What follows belongs to an exercise in optimizing a design on an open flow for small area and a short achievable clock period; a production flow would make more cautious choices. Where RTL was checked, it was by simulation tests only, not by an equivalence proof against the original. Not every run is shown, and edits may drop behaviour that the tests do not exercise. Function not checked in runs 1 and 4: the RTL went through the layout flow alone.

Fig. 1: run 1, PDN straps and rails
Pins as bars on the die edge. Tap cells in grey.
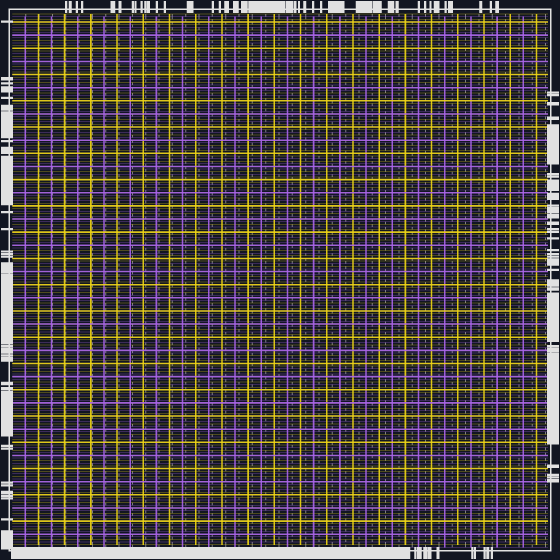
Fig. 2: run 1, cells coloured by class
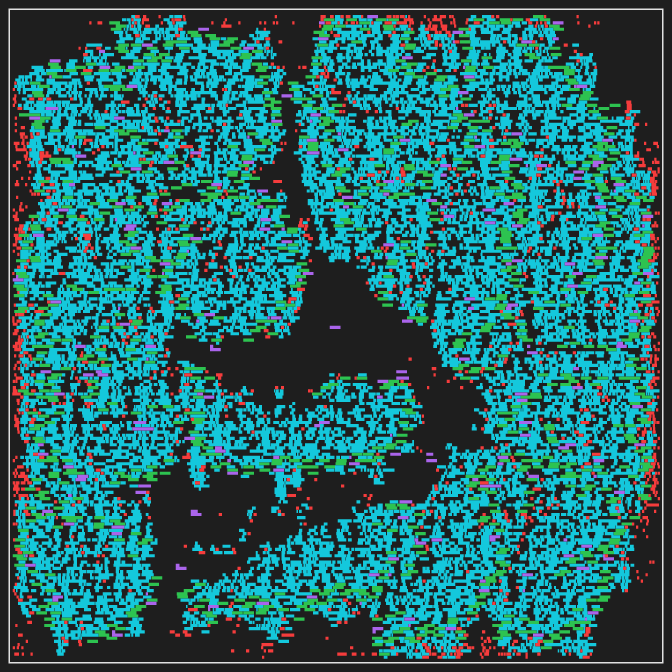
Fig. 3: run 1, routed clock nets over the placement
Bar = 200 µm.
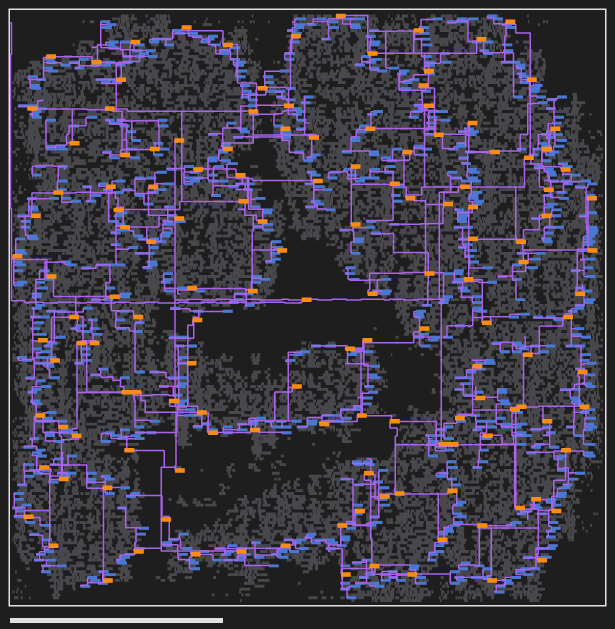
Fig. 4: run 1, routed metal, one colour a layer
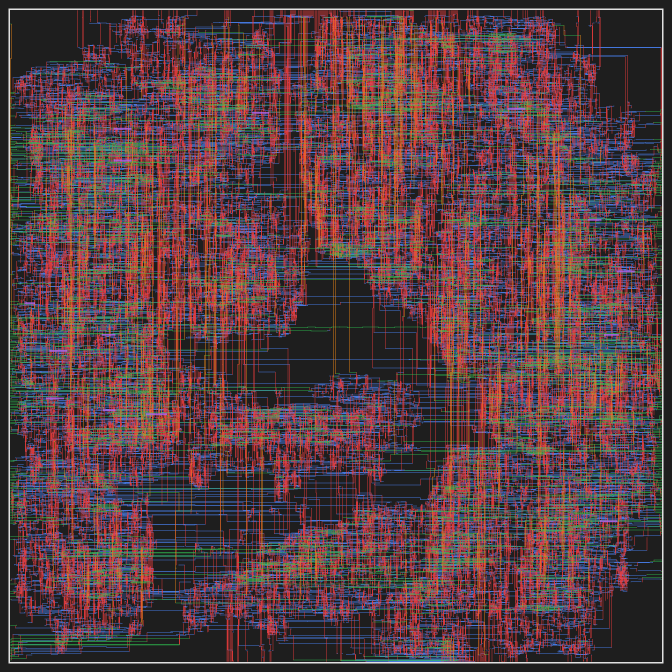
**design/flow/config.mk**
```make
export PLATFORM = sky130hd
export DESIGN_NAME = MatMul4x4_FP16
export DESIGN_NICKNAME = MatMul4x4_FP16
export VERILOG_FILES = /design/flow/design.v
export SDC_FILE = /design/flow/constraint.sdc
export NUM_CORES = 4
export LEC_CHECK = 0
export CAP_MARGIN = 20
export CORE_MARGIN = 2
export CORE_UTILIZATION = 50
export SETUP_SLACK_MARGIN = 2.8
export SLEW_MARGIN = 20
export SYNTH_HIERARCHICAL = 1
export SYNTH_MINIMUM_KEEP_SIZE = 0
```
**design/flow/constraint.sdc**
```tcl
create_clock -name core_clock -period 8.0 [get_ports {clk}]
set_input_delay 1.6000 -clock core_clock [delete_from_list [all_inputs] [get_ports {clk}]]
set_output_delay 1.6000 -clock core_clock [all_outputs]
set_load 0.01 [all_outputs]
```
**design/flow/design.v**
```verilog
module mac (
  input  [15:0] a,
  input  [7:0] one, input [7:0] two, input [7:0] neg,
  input  [31:0] accs,
  input  [31:0] acck,
  input  kc,
  output [31:0] sn,
  output [31:0] kn,
  output kcn
);
  wire pp1;
  wire pp2;
  wire pp3;
  wire pp4;
  wire pp5;
  wire pp6;
  wire pp7;
  wire pp8;
  wire pp9;
  wire pp10;
  wire pp11;
  wire pp12;
  wire pp13;
  wire pp14;
  wire pp15;
  wire pp16;
  wire pp17;
  wire pp18;
  wire pp19;
  wire pp20;
  wire pp21;
  wire pp22;
  wire pp23;
  wire pp24;
  wire pp25;
  wire pp26;
  wire pp27;
  wire pp28;
  wire pp29;
  wire pp30;
  wire pp31;
  wire pp32;
  wire pp33;
  wire pp34;
  wire pp35;
  wire pp36;
  wire pp37;
  wire pp38;
  wire pp39;
  wire pp40;
  wire pp41;
  wire pp42;
  wire pp43;
  wire pp44;
  wire pp45;
  wire pp46;
  wire pp47;
  wire pp48;
  wire pp49;
  wire pp50;
  wire pp51;
  wire pp52;
  wire pp53;
  wire pp54;
  wire pp55;
  wire pp56;
  wire pp57;
  wire pp58;
  wire pp59;
  wire pp60;
  wire pp61;
  wire pp62;
  wire pp63;
  wire pp64;
  wire pp65;
  wire pp66;
  wire pp67;
  wire pp68;
  wire pp69;
  wire pp70;
  wire pp71;
  wire pp72;
  wire pp73;
  wire pp74;
  wire pp75;
  wire pp76;
  wire pp77;
  wire pp78;
  wire pp79;
  wire pp80;
  wire pp81;
  wire pp82;
  wire pp83;
  wire pp84;
  wire pp85;
  wire pp86;
  wire pp87;
  wire pp88;
  wire pp89;
  wire pp90;
  wire pp91;
  wire pp92;
  wire pp93;
  wire pp94;
  wire pp95;
  wire pp96;
  wire pp97;
  wire pp98;
  wire pp99;
  wire pp100;
  wire pp101;
  wire pp102;
  wire pp103;
  wire pp104;
  wire pp105;
  wire pp106;
  wire pp107;
  wire pp108;
  wire pp109;
  wire pp110;
  wire pp111;
  wire pp112;
  wire pp113;
  wire pp114;
  wire pp115;
  wire pp116;
  wire pp117;
  wire pp118;
  wire pp119;
  wire pp120;
  wire pp121;
  wire pp122;
  wire pp123;
  wire pp124;
  wire pp125;
  wire pp126;
  wire pp127;
  wire pp128;
  wire pp129;
  wire pp130;
  wire pp131;
  wire pp132;
  wire pp133;
  wire pp134;
  wire pp135;
  wire pp136;
  wire s137;
  wire c138;
  wire s139;
  wire c140;
  wire s141;
  wire c142;
  wire s143;
  wire c144;
  wire s145;
  wire c146;
  wire s147;
  wire c148;
  wire s149;
  wire c150;
  wire s151;
  wire c152;
  wire s153;
  wire c154;
  wire s155;
  wire c156;
  wire s157;
  wire c158;
  wire s159;
  wire s160;
  wire c161;
  wire s162;
  wire c163;
  wire s164;
  wire c165;
  wire s166;
  wire c167;
  wire s168;
  wire c169;
  wire s170;
  wire c171;
  wire s172;
  wire c173;
  wire s174;
  wire c175;
  wire s176;
  wire c177;
  wire s178;
  wire c179;
  wire s180;
  wire c181;
  wire s182;
  wire c183;
  wire s184;
  wire c185;
  wire s186;
  wire c187;
  wire s188;
  wire c189;
  wire s190;
  wire c191;
  wire s192;
  wire c193;
  wire s194;
  wire c195;
  wire s196;
  wire c197;
  wire s198;
  wire c199;
  wire s200;
  wire c201;
  wire s202;
  wire c203;
  wire s204;
  wire c205;
  wire s206;
  wire c207;
  wire s208;
  wire c209;
  wire s210;
  wire c211;
  wire s212;
  wire c213;
  wire s214;
  wire c215;
  wire s216;
  wire c217;
  wire s218;
  wire c219;
  wire s220;
  wire c221;
  wire s222;
  wire c223;
  wire s224;
  wire c225;
  wire s226;
  wire c227;
  wire s228;
  wire c229;
  wire s230;
  wire c231;
  wire s232;
  wire c233;
  wire s234;
  wire c235;
  wire s236;
  wire c237;
  wire s238;
  wire c239;
  wire s240;
  wire c241;
  wire s242;
  wire c243;
  wire s244;
  wire c245;
  wire s246;
  wire c247;
  wire s248;
  wire c249;
  wire s250;
  wire c251;
  wire s252;
  wire c253;
  wire s254;
  wire s255;
  wire c256;
  wire s257;
  wire c258;
  wire s259;
  wire c260;
  wire s261;
  wire c262;
  wire s263;
  wire c264;
  wire s265;
  wire c266;
  wire s267;
  wire c268;
  wire s269;
  wire c270;
  wire s271;
  wire c272;
  wire s273;
  wire c274;
  wire s275;
  wire c276;
  wire s277;
  wire c278;
  wire s279;
  wire c280;
  wire s281;
  wire c282;
  wire s283;
  wire c284;
  wire s285;
  wire c286;
  wire s287;
  wire c288;
  wire s289;
  wire c290;
  wire s291;
  wire c292;
  wire s293;
  wire c294;
  wire s295;
  wire c296;
  wire s297;
  wire c298;
  wire s299;
  wire c300;
  wire s301;
  wire c302;
  wire s303;
  wire c304;
  wire s305;
  wire c306;
  wire s307;
  wire c308;
  wire s309;
  wire c310;
  wire s311;
  wire c312;
  wire s313;
  wire c314;
  wire s315;
  wire c316;
  wire s317;
  wire c318;
  wire s319;
  wire c320;
  wire s321;
  wire c322;
  wire s323;
  wire c324;
  wire s325;
  wire c326;
  wire s327;
  wire c328;
  wire s329;
  wire c330;
  wire s331;
  wire c332;
  wire s333;
  wire c334;
  wire s335;
  wire c336;
  wire s337;
  wire c338;
  wire s339;
  wire c340;
  wire s341;
  wire c342;
  wire s343;
  wire c344;
  wire s345;
  wire c346;
  wire s347;
  wire c348;
  wire s349;
  wire c350;
  wire s351;
  wire s352;
  wire c353;
  wire s354;
  wire c355;
  wire s356;
  wire c357;
  wire s358;
  wire c359;
  wire s360;
  wire c361;
  wire s362;
  wire c363;
  wire s364;
  wire c365;
  wire s366;
  wire c367;
  wire s368;
  wire c369;
  wire s370;
  wire c371;
  wire s372;
  wire c373;
  wire s374;
  wire c375;
  wire s376;
  wire c377;
  wire s378;
  wire c379;
  wire s380;
  wire c381;
  wire s382;
  wire c383;
  wire s384;
  wire c385;
  wire s386;
  wire c387;
  wire s388;
  wire c389;
  wire s390;
  wire c391;
  wire s392;
  wire c393;
  wire s394;
  wire c395;
  wire s396;
  wire c397;
  wire s398;
  wire c399;
  wire s400;
  wire c401;
  wire s402;
  wire c403;
  wire s404;
  wire c405;
  wire s406;
  wire c407;
  wire s408;
  wire c409;
  wire s410;
  wire s411;
  wire c412;
  wire s413;
  wire c414;
  wire s415;
  wire c416;
  wire s417;
  wire c418;
  wire s419;
  wire c420;
  wire s421;
  wire c422;
  wire s423;
  wire c424;
  wire s425;
  wire c426;
  wire s427;
  wire c428;
  wire s429;
  wire c430;
  wire s431;
  wire c432;
  wire s433;
  wire c434;
  wire s435;
  wire c436;
  wire s437;
  wire c438;
  wire s439;
  wire c440;
  wire s441;
  wire c442;
  wire s443;
  wire c444;
  wire s445;
  wire c446;
  wire s447;
  wire c448;
  wire s449;
  wire c450;
  wire s451;
  wire c452;
  wire s453;
  wire c454;
  wire s455;
  wire c456;
  wire s457;
  wire c458;
  wire s459;
  wire c460;
  wire s461;
  wire c462;
  wire s463;
  wire c464;
  wire s465;
  wire c466;
  wire s467;
  wire c468;
  wire s469;
  wire c470;
  wire s471;
  wire c472;
  wire s473;
  assign pp1 = (one[0] & a[0]) ^ neg[0];
  assign pp2 = (((one[0] & a[1]) | (two[0] & a[0])) ^ neg[0]);
  assign pp3 = (((one[0] & a[2]) | (two[0] & a[1])) ^ neg[0]);
  assign pp4 = (((one[0] & a[3]) | (two[0] & a[2])) ^ neg[0]);
  assign pp5 = (((one[0] & a[4]) | (two[0] & a[3])) ^ neg[0]);
  assign pp6 = (((one[0] & a[5]) | (two[0] & a[4])) ^ neg[0]);
  assign pp7 = (((one[0] & a[6]) | (two[0] & a[5])) ^ neg[0]);
  assign pp8 = (((one[0] & a[7]) | (two[0] & a[6])) ^ neg[0]);
  assign pp9 = (((one[0] & a[8]) | (two[0] & a[7])) ^ neg[0]);
  assign pp10 = (((one[0] & a[9]) | (two[0] & a[8])) ^ neg[0]);
  assign pp11 = (((one[0] & a[10]) | (two[0] & a[9])) ^ neg[0]);
  assign pp12 = (((one[0] & a[11]) | (two[0] & a[10])) ^ neg[0]);
  assign pp13 = (((one[0] & a[12]) | (two[0] & a[11])) ^ neg[0]);
  assign pp14 = (((one[0] & a[13]) | (two[0] & a[12])) ^ neg[0]);
  assign pp15 = (((one[0] & a[14]) | (two[0] & a[13])) ^ neg[0]);
  assign pp16 = (((one[0] & a[15]) | (two[0] & a[14])) ^ neg[0]);
  assign pp17 = ~(((one[0] & a[15]) | (two[0] & a[15])) ^ neg[0]);
  assign pp18 = (one[1] & a[0]) ^ neg[1];
  assign pp19 = (((one[1] & a[1]) | (two[1] & a[0])) ^ neg[1]);
  assign pp20 = (((one[1] & a[2]) | (two[1] & a[1])) ^ neg[1]);
  assign pp21 = (((one[1] & a[3]) | (two[1] & a[2])) ^ neg[1]);
  assign pp22 = (((one[1] & a[4]) | (two[1] & a[3])) ^ neg[1]);
  assign pp23 = (((one[1] & a[5]) | (two[1] & a[4])) ^ neg[1]);
  assign pp24 = (((one[1] & a[6]) | (two[1] & a[5])) ^ neg[1]);
  assign pp25 = (((one[1] & a[7]) | (two[1] & a[6])) ^ neg[1]);
  assign pp26 = (((one[1] & a[8]) | (two[1] & a[7])) ^ neg[1]);
  assign pp27 = (((one[1] & a[9]) | (two[1] & a[8])) ^ neg[1]);
  assign pp28 = (((one[1] & a[10]) | (two[1] & a[9])) ^ neg[1]);
  assign pp29 = (((one[1] & a[11]) | (two[1] & a[10])) ^ neg[1]);
  assign pp30 = (((one[1] & a[12]) | (two[1] & a[11])) ^ neg[1]);
  assign pp31 = (((one[1] & a[13]) | (two[1] & a[12])) ^ neg[1]);
  assign pp32 = (((one[1] & a[14]) | (two[1] & a[13])) ^ neg[1]);
  assign pp33 = (((one[1] & a[15]) | (two[1] & a[14])) ^ neg[1]);
  assign pp34 = ~(((one[1] & a[15]) | (two[1] & a[15])) ^ neg[1]);
  assign pp35 = (one[2] & a[0]) ^ neg[2];
  assign pp36 = (((one[2] & a[1]) | (two[2] & a[0])) ^ neg[2]);
  assign pp37 = (((one[2] & a[2]) | (two[2] & a[1])) ^ neg[2]);
  assign pp38 = (((one[2] & a[3]) | (two[2] & a[2])) ^ neg[2]);
  assign pp39 = (((one[2] & a[4]) | (two[2] & a[3])) ^ neg[2]);
  assign pp40 = (((one[2] & a[5]) | (two[2] & a[4])) ^ neg[2]);
  assign pp41 = (((one[2] & a[6]) | (two[2] & a[5])) ^ neg[2]);
  assign pp42 = (((one[2] & a[7]) | (two[2] & a[6])) ^ neg[2]);
  assign pp43 = (((one[2] & a[8]) | (two[2] & a[7])) ^ neg[2]);
  assign pp44 = (((one[2] & a[9]) | (two[2] & a[8])) ^ neg[2]);
  assign pp45 = (((one[2] & a[10]) | (two[2] & a[9])) ^ neg[2]);
  assign pp46 = (((one[2] & a[11]) | (two[2] & a[10])) ^ neg[2]);
  assign pp47 = (((one[2] & a[12]) | (two[2] & a[11])) ^ neg[2]);
  assign pp48 = (((one[2] & a[13]) | (two[2] & a[12])) ^ neg[2]);
  assign pp49 = (((one[2] & a[14]) | (two[2] & a[13])) ^ neg[2]);
  assign pp50 = (((one[2] & a[15]) | (two[2] & a[14])) ^ neg[2]);
  assign pp51 = ~(((one[2] & a[15]) | (two[2] & a[15])) ^ neg[2]);
  assign pp52 = (one[3] & a[0]) ^ neg[3];
  assign pp53 = (((one[3] & a[1]) | (two[3] & a[0])) ^ neg[3]);
  assign pp54 = (((one[3] & a[2]) | (two[3] & a[1])) ^ neg[3]);
  assign pp55 = (((one[3] & a[3]) | (two[3] & a[2])) ^ neg[3]);
  assign pp56 = (((one[3] & a[4]) | (two[3] & a[3])) ^ neg[3]);
  assign pp57 = (((one[3] & a[5]) | (two[3] & a[4])) ^ neg[3]);
  assign pp58 = (((one[3] & a[6]) | (two[3] & a[5])) ^ neg[3]);
  assign pp59 = (((one[3] & a[7]) | (two[3] & a[6])) ^ neg[3]);
  assign pp60 = (((one[3] & a[8]) | (two[3] & a[7])) ^ neg[3]);
  assign pp61 = (((one[3] & a[9]) | (two[3] & a[8])) ^ neg[3]);
  assign pp62 = (((one[3] & a[10]) | (two[3] & a[9])) ^ neg[3]);
  assign pp63 = (((one[3] & a[11]) | (two[3] & a[10])) ^ neg[3]);
  assign pp64 = (((one[3] & a[12]) | (two[3] & a[11])) ^ neg[3]);
  assign pp65 = (((one[3] & a[13]) | (two[3] & a[12])) ^ neg[3]);
  assign pp66 = (((one[3] & a[14]) | (two[3] & a[13])) ^ neg[3]);
  assign pp67 = (((one[3] & a[15]) | (two[3] & a[14])) ^ neg[3]);
  assign pp68 = ~(((one[3] & a[15]) | (two[3] & a[15])) ^ neg[3]);
  assign pp69 = (one[4] & a[0]) ^ neg[4];
  assign pp70 = (((one[4] & a[1]) | (two[4] & a[0])) ^ neg[4]);
  assign pp71 = (((one[4] & a[2]) | (two[4] & a[1])) ^ neg[4]);
  assign pp72 = (((one[4] & a[3]) | (two[4] & a[2])) ^ neg[4]);
  assign pp73 = (((one[4] & a[4]) | (two[4] & a[3])) ^ neg[4]);
  assign pp74 = (((one[4] & a[5]) | (two[4] & a[4])) ^ neg[4]);
  assign pp75 = (((one[4] & a[6]) | (two[4] & a[5])) ^ neg[4]);
  assign pp76 = (((one[4] & a[7]) | (two[4] & a[6])) ^ neg[4]);
  assign pp77 = (((one[4] & a[8]) | (two[4] & a[7])) ^ neg[4]);
  assign pp78 = (((one[4] & a[9]) | (two[4] & a[8])) ^ neg[4]);
  assign pp79 = (((one[4] & a[10]) | (two[4] & a[9])) ^ neg[4]);
  assign pp80 = (((one[4] & a[11]) | (two[4] & a[10])) ^ neg[4]);
  assign pp81 = (((one[4] & a[12]) | (two[4] & a[11])) ^ neg[4]);
  assign pp82 = (((one[4] & a[13]) | (two[4] & a[12])) ^ neg[4]);
  assign pp83 = (((one[4] & a[14]) | (two[4] & a[13])) ^ neg[4]);
  assign pp84 = (((one[4] & a[15]) | (two[4] & a[14])) ^ neg[4]);
  assign pp85 = ~(((one[4] & a[15]) | (two[4] & a[15])) ^ neg[4]);
  assign pp86 = (one[5] & a[0]) ^ neg[5];
  assign pp87 = (((one[5] & a[1]) | (two[5] & a[0])) ^ neg[5]);
  assign pp88 = (((one[5] & a[2]) | (two[5] & a[1])) ^ neg[5]);
  assign pp89 = (((one[5] & a[3]) | (two[5] & a[2])) ^ neg[5]);
  assign pp90 = (((one[5] & a[4]) | (two[5] & a[3])) ^ neg[5]);
  assign pp91 = (((one[5] & a[5]) | (two[5] & a[4])) ^ neg[5]);
  assign pp92 = (((one[5] & a[6]) | (two[5] & a[5])) ^ neg[5]);
  assign pp93 = (((one[5] & a[7]) | (two[5] & a[6])) ^ neg[5]);
  assign pp94 = (((one[5] & a[8]) | (two[5] & a[7])) ^ neg[5]);
  assign pp95 = (((one[5] & a[9]) | (two[5] & a[8])) ^ neg[5]);
  assign pp96 = (((one[5] & a[10]) | (two[5] & a[9])) ^ neg[5]);
  assign pp97 = (((one[5] & a[11]) | (two[5] & a[10])) ^ neg[5]);
  assign pp98 = (((one[5] & a[12]) | (two[5] & a[11])) ^ neg[5]);
  assign pp99 = (((one[5] & a[13]) | (two[5] & a[12])) ^ neg[5]);
  assign pp100 = (((one[5] & a[14]) | (two[5] & a[13])) ^ neg[5]);
  assign pp101 = (((one[5] & a[15]) | (two[5] & a[14])) ^ neg[5]);
  assign pp102 = ~(((one[5] & a[15]) | (two[5] & a[15])) ^ neg[5]);
  assign pp103 = (one[6] & a[0]) ^ neg[6];
  assign pp104 = (((one[6] & a[1]) | (two[6] & a[0])) ^ neg[6]);
  assign pp105 = (((one[6] & a[2]) | (two[6] & a[1])) ^ neg[6]);
  assign pp106 = (((one[6] & a[3]) | (two[6] & a[2])) ^ neg[6]);
  assign pp107 = (((one[6] & a[4]) | (two[6] & a[3])) ^ neg[6]);
  assign pp108 = (((one[6] & a[5]) | (two[6] & a[4])) ^ neg[6]);
  assign pp109 = (((one[6] & a[6]) | (two[6] & a[5])) ^ neg[6]);
  assign pp110 = (((one[6] & a[7]) | (two[6] & a[6])) ^ neg[6]);
  assign pp111 = (((one[6] & a[8]) | (two[6] & a[7])) ^ neg[6]);
  assign pp112 = (((one[6] & a[9]) | (two[6] & a[8])) ^ neg[6]);
  assign pp113 = (((one[6] & a[10]) | (two[6] & a[9])) ^ neg[6]);
  assign pp114 = (((one[6] & a[11]) | (two[6] & a[10])) ^ neg[6]);
  assign pp115 = (((one[6] & a[12]) | (two[6] & a[11])) ^ neg[6]);
  assign pp116 = (((one[6] & a[13]) | (two[6] & a[12])) ^ neg[6]);
  assign pp117 = (((one[6] & a[14]) | (two[6] & a[13])) ^ neg[6]);
  assign pp118 = (((one[6] & a[15]) | (two[6] & a[14])) ^ neg[6]);
  assign pp119 = ~(((one[6] & a[15]) | (two[6] & a[15])) ^ neg[6]);
  assign pp120 = (one[7] & a[0]) ^ neg[7];
  assign pp121 = (((one[7] & a[1]) | (two[7] & a[0])) ^ neg[7]);
  assign pp122 = (((one[7] & a[2]) | (two[7] & a[1])) ^ neg[7]);
  assign pp123 = (((one[7] & a[3]) | (two[7] & a[2])) ^ neg[7]);
  assign pp124 = (((one[7] & a[4]) | (two[7] & a[3])) ^ neg[7]);
  assign pp125 = (((one[7] & a[5]) | (two[7] & a[4])) ^ neg[7]);
  assign pp126 = (((one[7] & a[6]) | (two[7] & a[5])) ^ neg[7]);
  assign pp127 = (((one[7] & a[7]) | (two[7] & a[6])) ^ neg[7]);
  assign pp128 = (((one[7] & a[8]) | (two[7] & a[7])) ^ neg[7]);
  assign pp129 = (((one[7] & a[9]) | (two[7] & a[8])) ^ neg[7]);
  assign pp130 = (((one[7] & a[10]) | (two[7] & a[9])) ^ neg[7]);
  assign pp131 = (((one[7] & a[11]) | (two[7] & a[10])) ^ neg[7]);
  assign pp132 = (((one[7] & a[12]) | (two[7] & a[11])) ^ neg[7]);
  assign pp133 = (((one[7] & a[13]) | (two[7] & a[12])) ^ neg[7]);
  assign pp134 = (((one[7] & a[14]) | (two[7] & a[13])) ^ neg[7]);
  assign pp135 = (((one[7] & a[15]) | (two[7] & a[14])) ^ neg[7]);
  assign pp136 = ~(((one[7] & a[15]) | (two[7] & a[15])) ^ neg[7]);
  ha u_s137 (.a(acck[12]), .b(accs[12]), .s(s137), .co(c138));
  ha u_s139 (.a(acck[13]), .b(accs[13]), .s(s139), .co(c140));
  fa u_s141 (.a(acck[14]), .b(accs[14]), .ci(neg[7]), .s(s141), .co(c142));
  ha u_s143 (.a(pp105), .b(pp120), .s(s143), .co(c144));
  fa u_s145 (.a(acck[15]), .b(accs[15]), .ci(pp106), .s(s145), .co(c146));
  ha u_s147 (.a(pp121), .b(pp16), .s(s147), .co(c148));
  fa u_s149 (.a(acck[16]), .b(accs[16]), .ci(1'b1), .s(s149), .co(c150));
  fa u_s151 (.a(pp107), .b(pp122), .ci(pp17), .s(s151), .co(c152));
  fa u_s153 (.a(acck[17]), .b(accs[17]), .ci(1'b1), .s(s153), .co(c154));
  ha u_s155 (.a(pp108), .b(pp123), .s(s155), .co(c156));
  fa u_s157 (.a(acck[18]), .b(accs[18]), .ci(pp109), .s(s157), .co(c158));
  assign s159 = ~acck[19];
  ha u_s160 (.a(acck[6]), .b(accs[6]), .s(s160), .co(c161));
  ha u_s162 (.a(acck[7]), .b(accs[7]), .s(s162), .co(c163));
  fa u_s164 (.a(acck[8]), .b(accs[8]), .ci(neg[4]), .s(s164), .co(c165));
  ha u_s166 (.a(pp24), .b(pp39), .s(s166), .co(c167));
  fa u_s168 (.a(acck[9]), .b(accs[9]), .ci(pp10), .s(s168), .co(c169));
  ha u_s170 (.a(pp25), .b(pp40), .s(s170), .co(c171));
  fa u_s172 (.a(acck[10]), .b(accs[10]), .ci(neg[5]), .s(s172), .co(c173));
  fa u_s174 (.a(pp11), .b(pp26), .ci(pp41), .s(s174), .co(c175));
  ha u_s176 (.a(pp56), .b(pp71), .s(s176), .co(c177));
  fa u_s178 (.a(acck[11]), .b(accs[11]), .ci(pp12), .s(s178), .co(c179));
  fa u_s180 (.a(pp27), .b(pp42), .ci(pp57), .s(s180), .co(c181));
  ha u_s182 (.a(pp72), .b(pp87), .s(s182), .co(c183));
  fa u_s184 (.a(s137), .b(neg[6]), .ci(pp103), .s(s184), .co(c185));
  fa u_s186 (.a(pp13), .b(pp28), .ci(pp43), .s(s186), .co(c187));
  fa u_s188 (.a(pp58), .b(pp73), .ci(pp88), .s(s188), .co(c189));
  fa u_s190 (.a(c138), .b(s139), .ci(pp104), .s(s190), .co(c191));
  fa u_s192 (.a(pp14), .b(pp29), .ci(pp44), .s(s192), .co(c193));
  fa u_s194 (.a(pp59), .b(pp74), .ci(pp89), .s(s194), .co(c195));
  fa u_s196 (.a(c140), .b(pp15), .ci(pp30), .s(s196), .co(c197));
  fa u_s198 (.a(pp45), .b(pp60), .ci(pp75), .s(s198), .co(c199));
  fa u_s200 (.a(pp90), .b(s141), .ci(s143), .s(s200), .co(c201));
  fa u_s202 (.a(pp31), .b(pp46), .ci(pp61), .s(s202), .co(c203));
  fa u_s204 (.a(pp76), .b(pp91), .ci(c142), .s(s204), .co(c205));
  fa u_s206 (.a(c144), .b(s147), .ci(s145), .s(s206), .co(c207));
  fa u_s208 (.a(s149), .b(pp32), .ci(pp47), .s(s208), .co(c209));
  fa u_s210 (.a(pp62), .b(pp77), .ci(pp92), .s(s210), .co(c211));
  fa u_s212 (.a(c148), .b(c146), .ci(s151), .s(s212), .co(c213));
  fa u_s214 (.a(c150), .b(s153), .ci(pp33), .s(s214), .co(c215));
  fa u_s216 (.a(pp48), .b(pp63), .ci(pp78), .s(s216), .co(c217));
  fa u_s218 (.a(pp93), .b(s155), .ci(c152), .s(s218), .co(c219));
  fa u_s220 (.a(c154), .b(pp124), .ci(pp34), .s(s220), .co(c221));
  fa u_s222 (.a(pp49), .b(pp64), .ci(pp79), .s(s222), .co(c223));
  fa u_s224 (.a(pp94), .b(c156), .ci(s157), .s(s224), .co(c225));
  fa u_s226 (.a(accs[19]), .b(s159), .ci(pp110), .s(s226), .co(c227));
  fa u_s228 (.a(pp125), .b(pp50), .ci(pp65), .s(s228), .co(c229));
  fa u_s230 (.a(pp80), .b(pp95), .ci(c158), .s(s230), .co(c231));
  fa u_s232 (.a(acck[19]), .b(acck[20]), .ci(accs[20]), .s(s232), .co(c233));
  fa u_s234 (.a(pp111), .b(pp126), .ci(pp51), .s(s234), .co(c235));
  fa u_s236 (.a(pp66), .b(pp81), .ci(pp96), .s(s236), .co(c237));
  fa u_s238 (.a(acck[21]), .b(accs[21]), .ci(1'b1), .s(s238), .co(c239));
  fa u_s240 (.a(pp112), .b(pp127), .ci(pp67), .s(s240), .co(c241));
  ha u_s242 (.a(pp82), .b(pp97), .s(s242), .co(c243));
  fa u_s244 (.a(acck[22]), .b(accs[22]), .ci(pp113), .s(s244), .co(c245));
  fa u_s246 (.a(pp128), .b(pp68), .ci(pp83), .s(s246), .co(c247));
  fa u_s248 (.a(acck[23]), .b(accs[23]), .ci(1'b1), .s(s248), .co(c249));
  ha u_s250 (.a(pp114), .b(pp129), .s(s250), .co(c251));
  fa u_s252 (.a(acck[24]), .b(accs[24]), .ci(pp100), .s(s252), .co(c253));
  assign s254 = ~acck[25];
  ha u_s255 (.a(accs[4]), .b(neg[2]), .s(s255), .co(c256));
  fa u_s257 (.a(acck[5]), .b(accs[5]), .ci(kc), .s(s257), .co(c258));
  ha u_s259 (.a(pp21), .b(pp36), .s(s259), .co(c260));
  fa u_s261 (.a(s160), .b(neg[3]), .ci(pp22), .s(s261), .co(c262));
  fa u_s263 (.a(pp37), .b(pp52), .ci(pp7), .s(s263), .co(c264));
  fa u_s265 (.a(c161), .b(s162), .ci(pp23), .s(s265), .co(c266));
  fa u_s267 (.a(pp38), .b(pp53), .ci(pp8), .s(s267), .co(c268));
  fa u_s269 (.a(c163), .b(pp54), .ci(pp69), .s(s269), .co(c270));
  fa u_s271 (.a(pp9), .b(s164), .ci(s166), .s(s271), .co(c272));
  fa u_s273 (.a(pp55), .b(pp70), .ci(c165), .s(s273), .co(c274));
  fa u_s275 (.a(c167), .b(s170), .ci(s168), .s(s275), .co(c276));
  fa u_s277 (.a(pp86), .b(s172), .ci(c171), .s(s277), .co(c278));
  fa u_s279 (.a(s176), .b(c169), .ci(s174), .s(s279), .co(c280));
  fa u_s281 (.a(c173), .b(c177), .ci(s182), .s(s281), .co(c282));
  fa u_s283 (.a(c175), .b(s178), .ci(s180), .s(s283), .co(c284));
  fa u_s285 (.a(c183), .b(c179), .ci(c181), .s(s285), .co(c286));
  fa u_s287 (.a(s184), .b(s186), .ci(s188), .s(s287), .co(c288));
  fa u_s289 (.a(c185), .b(c187), .ci(c189), .s(s289), .co(c290));
  fa u_s291 (.a(s190), .b(s192), .ci(s194), .s(s291), .co(c292));
  fa u_s293 (.a(c191), .b(c193), .ci(c195), .s(s293), .co(c294));
  fa u_s295 (.a(s196), .b(s198), .ci(s200), .s(s295), .co(c296));
  fa u_s297 (.a(c197), .b(c199), .ci(s202), .s(s297), .co(c298));
  fa u_s299 (.a(s204), .b(c201), .ci(s206), .s(s299), .co(c300));
  fa u_s301 (.a(c203), .b(s208), .ci(s210), .s(s301), .co(c302));
  fa u_s303 (.a(c205), .b(c207), .ci(s212), .s(s303), .co(c304));
  fa u_s305 (.a(c209), .b(c211), .ci(s214), .s(s305), .co(c306));
  fa u_s307 (.a(s216), .b(s218), .ci(c213), .s(s307), .co(c308));
  fa u_s309 (.a(c215), .b(c217), .ci(s220), .s(s309), .co(c310));
  fa u_s311 (.a(s222), .b(c219), .ci(s224), .s(s311), .co(c312));
  fa u_s313 (.a(c221), .b(c223), .ci(s226), .s(s313), .co(c314));
  fa u_s315 (.a(s228), .b(s230), .ci(c225), .s(s315), .co(c316));
  fa u_s317 (.a(s232), .b(c227), .ci(c229), .s(s317), .co(c318));
  fa u_s319 (.a(s234), .b(s236), .ci(c231), .s(s319), .co(c320));
  fa u_s321 (.a(c233), .b(s238), .ci(s242), .s(s321), .co(c322));
  fa u_s323 (.a(c235), .b(c237), .ci(s240), .s(s323), .co(c324));
  fa u_s325 (.a(c239), .b(pp98), .ci(c243), .s(s325), .co(c326));
  fa u_s327 (.a(c241), .b(s244), .ci(s246), .s(s327), .co(c328));
  fa u_s329 (.a(s248), .b(pp84), .ci(pp99), .s(s329), .co(c330));
  fa u_s331 (.a(s250), .b(c245), .ci(c247), .s(s331), .co(c332));
  fa u_s333 (.a(c249), .b(pp115), .ci(pp130), .s(s333), .co(c334));
  fa u_s335 (.a(pp85), .b(c251), .ci(s252), .s(s335), .co(c336));
  fa u_s337 (.a(accs[25]), .b(s254), .ci(pp101), .s(s337), .co(c338));
  fa u_s339 (.a(pp116), .b(pp131), .ci(c253), .s(s339), .co(c340));
  fa u_s341 (.a(acck[25]), .b(acck[26]), .ci(accs[26]), .s(s341), .co(c342));
  fa u_s343 (.a(pp102), .b(pp117), .ci(pp132), .s(s343), .co(c344));
  fa u_s345 (.a(acck[27]), .b(accs[27]), .ci(1'b1), .s(s345), .co(c346));
  ha u_s347 (.a(pp118), .b(pp133), .s(s347), .co(c348));
  fa u_s349 (.a(acck[28]), .b(accs[28]), .ci(pp119), .s(s349), .co(c350));
  assign s351 = ~acck[29];
  ha u_s352 (.a(accs[2]), .b(neg[1]), .s(s352), .co(c353));
  ha u_s354 (.a(accs[3]), .b(pp19), .s(s354), .co(c355));
  fa u_s356 (.a(pp20), .b(pp35), .ci(pp5), .s(s356), .co(c357));
  fa u_s358 (.a(s257), .b(c256), .ci(pp6), .s(s358), .co(c359));
  fa u_s360 (.a(c258), .b(c260), .ci(s261), .s(s360), .co(c361));
  fa u_s362 (.a(c262), .b(c264), .ci(s265), .s(s362), .co(c363));
  fa u_s364 (.a(c266), .b(c268), .ci(s269), .s(s364), .co(c365));
  fa u_s366 (.a(c270), .b(s273), .ci(c272), .s(s366), .co(c367));
  fa u_s368 (.a(c274), .b(s277), .ci(c276), .s(s368), .co(c369));
  fa u_s370 (.a(c278), .b(s281), .ci(c280), .s(s370), .co(c371));
  fa u_s372 (.a(c282), .b(s285), .ci(c284), .s(s372), .co(c373));
  fa u_s374 (.a(c286), .b(s289), .ci(c288), .s(s374), .co(c375));
  fa u_s376 (.a(c290), .b(s293), .ci(c292), .s(s376), .co(c377));
  fa u_s378 (.a(c294), .b(s297), .ci(c296), .s(s378), .co(c379));
  fa u_s380 (.a(c298), .b(s301), .ci(c300), .s(s380), .co(c381));
  fa u_s382 (.a(c302), .b(s305), .ci(c304), .s(s382), .co(c383));
  fa u_s384 (.a(c306), .b(s309), .ci(c308), .s(s384), .co(c385));
  fa u_s386 (.a(c310), .b(s313), .ci(c312), .s(s386), .co(c387));
  fa u_s388 (.a(s317), .b(c314), .ci(c316), .s(s388), .co(c389));
  fa u_s390 (.a(s321), .b(c318), .ci(s323), .s(s390), .co(c391));
  fa u_s392 (.a(s325), .b(c322), .ci(c324), .s(s392), .co(c393));
  fa u_s394 (.a(s329), .b(c326), .ci(s331), .s(s394), .co(c395));
  fa u_s396 (.a(c330), .b(s333), .ci(c332), .s(s396), .co(c397));
  fa u_s398 (.a(c334), .b(s337), .ci(s339), .s(s398), .co(c399));
  fa u_s400 (.a(s341), .b(c338), .ci(s343), .s(s400), .co(c401));
  fa u_s402 (.a(c342), .b(s345), .ci(s347), .s(s402), .co(c403));
  fa u_s404 (.a(c346), .b(pp134), .ci(c348), .s(s404), .co(c405));
  fa u_s406 (.a(accs[29]), .b(s351), .ci(pp135), .s(s406), .co(c407));
  fa u_s408 (.a(acck[29]), .b(acck[30]), .ci(accs[30]), .s(s408), .co(c409));
  assign s410 = ~acck[31];
  ha u_s411 (.a(accs[0]), .b(neg[0]), .s(s411), .co(c412));
  ha u_s413 (.a(accs[1]), .b(pp2), .s(s413), .co(c414));
  fa u_s415 (.a(pp18), .b(pp3), .ci(s352), .s(s415), .co(c416));
  fa u_s417 (.a(c353), .b(pp4), .ci(s354), .s(s417), .co(c418));
  fa u_s419 (.a(s255), .b(c355), .ci(s356), .s(s419), .co(c420));
  fa u_s421 (.a(s259), .b(c357), .ci(s358), .s(s421), .co(c422));
  fa u_s423 (.a(c359), .b(s263), .ci(s360), .s(s423), .co(c424));
  fa u_s425 (.a(s267), .b(c361), .ci(s362), .s(s425), .co(c426));
  fa u_s427 (.a(s271), .b(c363), .ci(s364), .s(s427), .co(c428));
  fa u_s429 (.a(c365), .b(s275), .ci(s366), .s(s429), .co(c430));
  fa u_s431 (.a(s279), .b(c367), .ci(s368), .s(s431), .co(c432));
  fa u_s433 (.a(s283), .b(c369), .ci(s370), .s(s433), .co(c434));
  fa u_s435 (.a(s287), .b(c371), .ci(s372), .s(s435), .co(c436));
  fa u_s437 (.a(s291), .b(c373), .ci(s374), .s(s437), .co(c438));
  fa u_s439 (.a(s295), .b(c375), .ci(s376), .s(s439), .co(c440));
  fa u_s441 (.a(c377), .b(s299), .ci(s378), .s(s441), .co(c442));
  fa u_s443 (.a(s303), .b(c379), .ci(s380), .s(s443), .co(c444));
  fa u_s445 (.a(s307), .b(c381), .ci(s382), .s(s445), .co(c446));
  fa u_s447 (.a(s311), .b(c383), .ci(s384), .s(s447), .co(c448));
  fa u_s449 (.a(s315), .b(c385), .ci(s386), .s(s449), .co(c450));
  fa u_s451 (.a(s319), .b(c387), .ci(s388), .s(s451), .co(c452));
  fa u_s453 (.a(c320), .b(s390), .ci(c389), .s(s453), .co(c454));
  fa u_s455 (.a(s327), .b(c391), .ci(s392), .s(s455), .co(c456));
  fa u_s457 (.a(c328), .b(c393), .ci(s394), .s(s457), .co(c458));
  fa u_s459 (.a(s335), .b(c395), .ci(s396), .s(s459), .co(c460));
  fa u_s461 (.a(c336), .b(c397), .ci(s398), .s(s461), .co(c462));
  fa u_s463 (.a(c340), .b(s400), .ci(c399), .s(s463), .co(c464));
  fa u_s465 (.a(c344), .b(s402), .ci(c401), .s(s465), .co(c466));
  fa u_s467 (.a(s349), .b(s404), .ci(c403), .s(s467), .co(c468));
  fa u_s469 (.a(c350), .b(s406), .ci(c405), .s(s469), .co(c470));
  fa u_s471 (.a(s408), .b(pp136), .ci(c407), .s(s471), .co(c472));
  assign s473 = accs[31] ^ s410 ^ c409;
  wire [31:0] x = {c472, c470, c468, c466, c464, c462, c460, c458, c456, c454, c452, c450, c448, c446, c444, c442, c440, c438, c436, c434, c432, c430, c428, c426, c424, c422, c420, c418, c416, c414, c412, s411};
  wire [31:0] y = {s473, s471, s469, s467, s465, s463, s461, s459, s457, s455, s453, s451, s449, s447, s445, s443, s441, s439, s437, s435, s433, s431, s429, s427, s425, s423, s421, s419, s417, s415, s413, pp1};
  wire [4:0] lx = x[4:0];
  wire [4:0] ly = y[4:0];
  wire [4:0] ls;
  wire [4:0] lp, lg;
  pg u_lpg0 (.x(lx[0]), .y(ly[0]), .p(lp[0]), .g(lg[0]));
  pg u_lpg1 (.x(lx[1]), .y(ly[1]), .p(lp[1]), .g(lg[1]));
  pg u_lpg2 (.x(lx[2]), .y(ly[2]), .p(lp[2]), .g(lg[2]));
  pg u_lpg3 (.x(lx[3]), .y(ly[3]), .p(lp[3]), .g(lg[3]));
  pg u_lpg4 (.x(lx[4]), .y(ly[4]), .p(lp[4]), .g(lg[4]));
  wire lG1 = lg[1] | (lp[1] & lg[0]);
  wire lG2 = lg[3] | (lp[3] & lg[2]);
  wire lP2 = lp[3] & lp[2];
  wire lG3 = lg[2] | (lp[2] & lG1);
  wire lG4 = lG2 | (lP2 & lG1);
  wire lG5 = lg[4] | (lp[4] & lG4);
  assign ls[0] = lp[0];
  assign ls[1] = lp[1] ^ lg[0];
  assign ls[2] = lp[2] ^ lG1;
  assign ls[3] = lp[3] ^ lG3;
  assign ls[4] = lp[4] ^ lG4;
  assign kcn = lG5;
  assign sn = {x[31:5], ls};
  assign kn = {y[31:5], 5'd0};
endmodule
module fa (input a, input b, input ci, output s, output co);
  assign s = a ^ b ^ ci;
  assign co = (a & b) | (a & ci) | (b & ci);
endmodule
module ha (input a, input b, output s, output co);
  assign s = a ^ b;
  assign co = a & b;
endmodule
module ha1 (input a, input b, output s, output co);
  assign s = ~(a ^ b);
  assign co = a | b;
endmodule
module pg (input x, input y, output p, output g);
  assign p = x ^ y;
  assign g = x & y;
endmodule
module bsel (input one, input two, input neg, input a0, input a1, output p);
  assign p = ((one & a0) | (two & a1)) ^ neg;
endmodule
module bseln (input one, input two, input neg, input a0, input a1, output pn);
  assign pn = ~(((one & a0) | (two & a1)) ^ neg);
endmodule
module booth_enc (
  input  [15:0] b,
  output [7:0] one, output [7:0] two, output [7:0] neg
);
  wire [16:0] bb = {b, 1'b0};
  genvar k;
  generate for (k = 0; k < 8; k = k + 1) begin : g_d
    wire b0 = bb[2*k];
    wire b1 = bb[2*k+1];
    wire b2 = bb[2*k+2];
    assign one[k] = b1 ^ b0;
    assign two[k] = (b2 & ~b1 & ~b0) | (~b2 & b1 & b0);
    assign neg[k] = b2 & ~(b1 & b0);
  end endgenerate
endmodule
module outadd (input [26:0] x, input [26:0] y, input ci, output [26:0] s);
  wire [26:0] p, g;
  pg u_pg0 (.x(x[0]), .y(y[0]), .p(p[0]), .g(g[0]));
  pg u_pg1 (.x(x[1]), .y(y[1]), .p(p[1]), .g(g[1]));
  pg u_pg2 (.x(x[2]), .y(y[2]), .p(p[2]), .g(g[2]));
  pg u_pg3 (.x(x[3]), .y(y[3]), .p(p[3]), .g(g[3]));
  pg u_pg4 (.x(x[4]), .y(y[4]), .p(p[4]), .g(g[4]));
  pg u_pg5 (.x(x[5]), .y(y[5]), .p(p[5]), .g(g[5]));
  pg u_pg6 (.x(x[6]), .y(y[6]), .p(p[6]), .g(g[6]));
  pg u_pg7 (.x(x[7]), .y(y[7]), .p(p[7]), .g(g[7]));
  pg u_pg8 (.x(x[8]), .y(y[8]), .p(p[8]), .g(g[8]));
  pg u_pg9 (.x(x[9]), .y(y[9]), .p(p[9]), .g(g[9]));
  pg u_pg10 (.x(x[10]), .y(y[10]), .p(p[10]), .g(g[10]));
  pg u_pg11 (.x(x[11]), .y(y[11]), .p(p[11]), .g(g[11]));
  pg u_pg12 (.x(x[12]), .y(y[12]), .p(p[12]), .g(g[12]));
  pg u_pg13 (.x(x[13]), .y(y[13]), .p(p[13]), .g(g[13]));
  pg u_pg14 (.x(x[14]), .y(y[14]), .p(p[14]), .g(g[14]));
  pg u_pg15 (.x(x[15]), .y(y[15]), .p(p[15]), .g(g[15]));
  pg u_pg16 (.x(x[16]), .y(y[16]), .p(p[16]), .g(g[16]));
  pg u_pg17 (.x(x[17]), .y(y[17]), .p(p[17]), .g(g[17]));
  pg u_pg18 (.x(x[18]), .y(y[18]), .p(p[18]), .g(g[18]));
  pg u_pg19 (.x(x[19]), .y(y[19]), .p(p[19]), .g(g[19]));
  pg u_pg20 (.x(x[20]), .y(y[20]), .p(p[20]), .g(g[20]));
  pg u_pg21 (.x(x[21]), .y(y[21]), .p(p[21]), .g(g[21]));
  pg u_pg22 (.x(x[22]), .y(y[22]), .p(p[22]), .g(g[22]));
  pg u_pg23 (.x(x[23]), .y(y[23]), .p(p[23]), .g(g[23]));
  pg u_pg24 (.x(x[24]), .y(y[24]), .p(p[24]), .g(g[24]));
  pg u_pg25 (.x(x[25]), .y(y[25]), .p(p[25]), .g(g[25]));
  pg u_pg26 (.x(x[26]), .y(y[26]), .p(p[26]), .g(g[26]));
  wire g0c = g[0] | (p[0] & ci);
  wire G1 = g[1] | (p[1] & g0c);
  wire G2 = g[3] | (p[3] & g[2]);
  wire P2 = p[3] & p[2];
  wire G3 = g[5] | (p[5] & g[4]);
  wire P3 = p[5] & p[4];
  wire G4 = g[7] | (p[7] & g[6]);
  wire P4 = p[7] & p[6];
  wire G5 = g[9] | (p[9] & g[8]);
  wire P5 = p[9] & p[8];
  wire G6 = g[11] | (p[11] & g[10]);
  wire P6 = p[11] & p[10];
  wire G7 = g[13] | (p[13] & g[12]);
  wire P7 = p[13] & p[12];
  wire G8 = g[15] | (p[15] & g[14]);
  wire P8 = p[15] & p[14];
  wire G9 = g[17] | (p[17] & g[16]);
  wire P9 = p[17] & p[16];
  wire G10 = g[19] | (p[19] & g[18]);
  wire P10 = p[19] & p[18];
  wire G11 = g[21] | (p[21] & g[20]);
  wire P11 = p[21] & p[20];
  wire G12 = g[23] | (p[23] & g[22]);
  wire P12 = p[23] & p[22];
  wire G13 = g[25] | (p[25] & g[24]);
  wire P13 = p[25] & p[24];
  wire G14 = g[2] | (p[2] & G1);
  wire G15 = G2 | (P2 & G1);
  wire G16 = g[6] | (p[6] & G3);
  wire P16 = p[6] & P3;
  wire G17 = G4 | (P4 & G3);
  wire P17 = P4 & P3;
  wire G18 = g[10] | (p[10] & G5);
  wire P18 = p[10] & P5;
  wire G19 = G6 | (P6 & G5);
  wire P19 = P6 & P5;
  wire G20 = g[14] | (p[14] & G7);
  wire P20 = p[14] & P7;
  wire G21 = G8 | (P8 & G7);
  wire P21 = P8 & P7;
  wire G22 = g[18] | (p[18] & G9);
  wire P22 = p[18] & P9;
  wire G23 = G10 | (P10 & G9);
  wire P23 = P10 & P9;
  wire G24 = g[22] | (p[22] & G11);
  wire P24 = p[22] & P11;
  wire G25 = G12 | (P12 & G11);
  wire P25 = P12 & P11;
  wire G26 = g[26] | (p[26] & G13);
  wire P26 = p[26] & P13;
  wire G27 = g[4] | (p[4] & G15);
  wire G28 = G3 | (P3 & G15);
  wire G29 = G16 | (P16 & G15);
  wire G30 = G17 | (P17 & G15);
  wire G31 = g[12] | (p[12] & G19);
  wire P31 = p[12] & P19;
  wire G32 = G7 | (P7 & G19);
  wire P32 = P7 & P19;
  wire G33 = G20 | (P20 & G19);
  wire P33 = P20 & P19;
  wire G34 = G21 | (P21 & G19);
  wire P34 = P21 & P19;
  wire G35 = g[20] | (p[20] & G23);
  wire P35 = p[20] & P23;
  wire G36 = G11 | (P11 & G23);
  wire P36 = P11 & P23;
  wire G37 = G24 | (P24 & G23);
  wire P37 = P24 & P23;
  wire G38 = G25 | (P25 & G23);
  wire P38 = P25 & P23;
  wire G39 = g[8] | (p[8] & G30);
  wire G40 = G5 | (P5 & G30);
  wire G41 = G18 | (P18 & G30);
  wire G42 = G19 | (P19 & G30);
  wire G43 = G31 | (P31 & G30);
  wire G44 = G32 | (P32 & G30);
  wire G45 = G33 | (P33 & G30);
  wire G46 = G34 | (P34 & G30);
  wire G47 = g[24] | (p[24] & G38);
  wire P47 = p[24] & P38;
  wire G48 = G13 | (P13 & G38);
  wire P48 = P13 & P38;
  wire G49 = G26 | (P26 & G38);
  wire P49 = P26 & P38;
  wire G50 = g[16] | (p[16] & G46);
  wire G51 = G9 | (P9 & G46);
  wire G52 = G22 | (P22 & G46);
  wire G53 = G23 | (P23 & G46);
  wire G54 = G35 | (P35 & G46);
  wire G55 = G36 | (P36 & G46);
  wire G56 = G37 | (P37 & G46);
  wire G57 = G38 | (P38 & G46);
  wire G58 = G47 | (P47 & G46);
  wire G59 = G48 | (P48 & G46);
  wire G60 = G49 | (P49 & G46);
  assign s[0] = p[0] ^ ci;
  assign s[1] = p[1] ^ g0c;
  assign s[2] = p[2] ^ G1;
  assign s[3] = p[3] ^ G14;
  assign s[4] = p[4] ^ G15;
  assign s[5] = p[5] ^ G27;
  assign s[6] = p[6] ^ G28;
  assign s[7] = p[7] ^ G29;
  assign s[8] = p[8] ^ G30;
  assign s[9] = p[9] ^ G39;
  assign s[10] = p[10] ^ G40;
  assign s[11] = p[11] ^ G41;
  assign s[12] = p[12] ^ G42;
  assign s[13] = p[13] ^ G43;
  assign s[14] = p[14] ^ G44;
  assign s[15] = p[15] ^ G45;
  assign s[16] = p[16] ^ G46;
  assign s[17] = p[17] ^ G50;
  assign s[18] = p[18] ^ G51;
  assign s[19] = p[19] ^ G52;
  assign s[20] = p[20] ^ G53;
  assign s[21] = p[21] ^ G54;
  assign s[22] = p[22] ^ G55;
  assign s[23] = p[23] ^ G56;
  assign s[24] = p[24] ^ G57;
  assign s[25] = p[25] ^ G58;
  assign s[26] = p[26] ^ G59;
endmodule
module MatMul4x4_FP16 (
    input clk,
    input rst,
    input [255:0] A,
    input [255:0] B,
    output [511:0] C
);
    localparam [31:0] KMASK = 32'b11111111111111111111111111100000;
    reg  [31:0] Sr [0:3][0:3];
    reg  [31:0] Kr [0:3][0:3];
    reg         Kc [0:3][0:3];
    wire        Kcn [0:3][0:3];
    wire [31:0] Sn [0:3][0:3];
    wire [31:0] Kn [0:3][0:3];
    genvar gi, gj;
    generate
        for (gi = 0; gi < 4; gi = gi + 1) begin : g_row
            for (gj = 0; gj < 4; gj = gj + 1) begin : g_col
                wire [7:0] one, two, neg;
                booth_enc u_enc (.b(B[(12+gj)*16 +: 16]), .one(one), .two(two), .neg(neg));
                mac u_mac (.a(A[(gi*4+3)*16 +: 16]), .one(one), .two(two), .neg(neg),
                           .accs(Sr[gi][gj]), .acck(Kr[gi][gj] & KMASK), .kc(Kc[gi][gj]),
                           .sn(Sn[gi][gj]), .kn(Kn[gi][gj]), .kcn(Kcn[gi][gj]));
                always @(posedge clk or posedge rst) begin
                    if (rst) begin
                        Sr[gi][gj] <= 32'd0;
                        Kr[gi][gj] <= 32'd0;
                        Kc[gi][gj] <= 1'b0;
                    end else begin
                        Sr[gi][gj] <= Sn[gi][gj];
                        Kr[gi][gj] <= Kn[gi][gj] & KMASK;
                        Kc[gi][gj] <= Kcn[gi][gj];
                    end
                end
                wire [31:0] kk = Kr[gi][gj] & KMASK;
                assign C[(gi*4+gj)*32 +: 5] = Sr[gi][gj][4:0];
                outadd u_out (.x(Sr[gi][gj][31:5]), .y(kk[31:5]), .ci(Kc[gi][gj]),
                              .s(C[(gi*4+gj)*32+5 +: 27]));
            end
        end
    endgenerate
endmodule
```
**design/flow/flow/run.sh**
```bash
#!/bin/bash
# Own layout flow: the standard ORFS flow (standard.sh), with the port
# buffers that buffer_ports inserts made plain sky130 buffers (buf_1, which
# repair_design/repair_timing may then upsize) instead of the default
# clkdlybuf4s50_1 delay cells. Everything else is the standard flow.
set -euo pipefail
cd "$(dirname "$0")/.."
export BUFFER_PORTS_ARGS="-buffer_cell sky130_fd_sc_hd__buf_1"
if [[ -f flow/extra.env ]]; then
  set -a; source flow/extra.env; set +a
fi
bash standard.sh finish > flow_standard.log 2>&1
```
**design/flow/standard.sh**
```bash
#!/bin/bash
# synth_recipe.tcl (not shown) runs the flow's synth.tcl, then flattens the netlist and writes it again
# the make line also repeats each setting of config.mk as NAME=value (left out here)
make -C /OpenROAD-flow-scripts/flow DESIGN_CONFIG=/design/flow/config.mk WORK_HOME=/design/flow/orfs CLKGATE_MAP_FILE= SYNTH_SCRIPT=/design/flow/synth_recipe.tcl "${@:-finish}"
```
==> results.txt, run 1 <==
total CTS buffers 143; worst hold stages 1; setup skew after layout 0.0395 ns; final-layout worst hold slack 0.470 ns; latest clock arrival within the worst-skew pair 0.87 ns; data required time of the critical path 6.40 ns; setup repair after global routing missed its margin true; CP startpoint kind flop; number of clock sinks 960; number of clock-tree buffers in the layout 201; Chip Height 559 µm; proportion of final cell area spent on non-clock buffers 0.0587; status finished clean; GR Util met1 0.408; clock tree from TritonCTS done; post-layout util 0.526; count of buffers not belonging to the clock network in the layout 1330; met3 routing resource usage after global routing 0.0810; post-detailed-route via-to-cell ratio 6.12; DP Area 0.148 mm²; actual slew at the worst max-slew pin 1.23 ns; Longest Clk Path Bufs 4; antenna cell count 6; placement row count 203; number of warning messages in the yosys log 13; final setup violation count 0; count of inserted tapcells 4100; met2 capacity usage during global routing 0.467; gr ovfl total 0; cell count after synthesis 13.4k; clock period minus worst slack 5.54 ns; Placer Congestion 0.919; data arrival at the endpoint of the critical path 3.94 ns; crit end category primary output; layout cells sized above 1 0.191; flip-flop and latch share of the layout cell area 0.149; DR pass1 iterations 7; Biggest Area Class multi-input gates; Clock transition at path regs 0.05 ns; Rel. slew slack 0.179; number of DRC markers after the initial detailed-route iteration 9673; number of placed I/O pins 1026; post-placement worst setup slack 1.73 ns; footprint of the multi-input gates 0.117 mm²; area of the die 0.313 mm²; sequential cell count of the final layout 960; #MultiIn Comb 10.3k; area growth from synthesis to final layout 4.55%; sum of net half-perimeters after detailed placement 350000 µm; portion of the layout cell area used by clock cells 0.0300; vias in the first global route 113k; Most Used Layer, Global Route met2; width of the die 559 µm; sequential cell area 0.0240 mm²; Antenna Nets Post-Route 0; final hold violation count 0; highest-count cells in the layout ignoring fill and taps sky130_fd_sc_hd__fa_1 (2336), sky130_fd_sc_hd__xnor2_1 (2160), sky130_fd_sc_hd__a22oi_1 (1568), sky130_fd_sc_hd__ha_1 (1008), sky130_fd_sc_hd__dfrtp_1 (960); most common cell after layout, fill and taps aside sky130_fd_sc_hd__fa_1; Initial Util 0.503; peak fanout along the critical path 3; Mapped Area 0.154 mm²; initial antenna violation count 31; Final Max Slew Viols 0; H-tree depth 4; number of maximum-capacitance constraint violations 0; count of filler cells inserted in the layout 26.6k; worst setup margin 2.46 ns; Net count, final 16.8k; multi-input combinational area share 0.727; period utilization 0.692; type of the worst min-delay path reg2reg; largest net degree at the start of global routing 160; DRC violations left 0; wire length of the first global-routing pass 727000 µm; input/output buffers 641; maximum clock frequency 181 MHz; CTS Root Cell sky130_fd_sc_hd__clkbuf_16; Reg2Reg Depth 5; WS Path Type reg2out; non-clock inverter total of the final layout 129; Post-Synthesis Mean Instance Area 11.5 µm²
About Fig. 1:
| net | colour |
|---|---|
| VSS | purple |
| VDD | yellow |
signal pins: 1026
tap cells: 4100

About Fig. 2:
| class | colour | cells | share of their area |
|---|---|---|---|
| other buffers and delay cells | red | 1330 | 6.1% |
| all other logic | cyan | 10401 | 75% |
| flip-flops | green | 960 | 15% |
| clock drivers and dummy loads | purple | 248 | 3.1% |
post-route standard cell area excluding fillers: 0.161 mm²
core box area: 0.306 mm²

About Fig. 3:
[flip-flops] blue | count: 960
[cells driving clock nets] orange | count: 143
[clock wires] purple | length: 19200 µm
routed clock nets: 144
flops lie: widely spread

About Fig. 4:
| layer | colour | wire length |
|---|---|---|
| met2 | red | 215 mm |
| met5 | purple | 174 µm |
| met3 | green | 49.9 mm |
| met1 | blue | 190 mm |
| met4 | orange | 23.2 mm |
count of vias placed by the detailed router: 104k
sum of routed wire length over all layers: 478000 µm
total global-route track usage: 0.305
Avg WL per Cell: 28.1 µm

-- run 1: worst paths after layout --
path	from	end	slack [ns]
worst max-delay path	Kr[15][5]$_DFF_PP0_	C[499]	2.46
worst min-delay path	Sr[8][31]$_DFF_PP0_	Kr[8][31]$_DFF_PP0_	0.47
worst max register to register	Kr[12][16]$_DFF_PP0_	Kr[12][16]$_DFF_PP0_	4.86
worst min register to register	Sr[8][31]$_DFF_PP0_	Kr[8][31]$_DFF_PP0_	0.47
max in group asynchronous	rst	Sr[3][14]$_DFF_PP0_	5.29
min in group asynchronous	rst	Sr[9][11]$_DFF_PP0_	1.06
-- run 1: stage by stage --
| stage | setup TNS, ns | instances |
|---|---|---|
| global route | 0 | 17000 |
| CTS | 0 | 16900 |
| floorplan | -6545.99 | 13500 |
| global placement | 0 | 16500 |
| finish | 0 | 17000 |
| detailed placement | 0 | 16500 |
-- run 1: registers in the layout, indices dropped and copies added (netlist names) --
name	cells
Kc	16
Kr	432
Sr	512
-- run 1: per-layer routing --
metal | vias to the layer above | part of all wire
met1 | 54100 | 0.40
met3 | 1015 | 0.10
met4 | 28 | 0.048
met2 | 5383 | 0.45
met5 | - | 0.00036
li1 | 43700 | -
-- run 1: worst max-delay path, cell delays in order, from the launching register on --
cell	delay, ns
sky130_fd_sc_hd__dfrtp_1	0.37
sky130_fd_sc_hd__ha_1	0.30
sky130_fd_sc_hd__ha_2	0.17
sky130_fd_sc_hd__or2_4	0.23
sky130_fd_sc_hd__ha_4	0.16
sky130_fd_sc_hd__o211ai_1	0.25
sky130_fd_sc_hd__a21oi_2	0.14
sky130_fd_sc_hd__o21a_2	0.25
sky130_fd_sc_hd__o211ai_1	0.30
sky130_fd_sc_hd__a21boi_2	0.13
sky130_fd_sc_hd__or4_4	0.45
sky130_fd_sc_hd__o2111ai_4	0.18
sky130_fd_sc_hd__buf_6	0.17
-- run 1: timing repair --
| action | in CTS | in global routing |
|---|---|---|
| gates resized for setup | 918 | 535 |
| pin swaps | 398 | 415 |
| endpoints found under the setup margin | 329 | 403 |
| hold endpoints to repair | 0 | 0 |
| setup buffers | 187 | 97 |
| hold buffers | 0 | 0 |
==> run 2, diff against run 1 <==
--- a/design/flow/design.v
+++ b/design/flow/design.v
@@ -806,10 +806,10 @@
   wire lG4 = lG2 | (lP2 & lG1);
   wire lG5 = lg[4] | (lp[4] & lG4);
   assign ls[0] = lp[0];
-  assign ls[1] = lp[1] ^ lg[0];
-  assign ls[2] = lp[2] ^ lG1;
-  assign ls[3] = lp[3] ^ lG3;
-  assign ls[4] = lp[4] ^ lG4;
+  sx u_lsx1 (.p(lp[1]), .c(lg[0]), .s(ls[1]));
+  sx u_lsx2 (.p(lp[2]), .c(lG1), .s(ls[2]));
+  sx u_lsx3 (.p(lp[3]), .c(lG3), .s(ls[3]));
+  sx u_lsx4 (.p(lp[4]), .c(lG4), .s(ls[4]));
   assign kcn = lG5;
   assign sn = {x[31:5], ls};
   assign kn = {y[31:5], 5'd0};
@@ -830,6 +830,9 @@
   assign p = x ^ y;
   assign g = x & y;
 endmodule
+module sx (input p, input c, output s);
+  assign s = p ^ c;
+endmodule
 module bsel (input one, input two, input neg, input a0, input a1, output p);
   assign p = ((one & a0) | (two & a1)) ^ neg;
 endmodule
@@ -975,33 +978,33 @@
   wire G58 = G47 | (P47 & G46);
   wire G59 = G48 | (P48 & G46);
   wire G60 = G49 | (P49 & G46);
-  assign s[0] = p[0] ^ ci;
-  assign s[1] = p[1] ^ g0c;
-  assign s[2] = p[2] ^ G1;
-  assign s[3] = p[3] ^ G14;
-  assign s[4] = p[4] ^ G15;
-  assign s[5] = p[5] ^ G27;
-  assign s[6] = p[6] ^ G28;
-  assign s[7] = p[7] ^ G29;
-  assign s[8] = p[8] ^ G30;
-  assign s[9] = p[9] ^ G39;
-  assign s[10] = p[10] ^ G40;
-  assign s[11] = p[11] ^ G41;
-  assign s[12] = p[12] ^ G42;
-  assign s[13] = p[13] ^ G43;
-  assign s[14] = p[14] ^ G44;
-  assign s[15] = p[15] ^ G45;
-  assign s[16] = p[16] ^ G46;
-  assign s[17] = p[17] ^ G50;
-  assign s[18] = p[18] ^ G51;
-  assign s[19] = p[19] ^ G52;
-  assign s[20] = p[20] ^ G53;
-  assign s[21] = p[21] ^ G54;
-  assign s[22] = p[22] ^ G55;
-  assign s[23] = p[23] ^ G56;
-  assign s[24] = p[24] ^ G57;
-  assign s[25] = p[25] ^ G58;
-  assign s[26] = p[26] ^ G59;
+  sx u_sx0 (.p(p[0]), .c(ci), .s(s[0]));
+  sx u_sx1 (.p(p[1]), .c(g0c), .s(s[1]));
+  sx u_sx2 (.p(p[2]), .c(G1), .s(s[2]));
+  sx u_sx3 (.p(p[3]), .c(G14), .s(s[3]));
+  sx u_sx4 (.p(p[4]), .c(G15), .s(s[4]));
+  sx u_sx5 (.p(p[5]), .c(G27), .s(s[5]));
+  sx u_sx6 (.p(p[6]), .c(G28), .s(s[6]));
+  sx u_sx7 (.p(p[7]), .c(G29), .s(s[7]));
+  sx u_sx8 (.p(p[8]), .c(G30), .s(s[8]));
+  sx u_sx9 (.p(p[9]), .c(G39), .s(s[9]));
+  sx u_sx10 (.p(p[10]), .c(G40), .s(s[10]));
+  sx u_sx11 (.p(p[11]), .c(G41), .s(s[11]));
+  sx u_sx12 (.p(p[12]), .c(G42), .s(s[12]));
+  sx u_sx13 (.p(p[13]), .c(G43), .s(s[13]));
+  sx u_sx14 (.p(p[14]), .c(G44), .s(s[14]));
+  sx u_sx15 (.p(p[15]), .c(G45), .s(s[15]));
+  sx u_sx16 (.p(p[16]), .c(G46), .s(s[16]));
+  sx u_sx17 (.p(p[17]), .c(G50), .s(s[17]));
+  sx u_sx18 (.p(p[18]), .c(G51), .s(s[18]));
+  sx u_sx19 (.p(p[19]), .c(G52), .s(s[19]));
+  sx u_sx20 (.p(p[20]), .c(G53), .s(s[20]));
+  sx u_sx21 (.p(p[21]), .c(G54), .s(s[21]));
+  sx u_sx22 (.p(p[22]), .c(G55), .s(s[22]));
+  sx u_sx23 (.p(p[23]), .c(G56), .s(s[23]));
+  sx u_sx24 (.p(p[24]), .c(G57), .s(s[24]));
+  sx u_sx25 (.p(p[25]), .c(G58), .s(s[25]));
+  sx u_sx26 (.p(p[26]), .c(G59), .s(s[26]));
 endmodule
 module MatMul4x4_FP16 (
     input clk,
==> results.txt, run 2 <==
total CTS buffers 146; initial antenna violation count 25; number of placed I/O pins 1026; sequential cell area 0.0240 mm²; count of filler cells inserted in the layout 26.7k; DRC violations left 0; Critical Path, Cell by Cell clkdlybuf4s15_1 > nor2b_2 > buf_4 > xnor2_1 > fa_1 > fa_1 > fa_1 > fa_1 > fa_1; number of warning messages in the yosys log 13; DP Area 0.147 mm²; vias in the first global route 111k; CP startpoint kind input port; period utilization 0.647; cell count after synthesis 13.3k; Initial Util 0.502; final hold violation count 0; final setup violation count 0; highest-delay cell along the critical path sky130_fd_sc_hd__clkdlybuf4s15_1; setup repair after global routing missed its margin true; type of the worst min-delay path reg2reg; number of maximum-capacitance constraint violations 0; area growth from synthesis to final layout 0.695%; setup skew after layout 0.0358 ns; DR pass1 iterations 6; placement row count 202; Worst R2R Start Kr[12][16]$_DFF_PP0_; Net count, final 16.2k; post-detailed-route via-to-cell ratio 6.11; sum of net half-perimeters after detailed placement 340000 µm; register-to-register setup slack 4.88 ns; H-tree depth 4; gr ovfl total 0; post-layout util 0.506; data arrival at the endpoint of the critical path 5.88 ns; latest clock arrival within the worst-skew pair 0.85 ns; final sum of negative setup slack 0 ns; Reg2Reg Depth 5; input/output buffers 641; slowest stage delay, CP 0.77 ns; worst flop-to-flop path endpoint Kr[12][16]$_DFF_PP0_; wire length of the first global-routing pass 700000 µm; peak fanout along the critical path 12; number of DRC markers after the initial detailed-route iteration 9702; Post-Synthesis Mean Instance Area 11.4 µm²; WS Path Type in2reg; status finished clean; most common cell after layout, fill and taps aside sky130_fd_sc_hd__fa_1; actual slew at the worst max-slew pin 1.17 ns; number of clock sinks 960; worst setup margin 2.82 ns; count of hold-fix buffers inserted at cts 0; registers with the most flip-flops Sr x512, Kr x432, Kc x16; Final Max Slew Viols 0; core box area 0.303 mm²; Mapped Area 0.152 mm²; layout cells sized above 1 0.118; Rel. slew slack 0.215; worst hold endpoint Kr[2][31]$_DFF_PP0_; maximum clock frequency 193 MHz; highest-count cells in the layout ignoring fill and taps sky130_fd_sc_hd__fa_1 (2336), sky130_fd_sc_hd__xnor2_1 (2064), sky130_fd_sc_hd__a22oi_1 (1632), sky130_fd_sc_hd__dfrtp_1 (959), sky130_fd_sc_hd__ha_1 (918); clock tree from TritonCTS done
-- run 2: how the worst max path moves through the flow --
stage / startpoint / to / slack [ns] / depth (start not counted)
after floorplan: rst / Kc[0]$_DFF_PP0_ / -6.82 / 1
after global placement: B[204] / Kr[12][17]$_DFF_PP0_ / 1.86 / 9
after detailed placement: B[204] / Kr[12][17]$_DFF_PP0_ / 1.81 / 9
after CTS: Kr[8][5]$_DFF_PP0_ / C[287] / 2.65 / 9
after global routing: Kr[8][5]$_DFF_PP0_ / C[284] / 2.74 / 10
final: B[223] / Kr[9][17]$_DFF_PP0_ / 2.82 / 9
-- run 2: worst max-delay path, delay by kind of cell --
kind	cells	cell delay [ns]
fa+ha+maj	5	2.29
buf+inv	2	1.12
simple gates	1	0.69
xor+xnor	1	0.17
-- run 2: repair_timing --
action,4_1_cts,5_1_grt
setup buffers,4,9
resized for setup,125,144
pin swaps,45,48
setup endpoints to repair,99,231
-- run 2: through the flow --
| step | std cells | hold slack (ns) |
|---|---|---|
| floorplan | 13300 | 0.566 |
| global placement | 16200 | 0.457 |
| detailed placement | 16300 | 0.466 |
| CTS | 16500 | 0.480 |
| global route | 16500 | 0.485 |
| finish | 16500 | 0.472 |
-- run 2: layer usage --
| metal | wire length [µm] | part of all wire | track usage |
|---|---|---|---|
| met5 | 72 | 0.00016 | 0 |
| met4 | 20200 | 0.044 | 0.123 |
| met3 | 46700 | 0.10 | 0.0790 |
| met2 | 203000 | 0.45 | 0.452 |
| met1 | 186000 | 0.41 | 0.404 |
-- run 2: final cells by class --
type                       instances  area share
clock inverter                    41     0.00346
multi-input combinational      10100       0.734
sequential                       960       0.157
tap                             3978      0.0325
timing repair buffer            1069      0.0401
antenna                           17    0.000278
clock buffer                     212      0.0283
inverter                         161     0.00397
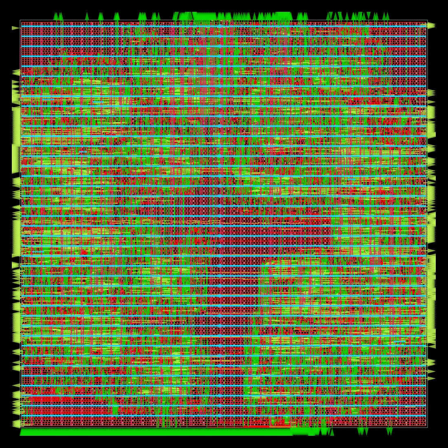
Fig. 5. Finished layout with every layer on (run 2).
area of the die: 0.308 mm²
post-route standard cell area excluding fillers: 0.153 mm²
sum of routed wire length over all layers: 456000 µm
width of the die: 555 µm

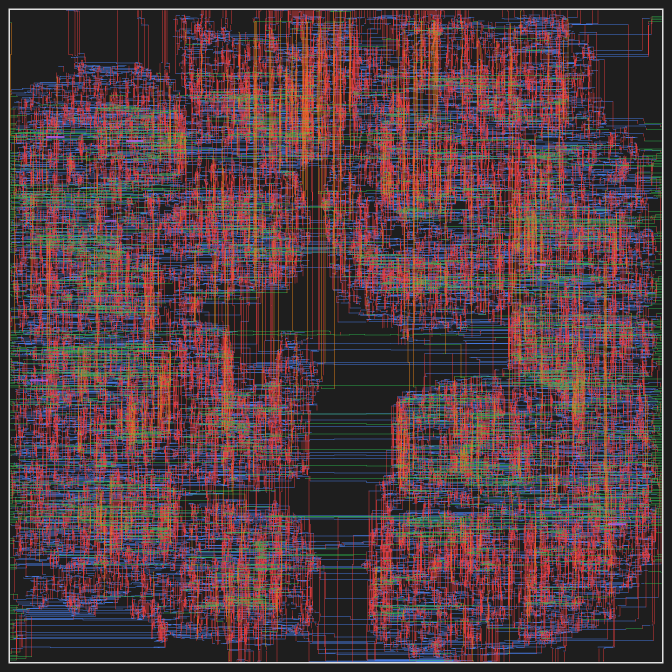
Fig. 6. Routed metal, one colour a layer (run 2).
| layer | colour | wire length |
|---|---|---|
| met4 | orange | 20.2 mm |
| met1 | blue | 186 mm |
| met3 | green | 46.7 mm |
| met2 | red | 203 mm |
| met5 | purple | 72.7 µm |
total global-route track usage: 0.298
Avg WL per Cell: 27.6 µm
count of vias placed by the detailed router: 101k

==> run 3, diff against run 2 <==
==> design/flow/flow/run.sh (replaced) <==
#!/bin/bash
# Own layout flow: the standard ORFS flow (standard.sh), with
#  - the port buffers that buffer_ports inserts made plain sky130 buffers
#    (buf_1, which repair_design/repair_timing may then upsize) instead of the
#    default clkdlybuf4s50_1 delay cells;
#  - the input port buffers made buf_4 before repair_design
#    (flow/upsize_inputs.tcl, run as ORFS's PRE_RESIZE_TCL hook);
#  - any extra ORFS make variables listed in flow/extra.vars (one NAME=VALUE
#    per line) passed on the make command line.
# Everything else is the standard flow. make's output goes to flow_standard.log.
set -euo pipefail
cd "$(dirname "$0")/.."
export BUFFER_PORTS_ARGS="-buffer_cell sky130_fd_sc_hd__buf_1"
export PRE_RESIZE_TCL="$PWD/flow/upsize_inputs.tcl"
extra=""
if [[ -f flow/extra.vars ]]; then
  while read -r line; do
    [[ -z "$line" || "$line" == \#* ]] && continue
    extra+=" $line"
  done < flow/extra.vars
fi
sed "s|CLKGATE_MAP_FILE= |CLKGATE_MAP_FILE= ${extra} |" standard.sh > standard_extra.sh
cmp -s standard.sh standard_extra.sh && [[ -n "$extra" ]] && { echo "extra make variables not applied" >&2; exit 1; }
bash standard_extra.sh finish > flow_standard.log 2>&1
==> design/flow/flow/extra.vars (new file) <==
'DONT_USE_CELLS=sky130_fd_sc_hd__probe_p_8 sky130_fd_sc_hd__probec_p_8 sky130_fd_sc_hd__lpflow_bleeder_1 sky130_fd_sc_hd__lpflow_clkbufkapwr_1 sky130_fd_sc_hd__lpflow_clkbufkapwr_16 sky130_fd_sc_hd__lpflow_clkbufkapwr_2 sky130_fd_sc_hd__lpflow_clkbufkapwr_4 sky130_fd_sc_hd__lpflow_clkbufkapwr_8 sky130_fd_sc_hd__lpflow_clkinvkapwr_1 sky130_fd_sc_hd__lpflow_clkinvkapwr_16 sky130_fd_sc_hd__lpflow_clkinvkapwr_2 sky130_fd_sc_hd__lpflow_clkinvkapwr_4 sky130_fd_sc_hd__lpflow_clkinvkapwr_8 sky130_fd_sc_hd__lpflow_decapkapwr_12 sky130_fd_sc_hd__lpflow_decapkapwr_3 sky130_fd_sc_hd__lpflow_decapkapwr_4 sky130_fd_sc_hd__lpflow_decapkapwr_6 sky130_fd_sc_hd__lpflow_decapkapwr_8 sky130_fd_sc_hd__lpflow_inputiso0n_1 sky130_fd_sc_hd__lpflow_inputiso0p_1 sky130_fd_sc_hd__lpflow_inputiso1n_1 sky130_fd_sc_hd__lpflow_inputiso1p_1 sky130_fd_sc_hd__lpflow_inputisolatch_1 sky130_fd_sc_hd__lpflow_isobufsrc_1 sky130_fd_sc_hd__lpflow_isobufsrc_16 sky130_fd_sc_hd__lpflow_isobufsrc_2 sky130_fd_sc_hd__lpflow_isobufsrc_4 sky130_fd_sc_hd__lpflow_isobufsrc_8 sky130_fd_sc_hd__lpflow_isobufsrckapwr_16 sky130_fd_sc_hd__lpflow_lsbuf_lh_hl_isowell_tap_1 sky130_fd_sc_hd__lpflow_lsbuf_lh_hl_isowell_tap_2 sky130_fd_sc_hd__lpflow_lsbuf_lh_hl_isowell_tap_4 sky130_fd_sc_hd__lpflow_lsbuf_lh_isowell_4 sky130_fd_sc_hd__lpflow_lsbuf_lh_isowell_tap_1 sky130_fd_sc_hd__lpflow_lsbuf_lh_isowell_tap_2 sky130_fd_sc_hd__lpflow_lsbuf_lh_isowell_tap_4 sky130_fd_sc_hd__clkdlybuf4s15_1 sky130_fd_sc_hd__clkdlybuf4s15_2 sky130_fd_sc_hd__clkdlybuf4s18_1 sky130_fd_sc_hd__clkdlybuf4s18_2 sky130_fd_sc_hd__clkdlybuf4s25_1 sky130_fd_sc_hd__clkdlybuf4s25_2 sky130_fd_sc_hd__clkdlybuf4s50_1 sky130_fd_sc_hd__clkdlybuf4s50_2 sky130_fd_sc_hd__dlygate4sd1_1 sky130_fd_sc_hd__dlygate4sd2_1 sky130_fd_sc_hd__dlygate4sd3_1 sky130_fd_sc_hd__dlymetal6s2s_1 sky130_fd_sc_hd__dlymetal6s4s_1 sky130_fd_sc_hd__dlymetal6s6s_1 '
==> design/flow/flow/upsize_inputs.tcl (new file) <==
# Before repair_design: make each weak input port buffer (buf_1/_2, clkbuf_1/_2
# or a delay buffer) a buf_4, since these buffers drive wide fanouts.
set n 0
foreach inst [[ord::get_db_block] getInsts] {
  set name [$inst getName]
  set m [[$inst getMaster] getName]
  if {[string match "input*" $name] && [regexp {^sky130_fd_sc_hd__(buf_[12]|clkbuf_[12]|clkdlybuf\w+)$} $m]} {
    replace_cell $name sky130_fd_sc_hd__buf_4
    incr n
  }
}
puts "upsize_inputs: $n input buffers made buf_4"
==> results.txt, run 3 <==
area of the die 0.308 mm²; final setup violation count 0; number of DRC markers after the initial detailed-route iteration 9170; most common cell after layout, fill and taps aside sky130_fd_sc_hd__fa_1; top layer in use met5; total CTS buffers 142; Avg WL per Cell 27.5 µm; Most flops, register Sr; post-route standard cell area excluding fillers 0.152 mm²; largest net degree at the start of global routing 142; number of warning messages in the yosys log 13; DR pass1 iterations 9; placement row count 202; registers with the most flip-flops Sr x512, Kr x432, Kc x16; Post-Synthesis Mean Instance Area 11.4 µm²; highest-count cells in the layout ignoring fill and taps sky130_fd_sc_hd__fa_1 (2336), sky130_fd_sc_hd__xnor2_1 (2064), sky130_fd_sc_hd__a22oi_1 (1632), sky130_fd_sc_hd__dfrtp_1 (958), sky130_fd_sc_hd__ha_1 (932); fin cells 16.5k; post-detailed-route via-to-cell ratio 6.09; wire length of the first global-routing pass 693000 µm; WS Path Type in2reg; Longest Clk Path Bufs 4; Mapped Area 0.152 mm²; Clock transition at path regs 0.06 ns; Cell Count Post-Placement 16.3k; final sum of negative setup slack 0 ns; Initial Util 0.502; type of the worst min-delay path reg2reg; period utilization 0.644; layout cells sized above 1 0.102; peak fanout along the critical path 42; Chip Height 555 µm; Antenna Nets Post-Route 0; count of hold-fix buffers inserted at cts 0; final hold violation count 0; Rel. slew slack 0.182; Final Max Slew Viols 0; WL met3 48200 µm; cell count after synthesis 13.3k; actual slew at the worst max-slew pin 1.22 ns; Net count, final 16.2k; CP startpoint kind input port; number of clock sinks 960; maximum clock frequency 194 MHz; data required time of the critical path 8.73 ns; initial antenna violation count 33; data arrival at the endpoint of the critical path 5.87 ns; number of placed I/O pins 1026; Routed met2 length 202000 µm; crit end category flop; DRC violations left 0; clock tree from TritonCTS done; core box area 0.303 mm²; setup repair after global routing missed its margin true; wire length the detailed router placed on met1 184000 µm; area growth from synthesis to final layout 0.163%; CTS Root Cell sky130_fd_sc_hd__clkbuf_16; clock period minus worst slack 5.15 ns; width of the die 555 µm; status finished clean; vias in the first global route 109k; gr ovfl total 0; input/output buffers 641; sum of net half-perimeters after detailed placement 346000 µm; DP Area 0.146 mm²; setup skew after layout 0.0451 ns; number of maximum-capacitance constraint violations 0; H-tree depth 4; number of flip-flops in the largest register 512; Placer Congestion 0.939
-- run 3: repair_timing --
action | in CTS | in global routing
gates resized for setup | 119 | 154
endpoints found under the setup margin | 97 | 168
endpoints found under the hold margin | 0 | 0
buffers inserted | 7 | 5
pin swaps | 34 | 51
-- run 3: worst max-delay path, cell delays in order --
cell                       delay (ns)
sky130_fd_sc_hd__clkbuf_4        0.65
sky130_fd_sc_hd__nand2_1         0.15
sky130_fd_sc_hd__o22ai_2         0.84
sky130_fd_sc_hd__a22oi_1         0.25
sky130_fd_sc_hd__xnor2_1         0.21
sky130_fd_sc_hd__fa_1            0.61
sky130_fd_sc_hd__fa_1            0.46
sky130_fd_sc_hd__fa_1            0.56
sky130_fd_sc_hd__fa_1            0.41
-- run 3: final cells by class --
type	instances	area (µm²)
clock inverters	55	673
well taps	3978	4980
diodes	14	35.0
flip-flops and latches	960	24000
fillers	26700	150000
repair buffers	1088	5280
clock buffers	189	4020
inverters	161	608
multi-input cells	10100	113000
-- run 3: worst paths after layout --
kind / start / cells past startpoint / slack (ns) / end
min in group asynchronous: rst / 2 / 0.95 / Sr[14][2]$_DFF_PP0_
worst min register to register: Sr[12][31]$_DFF_PP0_ / 1 / 0.47 / Kr[12][31]$_DFF_PP0_
worst max register to register: Kr[8][16]$_DFF_PP0_ / 5 / 4.89 / Kr[8][16]$_DFF_PP0_
worst max-delay path: B[241] / 9 / 2.85 / Kr[3][15]$_DFF_PP0_
worst min-delay path: Sr[12][31]$_DFF_PP0_ / 1 / 0.47 / Kr[12][31]$_DFF_PP0_
max in group asynchronous: rst / 4 / 5.09 / Kr[4][31]$_DFF_PP0_
-- run 3: routing by layer --
metal / up-vias / track usage
met3: 883 / 0.0811
met1: 52500 / 0.404
met5: - / 0.000938
li1: 42500 / -
met4: 20 / 0.115
met2: 4908 / 0.447
-- run 3: through the flow --
stage | setup WS, ns | util | hold WS, ns
after CTS | 2.64 | 0.500 | 0.471
after floorplan | -6.82 | - | 0.566
final | 2.85 | 0.503 | 0.471
after detailed placement | 1.90 | 0.482 | 0.467
after global routing | 2.72 | 0.503 | 0.488
after global placement | 1.66 | 0.481 | 0.460
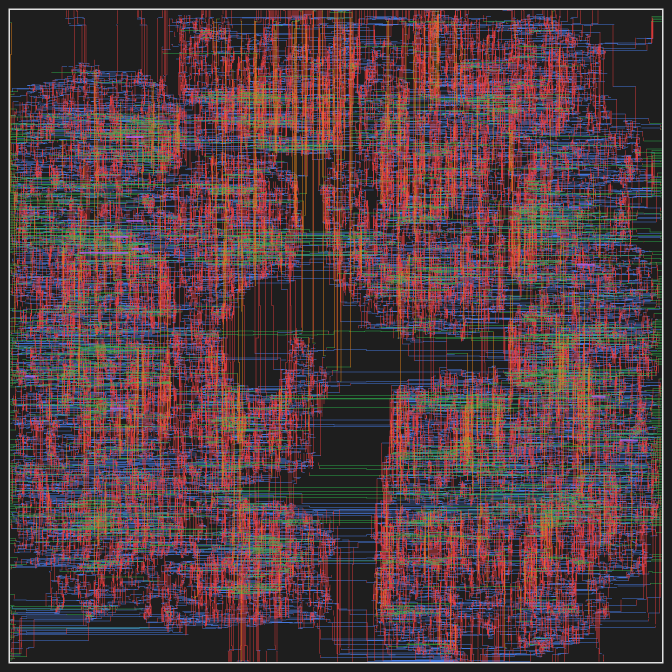
Fig. 7. Routed metal, one colour a layer (run 3).
| layer | colour | wire length |
|---|---|---|
| met4 | orange | 19800 µm |
| met2 | red | 202 mm |
| met1 | blue | 184 mm |
| met5 | purple | 151 µm |
| met3 | green | 48.2 mm |
count of vias placed by the detailed router: 101k
sum of routed wire length over all layers: 455000 µm
total global-route track usage: 0.296

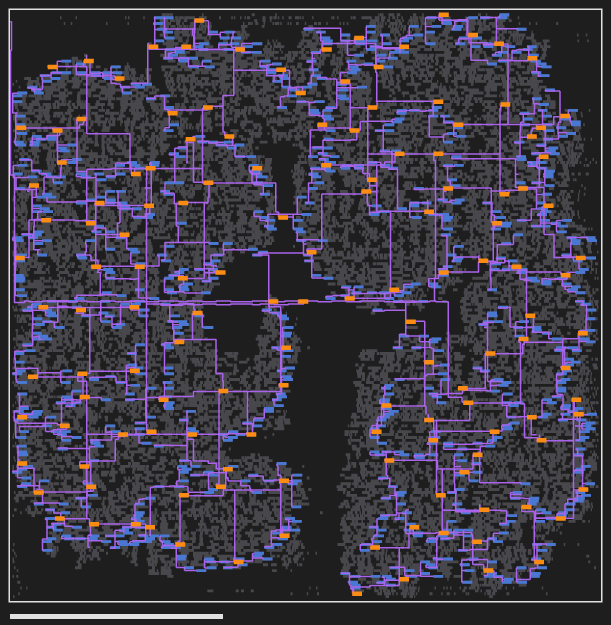
Fig. 8. Routed clock nets over the placement (run 3).
Bar = 200 µm.
[cells driving clock nets] orange | count: 142
[flip-flops] blue | count: 960
[clock wires] purple | length: 19300 µm
routed clock nets: 143
latest clock arrival within the worst-skew pair: 0.86 ns

==> run 4, diff against run 3 <==
--- a/design/flow/design.v
+++ b/design/flow/design.v
@@ -884,127 +884,215 @@
   pg u_pg25 (.x(x[25]), .y(y[25]), .p(p[25]), .g(g[25]));
   pg u_pg26 (.x(x[26]), .y(y[26]), .p(p[26]), .g(g[26]));
   wire g0c = g[0] | (p[0] & ci);
-  wire G1 = g[1] | (p[1] & g0c);
-  wire G2 = g[3] | (p[3] & g[2]);
-  wire P2 = p[3] & p[2];
-  wire G3 = g[5] | (p[5] & g[4]);
-  wire P3 = p[5] & p[4];
-  wire G4 = g[7] | (p[7] & g[6]);
-  wire P4 = p[7] & p[6];
-  wire G5 = g[9] | (p[9] & g[8]);
-  wire P5 = p[9] & p[8];
-  wire G6 = g[11] | (p[11] & g[10]);
-  wire P6 = p[11] & p[10];
-  wire G7 = g[13] | (p[13] & g[12]);
-  wire P7 = p[13] & p[12];
-  wire G8 = g[15] | (p[15] & g[14]);
-  wire P8 = p[15] & p[14];
-  wire G9 = g[17] | (p[17] & g[16]);
-  wire P9 = p[17] & p[16];
-  wire G10 = g[19] | (p[19] & g[18]);
-  wire P10 = p[19] & p[18];
-  wire G11 = g[21] | (p[21] & g[20]);
-  wire P11 = p[21] & p[20];
-  wire G12 = g[23] | (p[23] & g[22]);
-  wire P12 = p[23] & p[22];
-  wire G13 = g[25] | (p[25] & g[24]);
-  wire P13 = p[25] & p[24];
-  wire G14 = g[2] | (p[2] & G1);
-  wire G15 = G2 | (P2 & G1);
-  wire G16 = g[6] | (p[6] & G3);
-  wire P16 = p[6] & P3;
-  wire G17 = G4 | (P4 & G3);
-  wire P17 = P4 & P3;
-  wire G18 = g[10] | (p[10] & G5);
-  wire P18 = p[10] & P5;
-  wire G19 = G6 | (P6 & G5);
-  wire P19 = P6 & P5;
-  wire G20 = g[14] | (p[14] & G7);
-  wire P20 = p[14] & P7;
-  wire G21 = G8 | (P8 & G7);
-  wire P21 = P8 & P7;
-  wire G22 = g[18] | (p[18] & G9);
-  wire P22 = p[18] & P9;
-  wire G23 = G10 | (P10 & G9);
-  wire P23 = P10 & P9;
-  wire G24 = g[22] | (p[22] & G11);
-  wire P24 = p[22] & P11;
-  wire G25 = G12 | (P12 & G11);
-  wire P25 = P12 & P11;
-  wire G26 = g[26] | (p[26] & G13);
-  wire P26 = p[26] & P13;
-  wire G27 = g[4] | (p[4] & G15);
-  wire G28 = G3 | (P3 & G15);
-  wire G29 = G16 | (P16 & G15);
-  wire G30 = G17 | (P17 & G15);
-  wire G31 = g[12] | (p[12] & G19);
-  wire P31 = p[12] & P19;
-  wire G32 = G7 | (P7 & G19);
-  wire P32 = P7 & P19;
-  wire G33 = G20 | (P20 & G19);
-  wire P33 = P20 & P19;
-  wire G34 = G21 | (P21 & G19);
-  wire P34 = P21 & P19;
-  wire G35 = g[20] | (p[20] & G23);
-  wire P35 = p[20] & P23;
-  wire G36 = G11 | (P11 & G23);
-  wire P36 = P11 & P23;
-  wire G37 = G24 | (P24 & G23);
-  wire P37 = P24 & P23;
-  wire G38 = G25 | (P25 & G23);
-  wire P38 = P25 & P23;
-  wire G39 = g[8] | (p[8] & G30);
-  wire G40 = G5 | (P5 & G30);
-  wire G41 = G18 | (P18 & G30);
-  wire G42 = G19 | (P19 & G30);
-  wire G43 = G31 | (P31 & G30);
-  wire G44 = G32 | (P32 & G30);
-  wire G45 = G33 | (P33 & G30);
-  wire G46 = G34 | (P34 & G30);
-  wire G47 = g[24] | (p[24] & G38);
-  wire P47 = p[24] & P38;
-  wire G48 = G13 | (P13 & G38);
-  wire P48 = P13 & P38;
-  wire G49 = G26 | (P26 & G38);
-  wire P49 = P26 & P38;
-  wire G50 = g[16] | (p[16] & G46);
-  wire G51 = G9 | (P9 & G46);
-  wire G52 = G22 | (P22 & G46);
-  wire G53 = G23 | (P23 & G46);
-  wire G54 = G35 | (P35 & G46);
-  wire G55 = G36 | (P36 & G46);
-  wire G56 = G37 | (P37 & G46);
-  wire G57 = G38 | (P38 & G46);
-  wire G58 = G47 | (P47 & G46);
-  wire G59 = G48 | (P48 & G46);
-  wire G60 = G49 | (P49 & G46);
+  wire G1 = g[26] | (p[26] & g[25]);
+  wire P1 = p[26] & p[25];
+  wire G2 = g[25] | (p[25] & g[24]);
+  wire P2 = p[25] & p[24];
+  wire G3 = g[24] | (p[24] & g[23]);
+  wire P3 = p[24] & p[23];
+  wire G4 = g[23] | (p[23] & g[22]);
+  wire P4 = p[23] & p[22];
+  wire G5 = g[22] | (p[22] & g[21]);
+  wire P5 = p[22] & p[21];
+  wire G6 = g[21] | (p[21] & g[20]);
+  wire P6 = p[21] & p[20];
+  wire G7 = g[20] | (p[20] & g[19]);
+  wire P7 = p[20] & p[19];
+  wire G8 = g[19] | (p[19] & g[18]);
+  wire P8 = p[19] & p[18];
+  wire G9 = g[18] | (p[18] & g[17]);
+  wire P9 = p[18] & p[17];
+  wire G10 = g[17] | (p[17] & g[16]);
+  wire P10 = p[17] & p[16];
+  wire G11 = g[16] | (p[16] & g[15]);
+  wire P11 = p[16] & p[15];
+  wire G12 = g[15] | (p[15] & g[14]);
+  wire P12 = p[15] & p[14];
+  wire G13 = g[14] | (p[14] & g[13]);
+  wire P13 = p[14] & p[13];
+  wire G14 = g[13] | (p[13] & g[12]);
+  wire P14 = p[13] & p[12];
+  wire G15 = g[12] | (p[12] & g[11]);
+  wire P15 = p[12] & p[11];
+  wire G16 = g[11] | (p[11] & g[10]);
+  wire P16 = p[11] & p[10];
+  wire G17 = g[10] | (p[10] & g[9]);
+  wire P17 = p[10] & p[9];
+  wire G18 = g[9] | (p[9] & g[8]);
+  wire P18 = p[9] & p[8];
+  wire G19 = g[8] | (p[8] & g[7]);
+  wire P19 = p[8] & p[7];
+  wire G20 = g[7] | (p[7] & g[6]);
+  wire P20 = p[7] & p[6];
+  wire G21 = g[6] | (p[6] & g[5]);
+  wire P21 = p[6] & p[5];
+  wire G22 = g[5] | (p[5] & g[4]);
+  wire P22 = p[5] & p[4];
+  wire G23 = g[4] | (p[4] & g[3]);
+  wire P23 = p[4] & p[3];
+  wire G24 = g[3] | (p[3] & g[2]);
+  wire P24 = p[3] & p[2];
+  wire G25 = g[2] | (p[2] & g[1]);
+  wire P25 = p[2] & p[1];
+  wire G26 = g[1] | (p[1] & g0c);
+  wire G27 = G1 | (P1 & G3);
+  wire P27 = P1 & P3;
+  wire G28 = G2 | (P2 & G4);
+  wire P28 = P2 & P4;
+  wire G29 = G3 | (P3 & G5);
+  wire P29 = P3 & P5;
+  wire G30 = G4 | (P4 & G6);
+  wire P30 = P4 & P6;
+  wire G31 = G5 | (P5 & G7);
+  wire P31 = P5 & P7;
+  wire G32 = G6 | (P6 & G8);
+  wire P32 = P6 & P8;
+  wire G33 = G7 | (P7 & G9);
+  wire P33 = P7 & P9;
+  wire G34 = G8 | (P8 & G10);
+  wire P34 = P8 & P10;
+  wire G35 = G9 | (P9 & G11);
+  wire P35 = P9 & P11;
+  wire G36 = G10 | (P10 & G12);
+  wire P36 = P10 & P12;
+  wire G37 = G11 | (P11 & G13);
+  wire P37 = P11 & P13;
+  wire G38 = G12 | (P12 & G14);
+  wire P38 = P12 & P14;
+  wire G39 = G13 | (P13 & G15);
+  wire P39 = P13 & P15;
+  wire G40 = G14 | (P14 & G16);
+  wire P40 = P14 & P16;
+  wire G41 = G15 | (P15 & G17);
+  wire P41 = P15 & P17;
+  wire G42 = G16 | (P16 & G18);
+  wire P42 = P16 & P18;
+  wire G43 = G17 | (P17 & G19);
+  wire P43 = P17 & P19;
+  wire G44 = G18 | (P18 & G20);
+  wire P44 = P18 & P20;
+  wire G45 = G19 | (P19 & G21);
+  wire P45 = P19 & P21;
+  wire G46 = G20 | (P20 & G22);
+  wire P46 = P20 & P22;
+  wire G47 = G21 | (P21 & G23);
+  wire P47 = P21 & P23;
+  wire G48 = G22 | (P22 & G24);
+  wire P48 = P22 & P24;
+  wire G49 = G23 | (P23 & G25);
+  wire P49 = P23 & P25;
+  wire G50 = G24 | (P24 & G26);
+  wire G51 = G25 | (P25 & g0c);
+  wire G52 = G27 | (P27 & G31);
+  wire P52 = P27 & P31;
+  wire G53 = G28 | (P28 & G32);
+  wire P53 = P28 & P32;
+  wire G54 = G29 | (P29 & G33);
+  wire P54 = P29 & P33;
+  wire G55 = G30 | (P30 & G34);
+  wire P55 = P30 & P34;
+  wire G56 = G31 | (P31 & G35);
+  wire P56 = P31 & P35;
+  wire G57 = G32 | (P32 & G36);
+  wire P57 = P32 & P36;
+  wire G58 = G33 | (P33 & G37);
+  wire P58 = P33 & P37;
+  wire G59 = G34 | (P34 & G38);
+  wire P59 = P34 & P38;
+  wire G60 = G35 | (P35 & G39);
+  wire P60 = P35 & P39;
+  wire G61 = G36 | (P36 & G40);
+  wire P61 = P36 & P40;
+  wire G62 = G37 | (P37 & G41);
+  wire P62 = P37 & P41;
+  wire G63 = G38 | (P38 & G42);
+  wire P63 = P38 & P42;
+  wire G64 = G39 | (P39 & G43);
+  wire P64 = P39 & P43;
+  wire G65 = G40 | (P40 & G44);
+  wire P65 = P40 & P44;
+  wire G66 = G41 | (P41 & G45);
+  wire P66 = P41 & P45;
+  wire G67 = G42 | (P42 & G46);
+  wire P67 = P42 & P46;
+  wire G68 = G43 | (P43 & G47);
+  wire P68 = P43 & P47;
+  wire G69 = G44 | (P44 & G48);
+  wire P69 = P44 & P48;
+  wire G70 = G45 | (P45 & G49);
+  wire P70 = P45 & P49;
+  wire G71 = G46 | (P46 & G50);
+  wire G72 = G47 | (P47 & G51);
+  wire G73 = G48 | (P48 & G26);
+  wire G74 = G49 | (P49 & g0c);
+  wire G75 = G52 | (P52 & G60);
+  wire P75 = P52 & P60;
+  wire G76 = G53 | (P53 & G61);
+  wire P76 = P53 & P61;
+  wire G77 = G54 | (P54 & G62);
+  wire P77 = P54 & P62;
+  wire G78 = G55 | (P55 & G63);
+  wire P78 = P55 & P63;
+  wire G79 = G56 | (P56 & G64);
+  wire P79 = P56 & P64;
+  wire G80 = G57 | (P57 & G65);
+  wire P80 = P57 & P65;
+  wire G81 = G58 | (P58 & G66);
+  wire P81 = P58 & P66;
+  wire G82 = G59 | (P59 & G67);
+  wire P82 = P59 & P67;
+  wire G83 = G60 | (P60 & G68);
+  wire P83 = P60 & P68;
+  wire G84 = G61 | (P61 & G69);
+  wire P84 = P61 & P69;
+  wire G85 = G62 | (P62 & G70);
+  wire P85 = P62 & P70;
+  wire G86 = G63 | (P63 & G71);
+  wire G87 = G64 | (P64 & G72);
+  wire G88 = G65 | (P65 & G73);
+  wire G89 = G66 | (P66 & G74);
+  wire G90 = G67 | (P67 & G50);
+  wire G91 = G68 | (P68 & G51);
+  wire G92 = G69 | (P69 & G26);
+  wire G93 = G70 | (P70 & g0c);
+  wire G94 = G75 | (P75 & G91);
+  wire G95 = G76 | (P76 & G92);
+  wire G96 = G77 | (P77 & G93);
+  wire G97 = G78 | (P78 & G71);
+  wire G98 = G79 | (P79 & G72);
+  wire G99 = G80 | (P80 & G73);
+  wire G100 = G81 | (P81 & G74);
+  wire G101 = G82 | (P82 & G50);
+  wire G102 = G83 | (P83 & G51);
+  wire G103 = G84 | (P84 & G26);
+  wire G104 = G85 | (P85 & g0c);
   sx u_sx0 (.p(p[0]), .c(ci), .s(s[0]));
   sx u_sx1 (.p(p[1]), .c(g0c), .s(s[1]));
-  sx u_sx2 (.p(p[2]), .c(G1), .s(s[2]));
-  sx u_sx3 (.p(p[3]), .c(G14), .s(s[3]));
-  sx u_sx4 (.p(p[4]), .c(G15), .s(s[4]));
-  sx u_sx5 (.p(p[5]), .c(G27), .s(s[5]));
-  sx u_sx6 (.p(p[6]), .c(G28), .s(s[6]));
-  sx u_sx7 (.p(p[7]), .c(G29), .s(s[7]));
-  sx u_sx8 (.p(p[8]), .c(G30), .s(s[8]));
-  sx u_sx9 (.p(p[9]), .c(G39), .s(s[9]));
-  sx u_sx10 (.p(p[10]), .c(G40), .s(s[10]));
-  sx u_sx11 (.p(p[11]), .c(G41), .s(s[11]));
-  sx u_sx12 (.p(p[12]), .c(G42), .s(s[12]));
-  sx u_sx13 (.p(p[13]), .c(G43), .s(s[13]));
-  sx u_sx14 (.p(p[14]), .c(G44), .s(s[14]));
-  sx u_sx15 (.p(p[15]), .c(G45), .s(s[15]));
-  sx u_sx16 (.p(p[16]), .c(G46), .s(s[16]));
-  sx u_sx17 (.p(p[17]), .c(G50), .s(s[17]));
-  sx u_sx18 (.p(p[18]), .c(G51), .s(s[18]));
-  sx u_sx19 (.p(p[19]), .c(G52), .s(s[19]));
-  sx u_sx20 (.p(p[20]), .c(G53), .s(s[20]));
-  sx u_sx21 (.p(p[21]), .c(G54), .s(s[21]));
-  sx u_sx22 (.p(p[22]), .c(G55), .s(s[22]));
-  sx u_sx23 (.p(p[23]), .c(G56), .s(s[23]));
-  sx u_sx24 (.p(p[24]), .c(G57), .s(s[24]));
-  sx u_sx25 (.p(p[25]), .c(G58), .s(s[25]));
-  sx u_sx26 (.p(p[26]), .c(G59), .s(s[26]));
+  sx u_sx2 (.p(p[2]), .c(G26), .s(s[2]));
+  sx u_sx3 (.p(p[3]), .c(G51), .s(s[3]));
+  sx u_sx4 (.p(p[4]), .c(G50), .s(s[4]));
+  sx u_sx5 (.p(p[5]), .c(G74), .s(s[5]));
+  sx u_sx6 (.p(p[6]), .c(G73), .s(s[6]));
+  sx u_sx7 (.p(p[7]), .c(G72), .s(s[7]));
+  sx u_sx8 (.p(p[8]), .c(G71), .s(s[8]));
+  sx u_sx9 (.p(p[9]), .c(G93), .s(s[9]));
+  sx u_sx10 (.p(p[10]), .c(G92), .s(s[10]));
+  sx u_sx11 (.p(p[11]), .c(G91), .s(s[11]));
+  sx u_sx12 (.p(p[12]), .c(G90), .s(s[12]));
+  sx u_sx13 (.p(p[13]), .c(G89), .s(s[13]));
+  sx u_sx14 (.p(p[14]), .c(G88), .s(s[14]));
+  sx u_sx15 (.p(p[15]), .c(G87), .s(s[15]));
+  sx u_sx16 (.p(p[16]), .c(G86), .s(s[16]));
+  sx u_sx17 (.p(p[17]), .c(G104), .s(s[17]));
+  sx u_sx18 (.p(p[18]), .c(G103), .s(s[18]));
+  sx u_sx19 (.p(p[19]), .c(G102), .s(s[19]));
+  sx u_sx20 (.p(p[20]), .c(G101), .s(s[20]));
+  sx u_sx21 (.p(p[21]), .c(G100), .s(s[21]));
+  sx u_sx22 (.p(p[22]), .c(G99), .s(s[22]));
+  sx u_sx23 (.p(p[23]), .c(G98), .s(s[23]));
+  sx u_sx24 (.p(p[24]), .c(G97), .s(s[24]));
+  sx u_sx25 (.p(p[25]), .c(G96), .s(s[25]));
+  sx u_sx26 (.p(p[26]), .c(G95), .s(s[26]));
 endmodule
 module MatMul4x4_FP16 (
     input clk,
==> results.txt, run 4 <==
registers with the most flip-flops Sr x512, Kr x432, Kc x16; Net count, final 16.6k; input/output buffers 641; cell count after synthesis 13.7k; count of filler cells inserted in the layout 27.6k; actual slew at the worst max-slew pin 1.24 ns; post-detailed-route via-to-cell ratio 6.15; Most flops, register Sr; Post-CTS Resized 93; maximum clock frequency 192 MHz; Initial Util 0.503; total CTS buffers 145; DP Area 0.149 mm²; Final Max Slew Viols 0; peak fanout along the critical path 5; number of buffers inserted by post-CTS setup repair 8; gr ovfl total 0; clock tree from TritonCTS done; most common cell after layout, fill and taps aside sky130_fd_sc_hd__fa_1; sum of routed wire length over all layers 481000 µm; final-layout worst hold slack 0.466 ns; H-tree depth 4; largest net degree at the start of global routing 145; final hold violation count 0; clock period minus worst slack 5.22 ns; Placer Congestion 0.949; worst hold stages 1; count of hold-fix buffers inserted at cts 0; final setup violation count 0; number of warning messages in the yosys log 13; total global-route track usage 0.306; Clock transition at path regs 0.06 ns; CP startpoint kind flop; number of flip-flops in the largest register 512; Mapped Area 0.155 mm²; WS Path Type reg2out; layout cells sized above 1 0.107; number of DRC markers after the initial detailed-route iteration 10.5k; count of vias placed by the detailed router 105k; Post-Synthesis Mean Instance Area 11.4 µm²; area growth from synthesis to final layout 0.0819%; setup repair after global routing missed its margin true; status finished clean; register-to-register setup slack 4.87 ns; worst hold endpoint Kr[5][31]$_DFF_PP0_; Rel. slew slack 0.173; DR pass1 iterations 8; vias in the first global route 113k; Reg2Reg Depth 5; Worst Hold Launch Sr[5][31]$_DFF_PP0_; Avg WL per Cell 28.2 µm; number of placed I/O pins 1026; sum of net half-perimeters after detailed placement 362000 µm; highest-count cells in the layout ignoring fill and taps sky130_fd_sc_hd__fa_1 (2336), sky130_fd_sc_hd__xnor2_1 (2064), sky130_fd_sc_hd__a22oi_1 (1632), sky130_fd_sc_hd__dfrtp_1 (956), sky130_fd_sc_hd__ha_1 (899); Antenna Nets Post-Route 0; DRC violations left 0; initial antenna violation count 30; Longest Clk Path Bufs 4; worst flop-to-flop path endpoint Kr[5][16]$_DFF_PP0_; wire length of the first global-routing pass 729000 µm; period utilization 0.653; number of maximum-capacitance constraint violations 0; data required time of the critical path 6.40 ns; Worst R2R Start Kr[5][16]$_DFF_PP0_; Chip Height 561 µm; data arrival at the endpoint of the critical path 3.62 ns; number of clock sinks 960; width of the die 561 µm; area of the die 0.315 mm²; CTS Root Cell sky130_fd_sc_hd__clkbuf_16; crit end category primary output; type of the worst min-delay path reg2reg; final sum of negative setup slack 0 ns
==> run 4: through the flow <==
step           cells  worst slack, ns
3_5_place_dp   16800             1.89
5_1_grt        17100             2.71
2_1_floorplan  13700            -6.82
6_report       17100             2.78
4_1_cts        17000             2.64
3_3_place_gp   16800             1.48
==> run 4: critical path, cell delays in order (launching register included) <==
cell                      delay [ns]
sky130_fd_sc_hd__dfrtp_1        0.41
sky130_fd_sc_hd__ha_4           0.26
sky130_fd_sc_hd__a211o_1        0.29
sky130_fd_sc_hd__a31oi_4        0.29
sky130_fd_sc_hd__or4_4          0.22
sky130_fd_sc_hd__nand2_4        0.07
sky130_fd_sc_hd__a31o_4         0.30
sky130_fd_sc_hd__o31a_1         0.31
sky130_fd_sc_hd__xor2_4         0.45
sky130_fd_sc_hd__buf_6          0.17
==> run 4: layout make-up <==
type,instances,area (µm²),area share
Sequential cell,960,24000,0.155
Inverter,145,548,0.00352
Multi-Input combinational cell,10500,116000,0.745
Clock inverter,52,641,0.00412
Clock buffer,199,4140,0.0266
Antenna cell,10,25.0,0.000161
Timing Repair Buffer,1088,5080,0.0327
Tap cell,4120,5150,0.0331
==> run 4: layer usage <==
layer | wire length, µm | part of all wire | global-route usage | up-vias
li1 | - | - | - | 44300
met1 | 195000 | 0.41 | 0.416 | 54400
met2 | 210000 | 0.44 | 0.453 | 5340
met3 | 53200 | 0.11 | 0.0890 | 958
met4 | 22800 | 0.047 | 0.133 | 10
met5 | 48 | 0.00010 | 0 | -
==> run 4: how the worst max path moves through the flow <==
| stage | start | end | slack, ns | depth (start not counted) |
|---|---|---|---|---|
| 6_report | Sr[10][7]$_DFF_PP0_ | C[349] | 2.78 | 9 |
| 5_1_grt | Sr[2][7]$_DFF_PP0_ | C[76] | 2.71 | 10 |
| 4_1_cts | Kr[13][11]$_DFF_PP0_ | C[442] | 2.64 | 10 |
| 3_5_place_dp | B[241] | Kr[11][17]$_DFF_PP0_ | 1.89 | 11 |
| 3_3_place_gp | B[229] | Kr[10][15]$_DFF_PP0_ | 1.48 | 10 |
| 2_1_floorplan | rst | Kc[0]$_DFF_PP0_ | -6.82 | 1 |
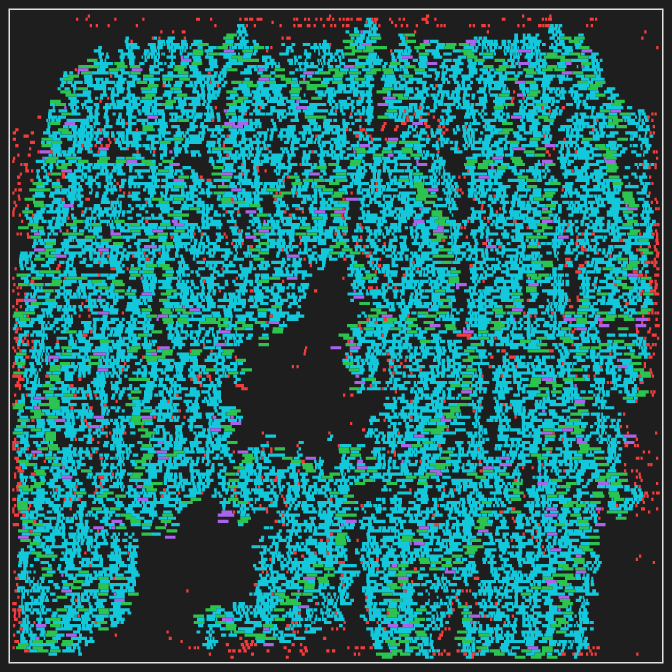
Fig. 9. Cells coloured by class (run 4).
| class | colour | cells | share of their area |
|---|---|---|---|
| clock drivers and dummy loads | purple | 251 | 3.2% |
| other buffers and delay cells | red | 1088 | 3.4% |
| all other logic | cyan | 10641 | 77% |
| flip-flops | green | 960 | 16% |
post-layout util: 0.503
flip-flop and latch share of the layout cell area: 0.155
core box area: 0.309 mm²
post-route standard cell area excluding fillers: 0.156 mm²
placement row count: 204

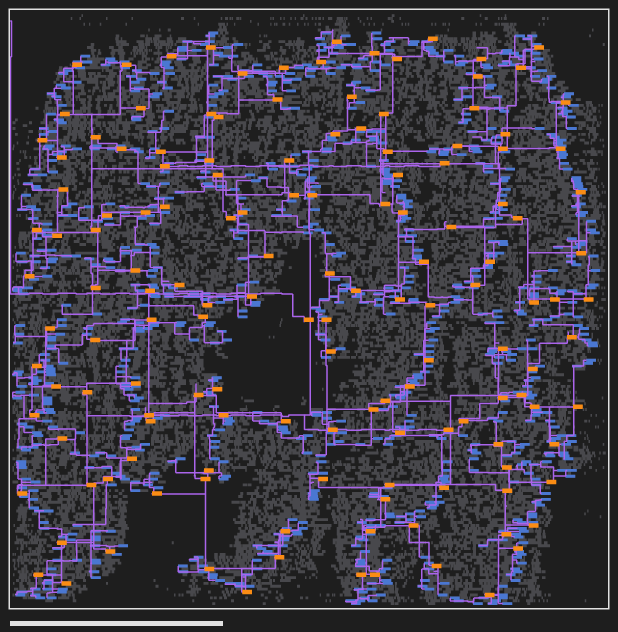
Fig. 10. Routed clock nets over the placement (run 4).
Bar = 200 µm.
[cells driving clock nets] orange | count: 145
[flip-flops] blue | count: 960
[clock wires] purple | length: 19100 µm
flops lie: widely spread
routed clock nets: 146
setup skew after layout: 0.0367 ns
latest clock arrival within the worst-skew pair: 0.84 ns

--- run 5: outline of the changes from run 4 ---
design/flow/design.v: 1138 -> 1073 lines; modules unchanged: 8
  mac: edited, 816 -> 867 lines
  outadd: edited, 240 -> 124 lines
  MatMul4x4_FP16: edited, 42 -> 42 lines
==> module MatMul4x4_FP16 as of run 5 <==
module MatMul4x4_FP16 (
    input clk,
    input rst,
    input [255:0] A,
    input [255:0] B,
    output [511:0] C
);
    localparam [31:0] KMASK = 32'b11111111111111111111111111000000;
    reg  [31:0] Sr [0:3][0:3];
    reg  [31:0] Kr [0:3][0:3];
    reg         Kc [0:3][0:3];
    wire        Kcn [0:3][0:3];
    wire [31:0] Sn [0:3][0:3];
    wire [31:0] Kn [0:3][0:3];
    genvar gi, gj;
    generate
        for (gi = 0; gi < 4; gi = gi + 1) begin : g_row
            for (gj = 0; gj < 4; gj = gj + 1) begin : g_col
                wire [7:0] one, two, neg;
                booth_enc u_enc (.b(B[(12+gj)*16 +: 16]), .one(one), .two(two), .neg(neg));
                mac u_mac (.a(A[(gi*4+3)*16 +: 16]), .one(one), .two(two), .neg(neg),
                           .accs(Sr[gi][gj]), .acck(Kr[gi][gj] & KMASK), .kc(Kc[gi][gj]),
                           .sn(Sn[gi][gj]), .kn(Kn[gi][gj]), .kcn(Kcn[gi][gj]));
                always @(posedge clk or posedge rst) begin
                    if (rst) begin
                        Sr[gi][gj] <= 32'd0;
                        Kr[gi][gj] <= 32'd0;
                        Kc[gi][gj] <= 1'b0;
                    end else begin
                        Sr[gi][gj] <= Sn[gi][gj];
                        Kr[gi][gj] <= Kn[gi][gj] & KMASK;
                        Kc[gi][gj] <= Kcn[gi][gj];
                    end
                end
                wire [31:0] kk = Kr[gi][gj] & KMASK;
                assign C[(gi*4+gj)*32 +: 5] = Sr[gi][gj][4:0];
                outadd u_out (.p(Sr[gi][gj][31:5]), .g({1'b0, kk[31:6]}), .ci(Kc[gi][gj]),
                              .s(C[(gi*4+gj)*32+5 +: 27]));
            end
        end
    endgenerate
endmodule
--- a/design/flow/config.mk
+++ b/design/flow/config.mk
@@ -8,5 +8,6 @@
 export CAP_MARGIN = 20
 export CORE_MARGIN = 2
-export CORE_UTILIZATION = 50
+export CORE_UTILIZATION = 58
+export PLACE_DENSITY = 0.68
 export SETUP_SLACK_MARGIN = 2.8
 export SLEW_MARGIN = 20
==> results.txt, run 5 <==
status finished clean; H-tree depth 4; CP startpoint kind flop; width of the die 514 µm; Mapped Area 0.151 mm²; post-route standard cell area excluding fillers 0.150 mm²; number of warning messages in the yosys log 13; Clock transition at path regs 0.06 ns; total global-route track usage 0.344; CTS Root Cell sky130_fd_sc_hd__clkbuf_16; clock period minus worst slack 5.22 ns; setup skew after layout 0.0490 ns; data required time of the critical path 6.40 ns; post-detailed-route via-to-cell ratio 6.44; number of buffers inserted by post-CTS setup repair 4; vias in the first global route 110k; largest net degree at the start of global routing 125; number of maximum-capacitance constraint violations 0; Net count, final 16.0k; setup repair after global routing missed its margin true; Initial Util 0.582; cell count after synthesis 13.1k; slowest stage delay, CP 0.77 ns; Rel. slew slack 0.186; area of the die 0.264 mm²; Placer Congestion 0.962; final hold violation count 0; Chip Height 514 µm; final sum of negative setup slack 0 ns; initial antenna violation count 31; number of flip-flops in the largest register 512; highest-count cells in the layout ignoring fill and taps sky130_fd_sc_hd__fa_1 (2320), sky130_fd_sc_hd__xnor2_1 (2064), sky130_fd_sc_hd__a22oi_1 (1616), sky130_fd_sc_hd__dfrtp_1 (944), sky130_fd_sc_hd__ha_1 (929); wire length of the first global-routing pass 686000 µm; number of placed I/O pins 1026; most common cell after layout, fill and taps aside sky130_fd_sc_hd__fa_1; number of DRC markers after the initial detailed-route iteration 10.9k; sum of routed wire length over all layers 449000 µm; type of the worst min-delay path reg2reg; sum of net half-perimeters after detailed placement 336000 µm; area growth from synthesis to final layout -0.696%; count of filler cells inserted in the layout 21.5k; DR pass1 iterations 7; Most common cell on crit path sky130_fd_sc_hd__a21o_1; Post-CTS Resized 26; peak fanout along the critical path 4; actual slew at the worst max-slew pin 1.22 ns; clock tree from TritonCTS done; data arrival at the endpoint of the critical path 3.62 ns; Antenna Nets Post-Route 0; Post-Synthesis Mean Instance Area 11.5 µm²; Most flops, register Sr; WS Path Type reg2out; highest-delay cell along the critical path sky130_fd_sc_hd__xor2_1; placement row count 187; number of clock sinks 944; layout cells sized above 1 0.101; count of vias placed by the detailed router 102k; input/output buffers 641; final-layout worst hold slack 0.629 ns; Avg WL per Cell 28.5 µm; maximum clock frequency 191 MHz; Longest Clk Path Bufs 3; crit end category primary output; gr ovfl total 0; count of hold-fix buffers inserted at cts 0; registers with the most flip-flops Sr x512, Kr x416, Kc x16; latest clock arrival within the worst-skew pair 0.82 ns; total CTS buffers 132; number of buffers and inverters on the critical path 1; DRC violations left 0; Final Max Slew Viols 0; period utilization 0.653; depth of the critical timing path with buffers and inverters included 8; CP delay by family, top compound AO/OA/AOI/OAI gates; Reg2Reg Depth 6; DP Area 0.144 mm²; final setup violation count 0; Critical Path, Cell by Cell and2_4 > a221oi_2 > nand2_1 > a21o_1 > a21o_1 > a21o_1 > xor2_1 > buf_1; worst hold stages 2
run 5: cell types whose count changed in the layout (fill, tap and decap cells not counted), sizes merged, moves of 19 or more:
cell    before  now
a211oi      32    0
a21boi      32    0
a21o       304  272
a21oi      224  176
a221oi       0   32
a31o        64   16
a32oi        0   32
clkbuf     251  232
nand2      464  352
nand3      128   80
nor2       112   80
o211ai      32    0
o21ai      320  288
or4         32    0
run 5: per-stage QoR:
stage	std cells	utilization	setup WS (ns)
2_1_floorplan	13100	-	-6.59
3_3_place_gp	15500	0.555	1.42
3_5_place_dp	15500	0.556	1.67
4_1_cts	15700	0.574	2.80
5_1_grt	15700	0.577	2.73
6_report	15800	0.578	2.78
run 5: cell type report:
class	count	area, µm²	area share
multi-input combinational	9904	111000	0.744
tap	3402	4260	0.0285
clock inverter	52	677	0.00452
inverter	161	608	0.00406
antenna	21	52.6	0.000351
sequential	944	23600	0.158
timing repair buffer	1086	5240	0.0350
clock buffer	186	3860	0.0258
run 5: routing by layer:
metal,global-route usage,share of wire,vias up
li1,-,-,41900
met1,0.450,0.38,52600
met2,0.504,0.44,5900
met3,0.129,0.13,1135
met4,0.161,0.052,18
met5,0,0.00025,-
run 5: path summary, 6_finish.rpt:
| kind | startpoint | end | slack [ns] |
|---|---|---|---|
| max | Sr[0][8]$_DFF_PP0_ | C[12] | 2.78 |
| min | Sr[3][0]$_DFF_PP0_ | Sr[3][0]$_DFF_PP0_ | 0.63 |
| max reg2reg | Sr[9][16]$_DFF_PP0_ | Sr[9][16]$_DFF_PP0_ | 4.53 |
| min reg2reg | Sr[3][0]$_DFF_PP0_ | Sr[3][0]$_DFF_PP0_ | 0.63 |
| max in group asynchronous | rst | Kr[4][12]$_DFF_PP0_ | 5.13 |
| min in group asynchronous | rst | Kr[15][6]$_DFF_PP0_ | 1.00 |
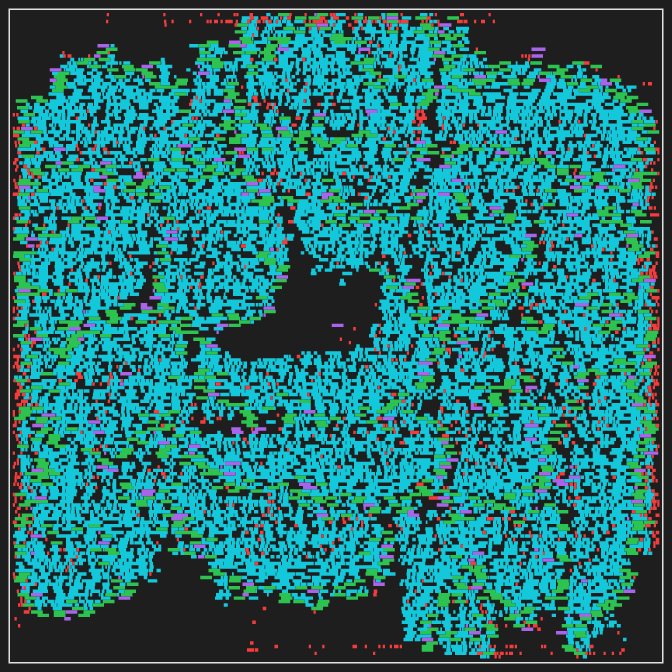
Fig. 11. Cells coloured by class (run 5).
| class | colour | cells | share of their area |
|---|---|---|---|
| clock drivers and dummy loads | purple | 238 | 3.1% |
| flip-flops | green | 944 | 16% |
| other buffers and delay cells | red | 1086 | 3.6% |
| all other logic | cyan | 10065 | 77% |

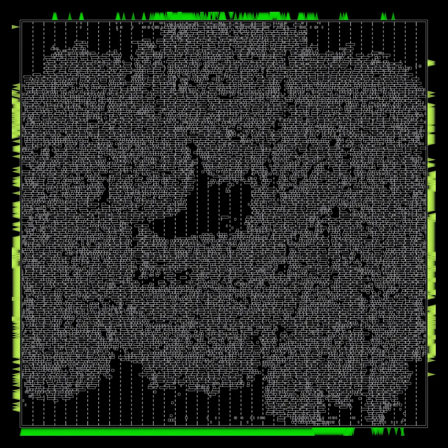
Fig. 12. Cell placement (run 5).
post-layout util: 0.578
core box area: 0.259 mm²

==> run 6, diff against run 5 <==
--- a/design/flow/config.mk
+++ b/design/flow/config.mk
@@ -7,8 +7,7 @@
 export LEC_CHECK = 0
 export CAP_MARGIN = 20
 export CORE_MARGIN = 2
-export CORE_UTILIZATION = 58
-export PLACE_DENSITY = 0.68
+export CORE_UTILIZATION = 50
 export SETUP_SLACK_MARGIN = 2.8
 export SLEW_MARGIN = 20
 export SYNTH_HIERARCHICAL = 1
==> results.txt, run 6 <==
status finished clean; Mapped Area 0.151 mm²; data required time of the critical path 8.72 ns; number of clock sinks 944; vias in the first global route 109k; number of maximum-capacitance constraint violations 0; total global-route track usage 0.300; count of vias placed by the detailed router 100k; layout cells sized above 1 0.103; highest-count cells in the layout ignoring fill and taps sky130_fd_sc_hd__fa_1 (2320), sky130_fd_sc_hd__xnor2_1 (2064), sky130_fd_sc_hd__a22oi_1 (1616), sky130_fd_sc_hd__dfrtp_1 (942), sky130_fd_sc_hd__ha_1 (938); number of DRC markers after the initial detailed-route iteration 9803; post-placement worst setup slack 1.58 ns; final-layout worst hold slack 0.619 ns; H-tree depth 4; final setup violation count 0; Net count, final 16.0k; CP delay by family, top adder cells; post-detailed-route via-to-cell ratio 6.15; Rel. slew slack 0.220; CP startpoint kind input port; Critical Path, Cell by Cell buf_4 > buf_2 > ha_1 > a22oi_1 > xnor2_1 > fa_1 > fa_1 > fa_1 > fa_1 > fa_1 > ha_1; Initial Util 0.503; worst setup margin 2.81 ns; most common cell after layout, fill and taps aside sky130_fd_sc_hd__fa_1; DR pass1 iterations 9; DRC violations left 0; number of placed I/O pins 1026; Avg WL per Cell 28.0 µm; initial antenna violation count 40; Most common cell on crit path sky130_fd_sc_hd__fa_1; number of flip-flops in the largest register 512; core box area 0.300 mm²; area growth from synthesis to final layout -0.0997%; registers with the most flip-flops Sr x512, Kr x416, Kc x16; Chip Height 553 µm; actual slew at the worst max-slew pin 1.17 ns; number of buffers and inverters on the critical path 2; highest-delay cell along the critical path sky130_fd_sc_hd__ha_1; largest net degree at the start of global routing 144; Antenna Nets Post-Route 0; setup skew after layout 0.0442 ns; Clock transition at path regs 0.05 ns; clock period minus worst slack 5.19 ns; maximum clock frequency 193 MHz; input/output buffers 641; period utilization 0.649; sum of net half-perimeters after detailed placement 343000 µm; final sum of negative setup slack 0 ns; slowest stage delay, CP 0.83 ns; Most flops, register Sr; peak fanout along the critical path 17; count of hold-fix buffers inserted at cts 0; width of the die 553 µm; total CTS buffers 138; cell count after synthesis 13.1k; number of warning messages in the yosys log 13; Longest Clk Path Bufs 4; crit end category flop; type of the worst min-delay path reg2reg; CTS Root Cell sky130_fd_sc_hd__clkbuf_16; WS Path Type in2reg; clock tree from TritonCTS done; Placer Congestion 0.923; latest clock arrival within the worst-skew pair 0.86 ns; final hold violation count 0; Post-Synthesis Mean Instance Area 11.5 µm²; count of filler cells inserted in the layout 26.6k; Final Max Slew Viols 0; setup repair after global routing missed its margin true; wire length of the first global-routing pass 697000 µm; data arrival at the endpoint of the critical path 5.91 ns; gr ovfl total 0
-- run 6: timing repair --
action / CTS / global route
gates resized for setup: 53 / 87
hold endpoints to repair: 0 / 0
buffers inserted: 0 / 34
setup endpoints to repair: 163 / 171
pin swaps: 8 / 24
-- run 6: path summary, 6_finish.rpt --
path / from / slack [ns] / cells after the start / end
worst max-delay path: B[254] / 2.81 / 11 / Sr[15][17]$_DFF_PP0_
worst min-delay path: Sr[6][0]$_DFF_PP0_ / 0.62 / 2 / Sr[6][0]$_DFF_PP0_
worst max register to register: Sr[15][16]$_DFF_PP0_ / 4.55 / 6 / Sr[15][16]$_DFF_PP0_
worst min register to register: Sr[6][0]$_DFF_PP0_ / 0.62 / 2 / Sr[6][0]$_DFF_PP0_
max in group asynchronous: rst / 5.08 / 4 / Kr[6][12]$_DFF_PP0_
min in group asynchronous: rst / 0.96 / 2 / Kc[10]$_DFF_PP0_
-- run 6: area by class of cell --
| class | instances | area [µm²] | share of cell area |
|---|---|---|---|
| Tap cell | 3958 | 4950 | 0.0329 |
| Sequential cell | 944 | 23600 | 0.157 |
| Antenna cell | 24 | 60.1 | 0.000399 |
| Multi-Input combinational cell | 9904 | 111000 | 0.740 |
| Inverter | 161 | 608 | 0.00404 |
| Clock buffer | 190 | 4020 | 0.0267 |
| Timing Repair Buffer | 1094 | 5310 | 0.0353 |
| Clock inverter | 51 | 581 | 0.00386 |
-- run 6: routing by layer --
layer / track usage / part of all wire / wire [µm] / up-vias
li1: - / - / - / 42000
met1: 0.401 / 0.40 / 184000 / 52400
met2: 0.441 / 0.44 / 199000 / 5066
met3: 0.0972 / 0.11 / 50800 / 981
met4: 0.137 / 0.050 / 23000 / 32
met5: 0 / 0.00040 / 184 / -
-- run 6: stage by stage --
step                      instance area (µm²)  instances   util
final                                  150000      16300  0.502
after global routing                   150000      16300  0.502
after floorplan                        151000      13100      -
after global placement                 144000      16000  0.482
after detailed placement               145000      16000  0.483
after CTS                              150000      16300  0.499
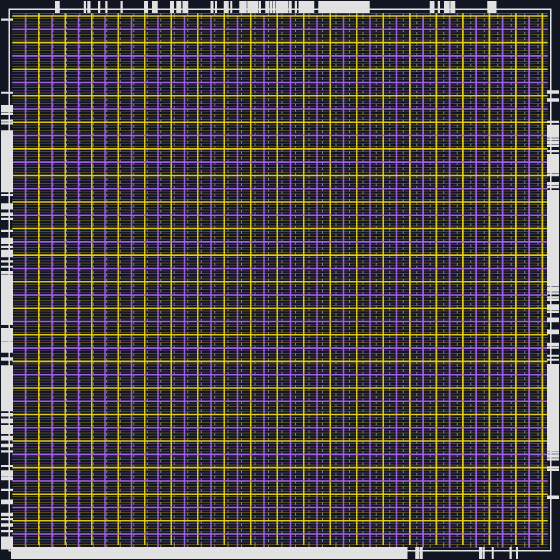
Fig. 13. PDN straps and rails (run 6).
Pins as bars on the die edge. Tap cells in grey.
| net | colour |
|---|---|
| VSS | purple |
| VDD | yellow |
signal pins: 1026
tap cells: 3958
met5 straps: 40

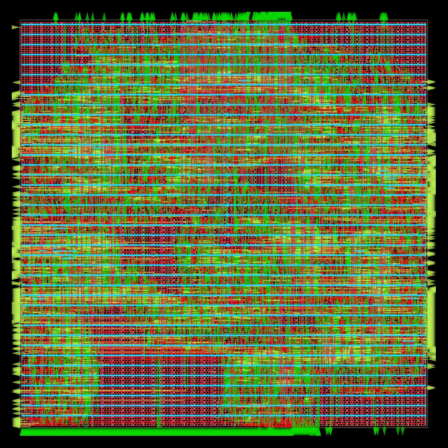
Fig. 14. Finished layout with every layer on (run 6).
post-route standard cell area excluding fillers: 0.150 mm²
sum of routed wire length over all layers: 457000 µm
area of the die: 0.306 mm²
placement row count: 201


==> notes/layouts.md <==
Pictures saved along the way, in no particular order.

Routed metal, one colour a layer.
panel A
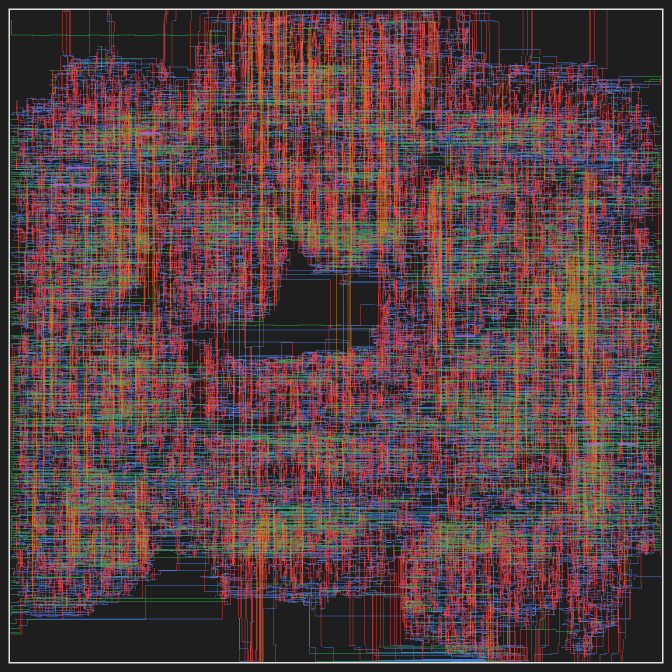
panel B
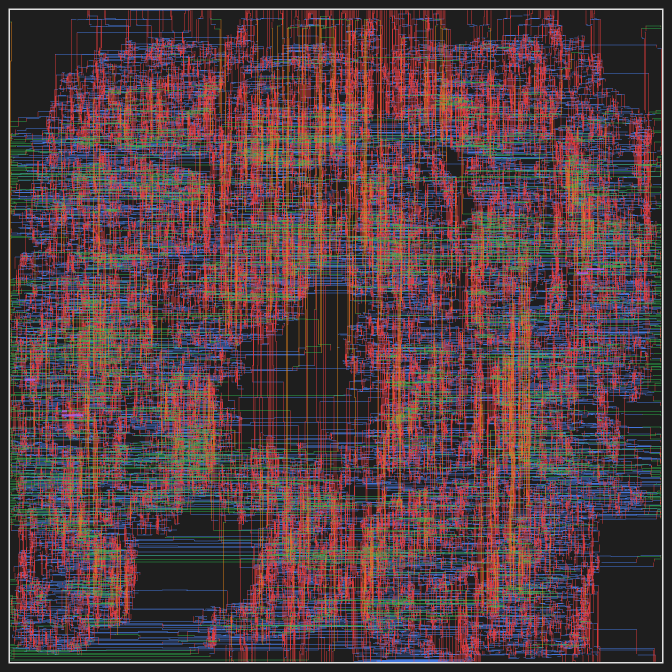
panel C
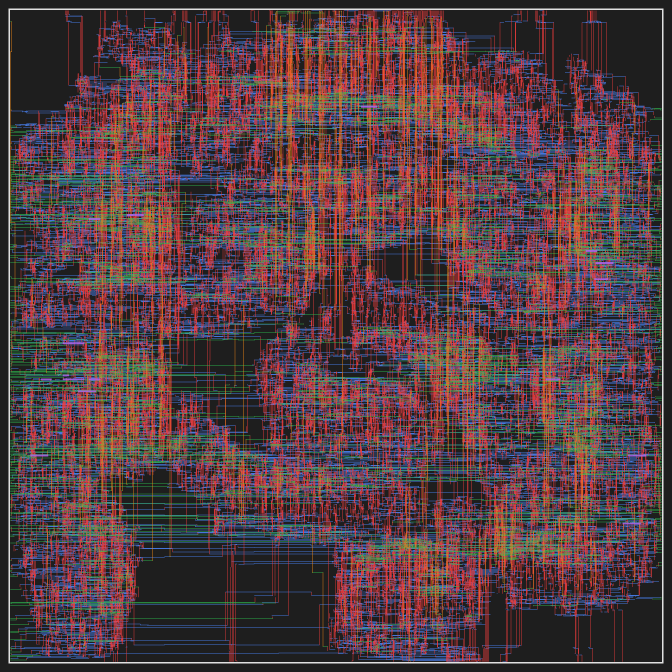
- panel B = run 4
- panel A = run 5
- panel C = run 6

Key to panel B:
| layer | colour | wire length |
|---|---|---|
| met1 | blue | 195 mm |
| met5 | purple | 48.8 µm |
| met2 | red | 210 mm |
| met3 | green | 53.2 mm |
| met4 | orange | 22.8 mm |

[afterwards: timing with drivers on the ports]
In the flow no input, the clock included, has a driving cell. The finished layouts below were timed again as built, in two steps.
Step 1 assumes that a clkbuf_16 drives the clock port and a buf_2 every other input.
Step 2, shift: input delay + t, output delay - t, t = (earliest + latest rising clock arrival at the registers) / 2. This alone moves slack from input paths to output paths.
Three values: no drivers, after step 1, after step 2; two values: the first two.
run | t, ns | slack for setup (ns) | worst hold slack (ns) | worst setup path after step 2
run 1 | 0.946 | 2.463 / 2.361 / 1.943 | 0.470 / 0.470 / 0.470 | input to register
run 2 | 0.948 | 2.820 / 2.736 / 1.932 | 0.472 / 0.472 / 0.472 | input to register
run 3 | 0.953 | 2.851 / 2.753 / 1.984 | 0.471 / 0.471 / 0.471 | input to register
run 4 | 0.929 | 2.778 / 2.676 / 1.909 | 0.466 / 0.466 / 0.466 | input to register
run 5 | 0.898 | 2.777 / 2.677 / 1.898 | 0.629 / 0.629 / 0.629 | input to register
run 6 | 0.946 | 2.805 / 2.727 / 1.903 | 0.619 / 0.619 / 0.619 | input to register
After both steps setup and hold are still met in every run listed. The setup slack of run 6, which loses most, moves by -0.078 ns with the drivers and by -0.902 ns with both steps.
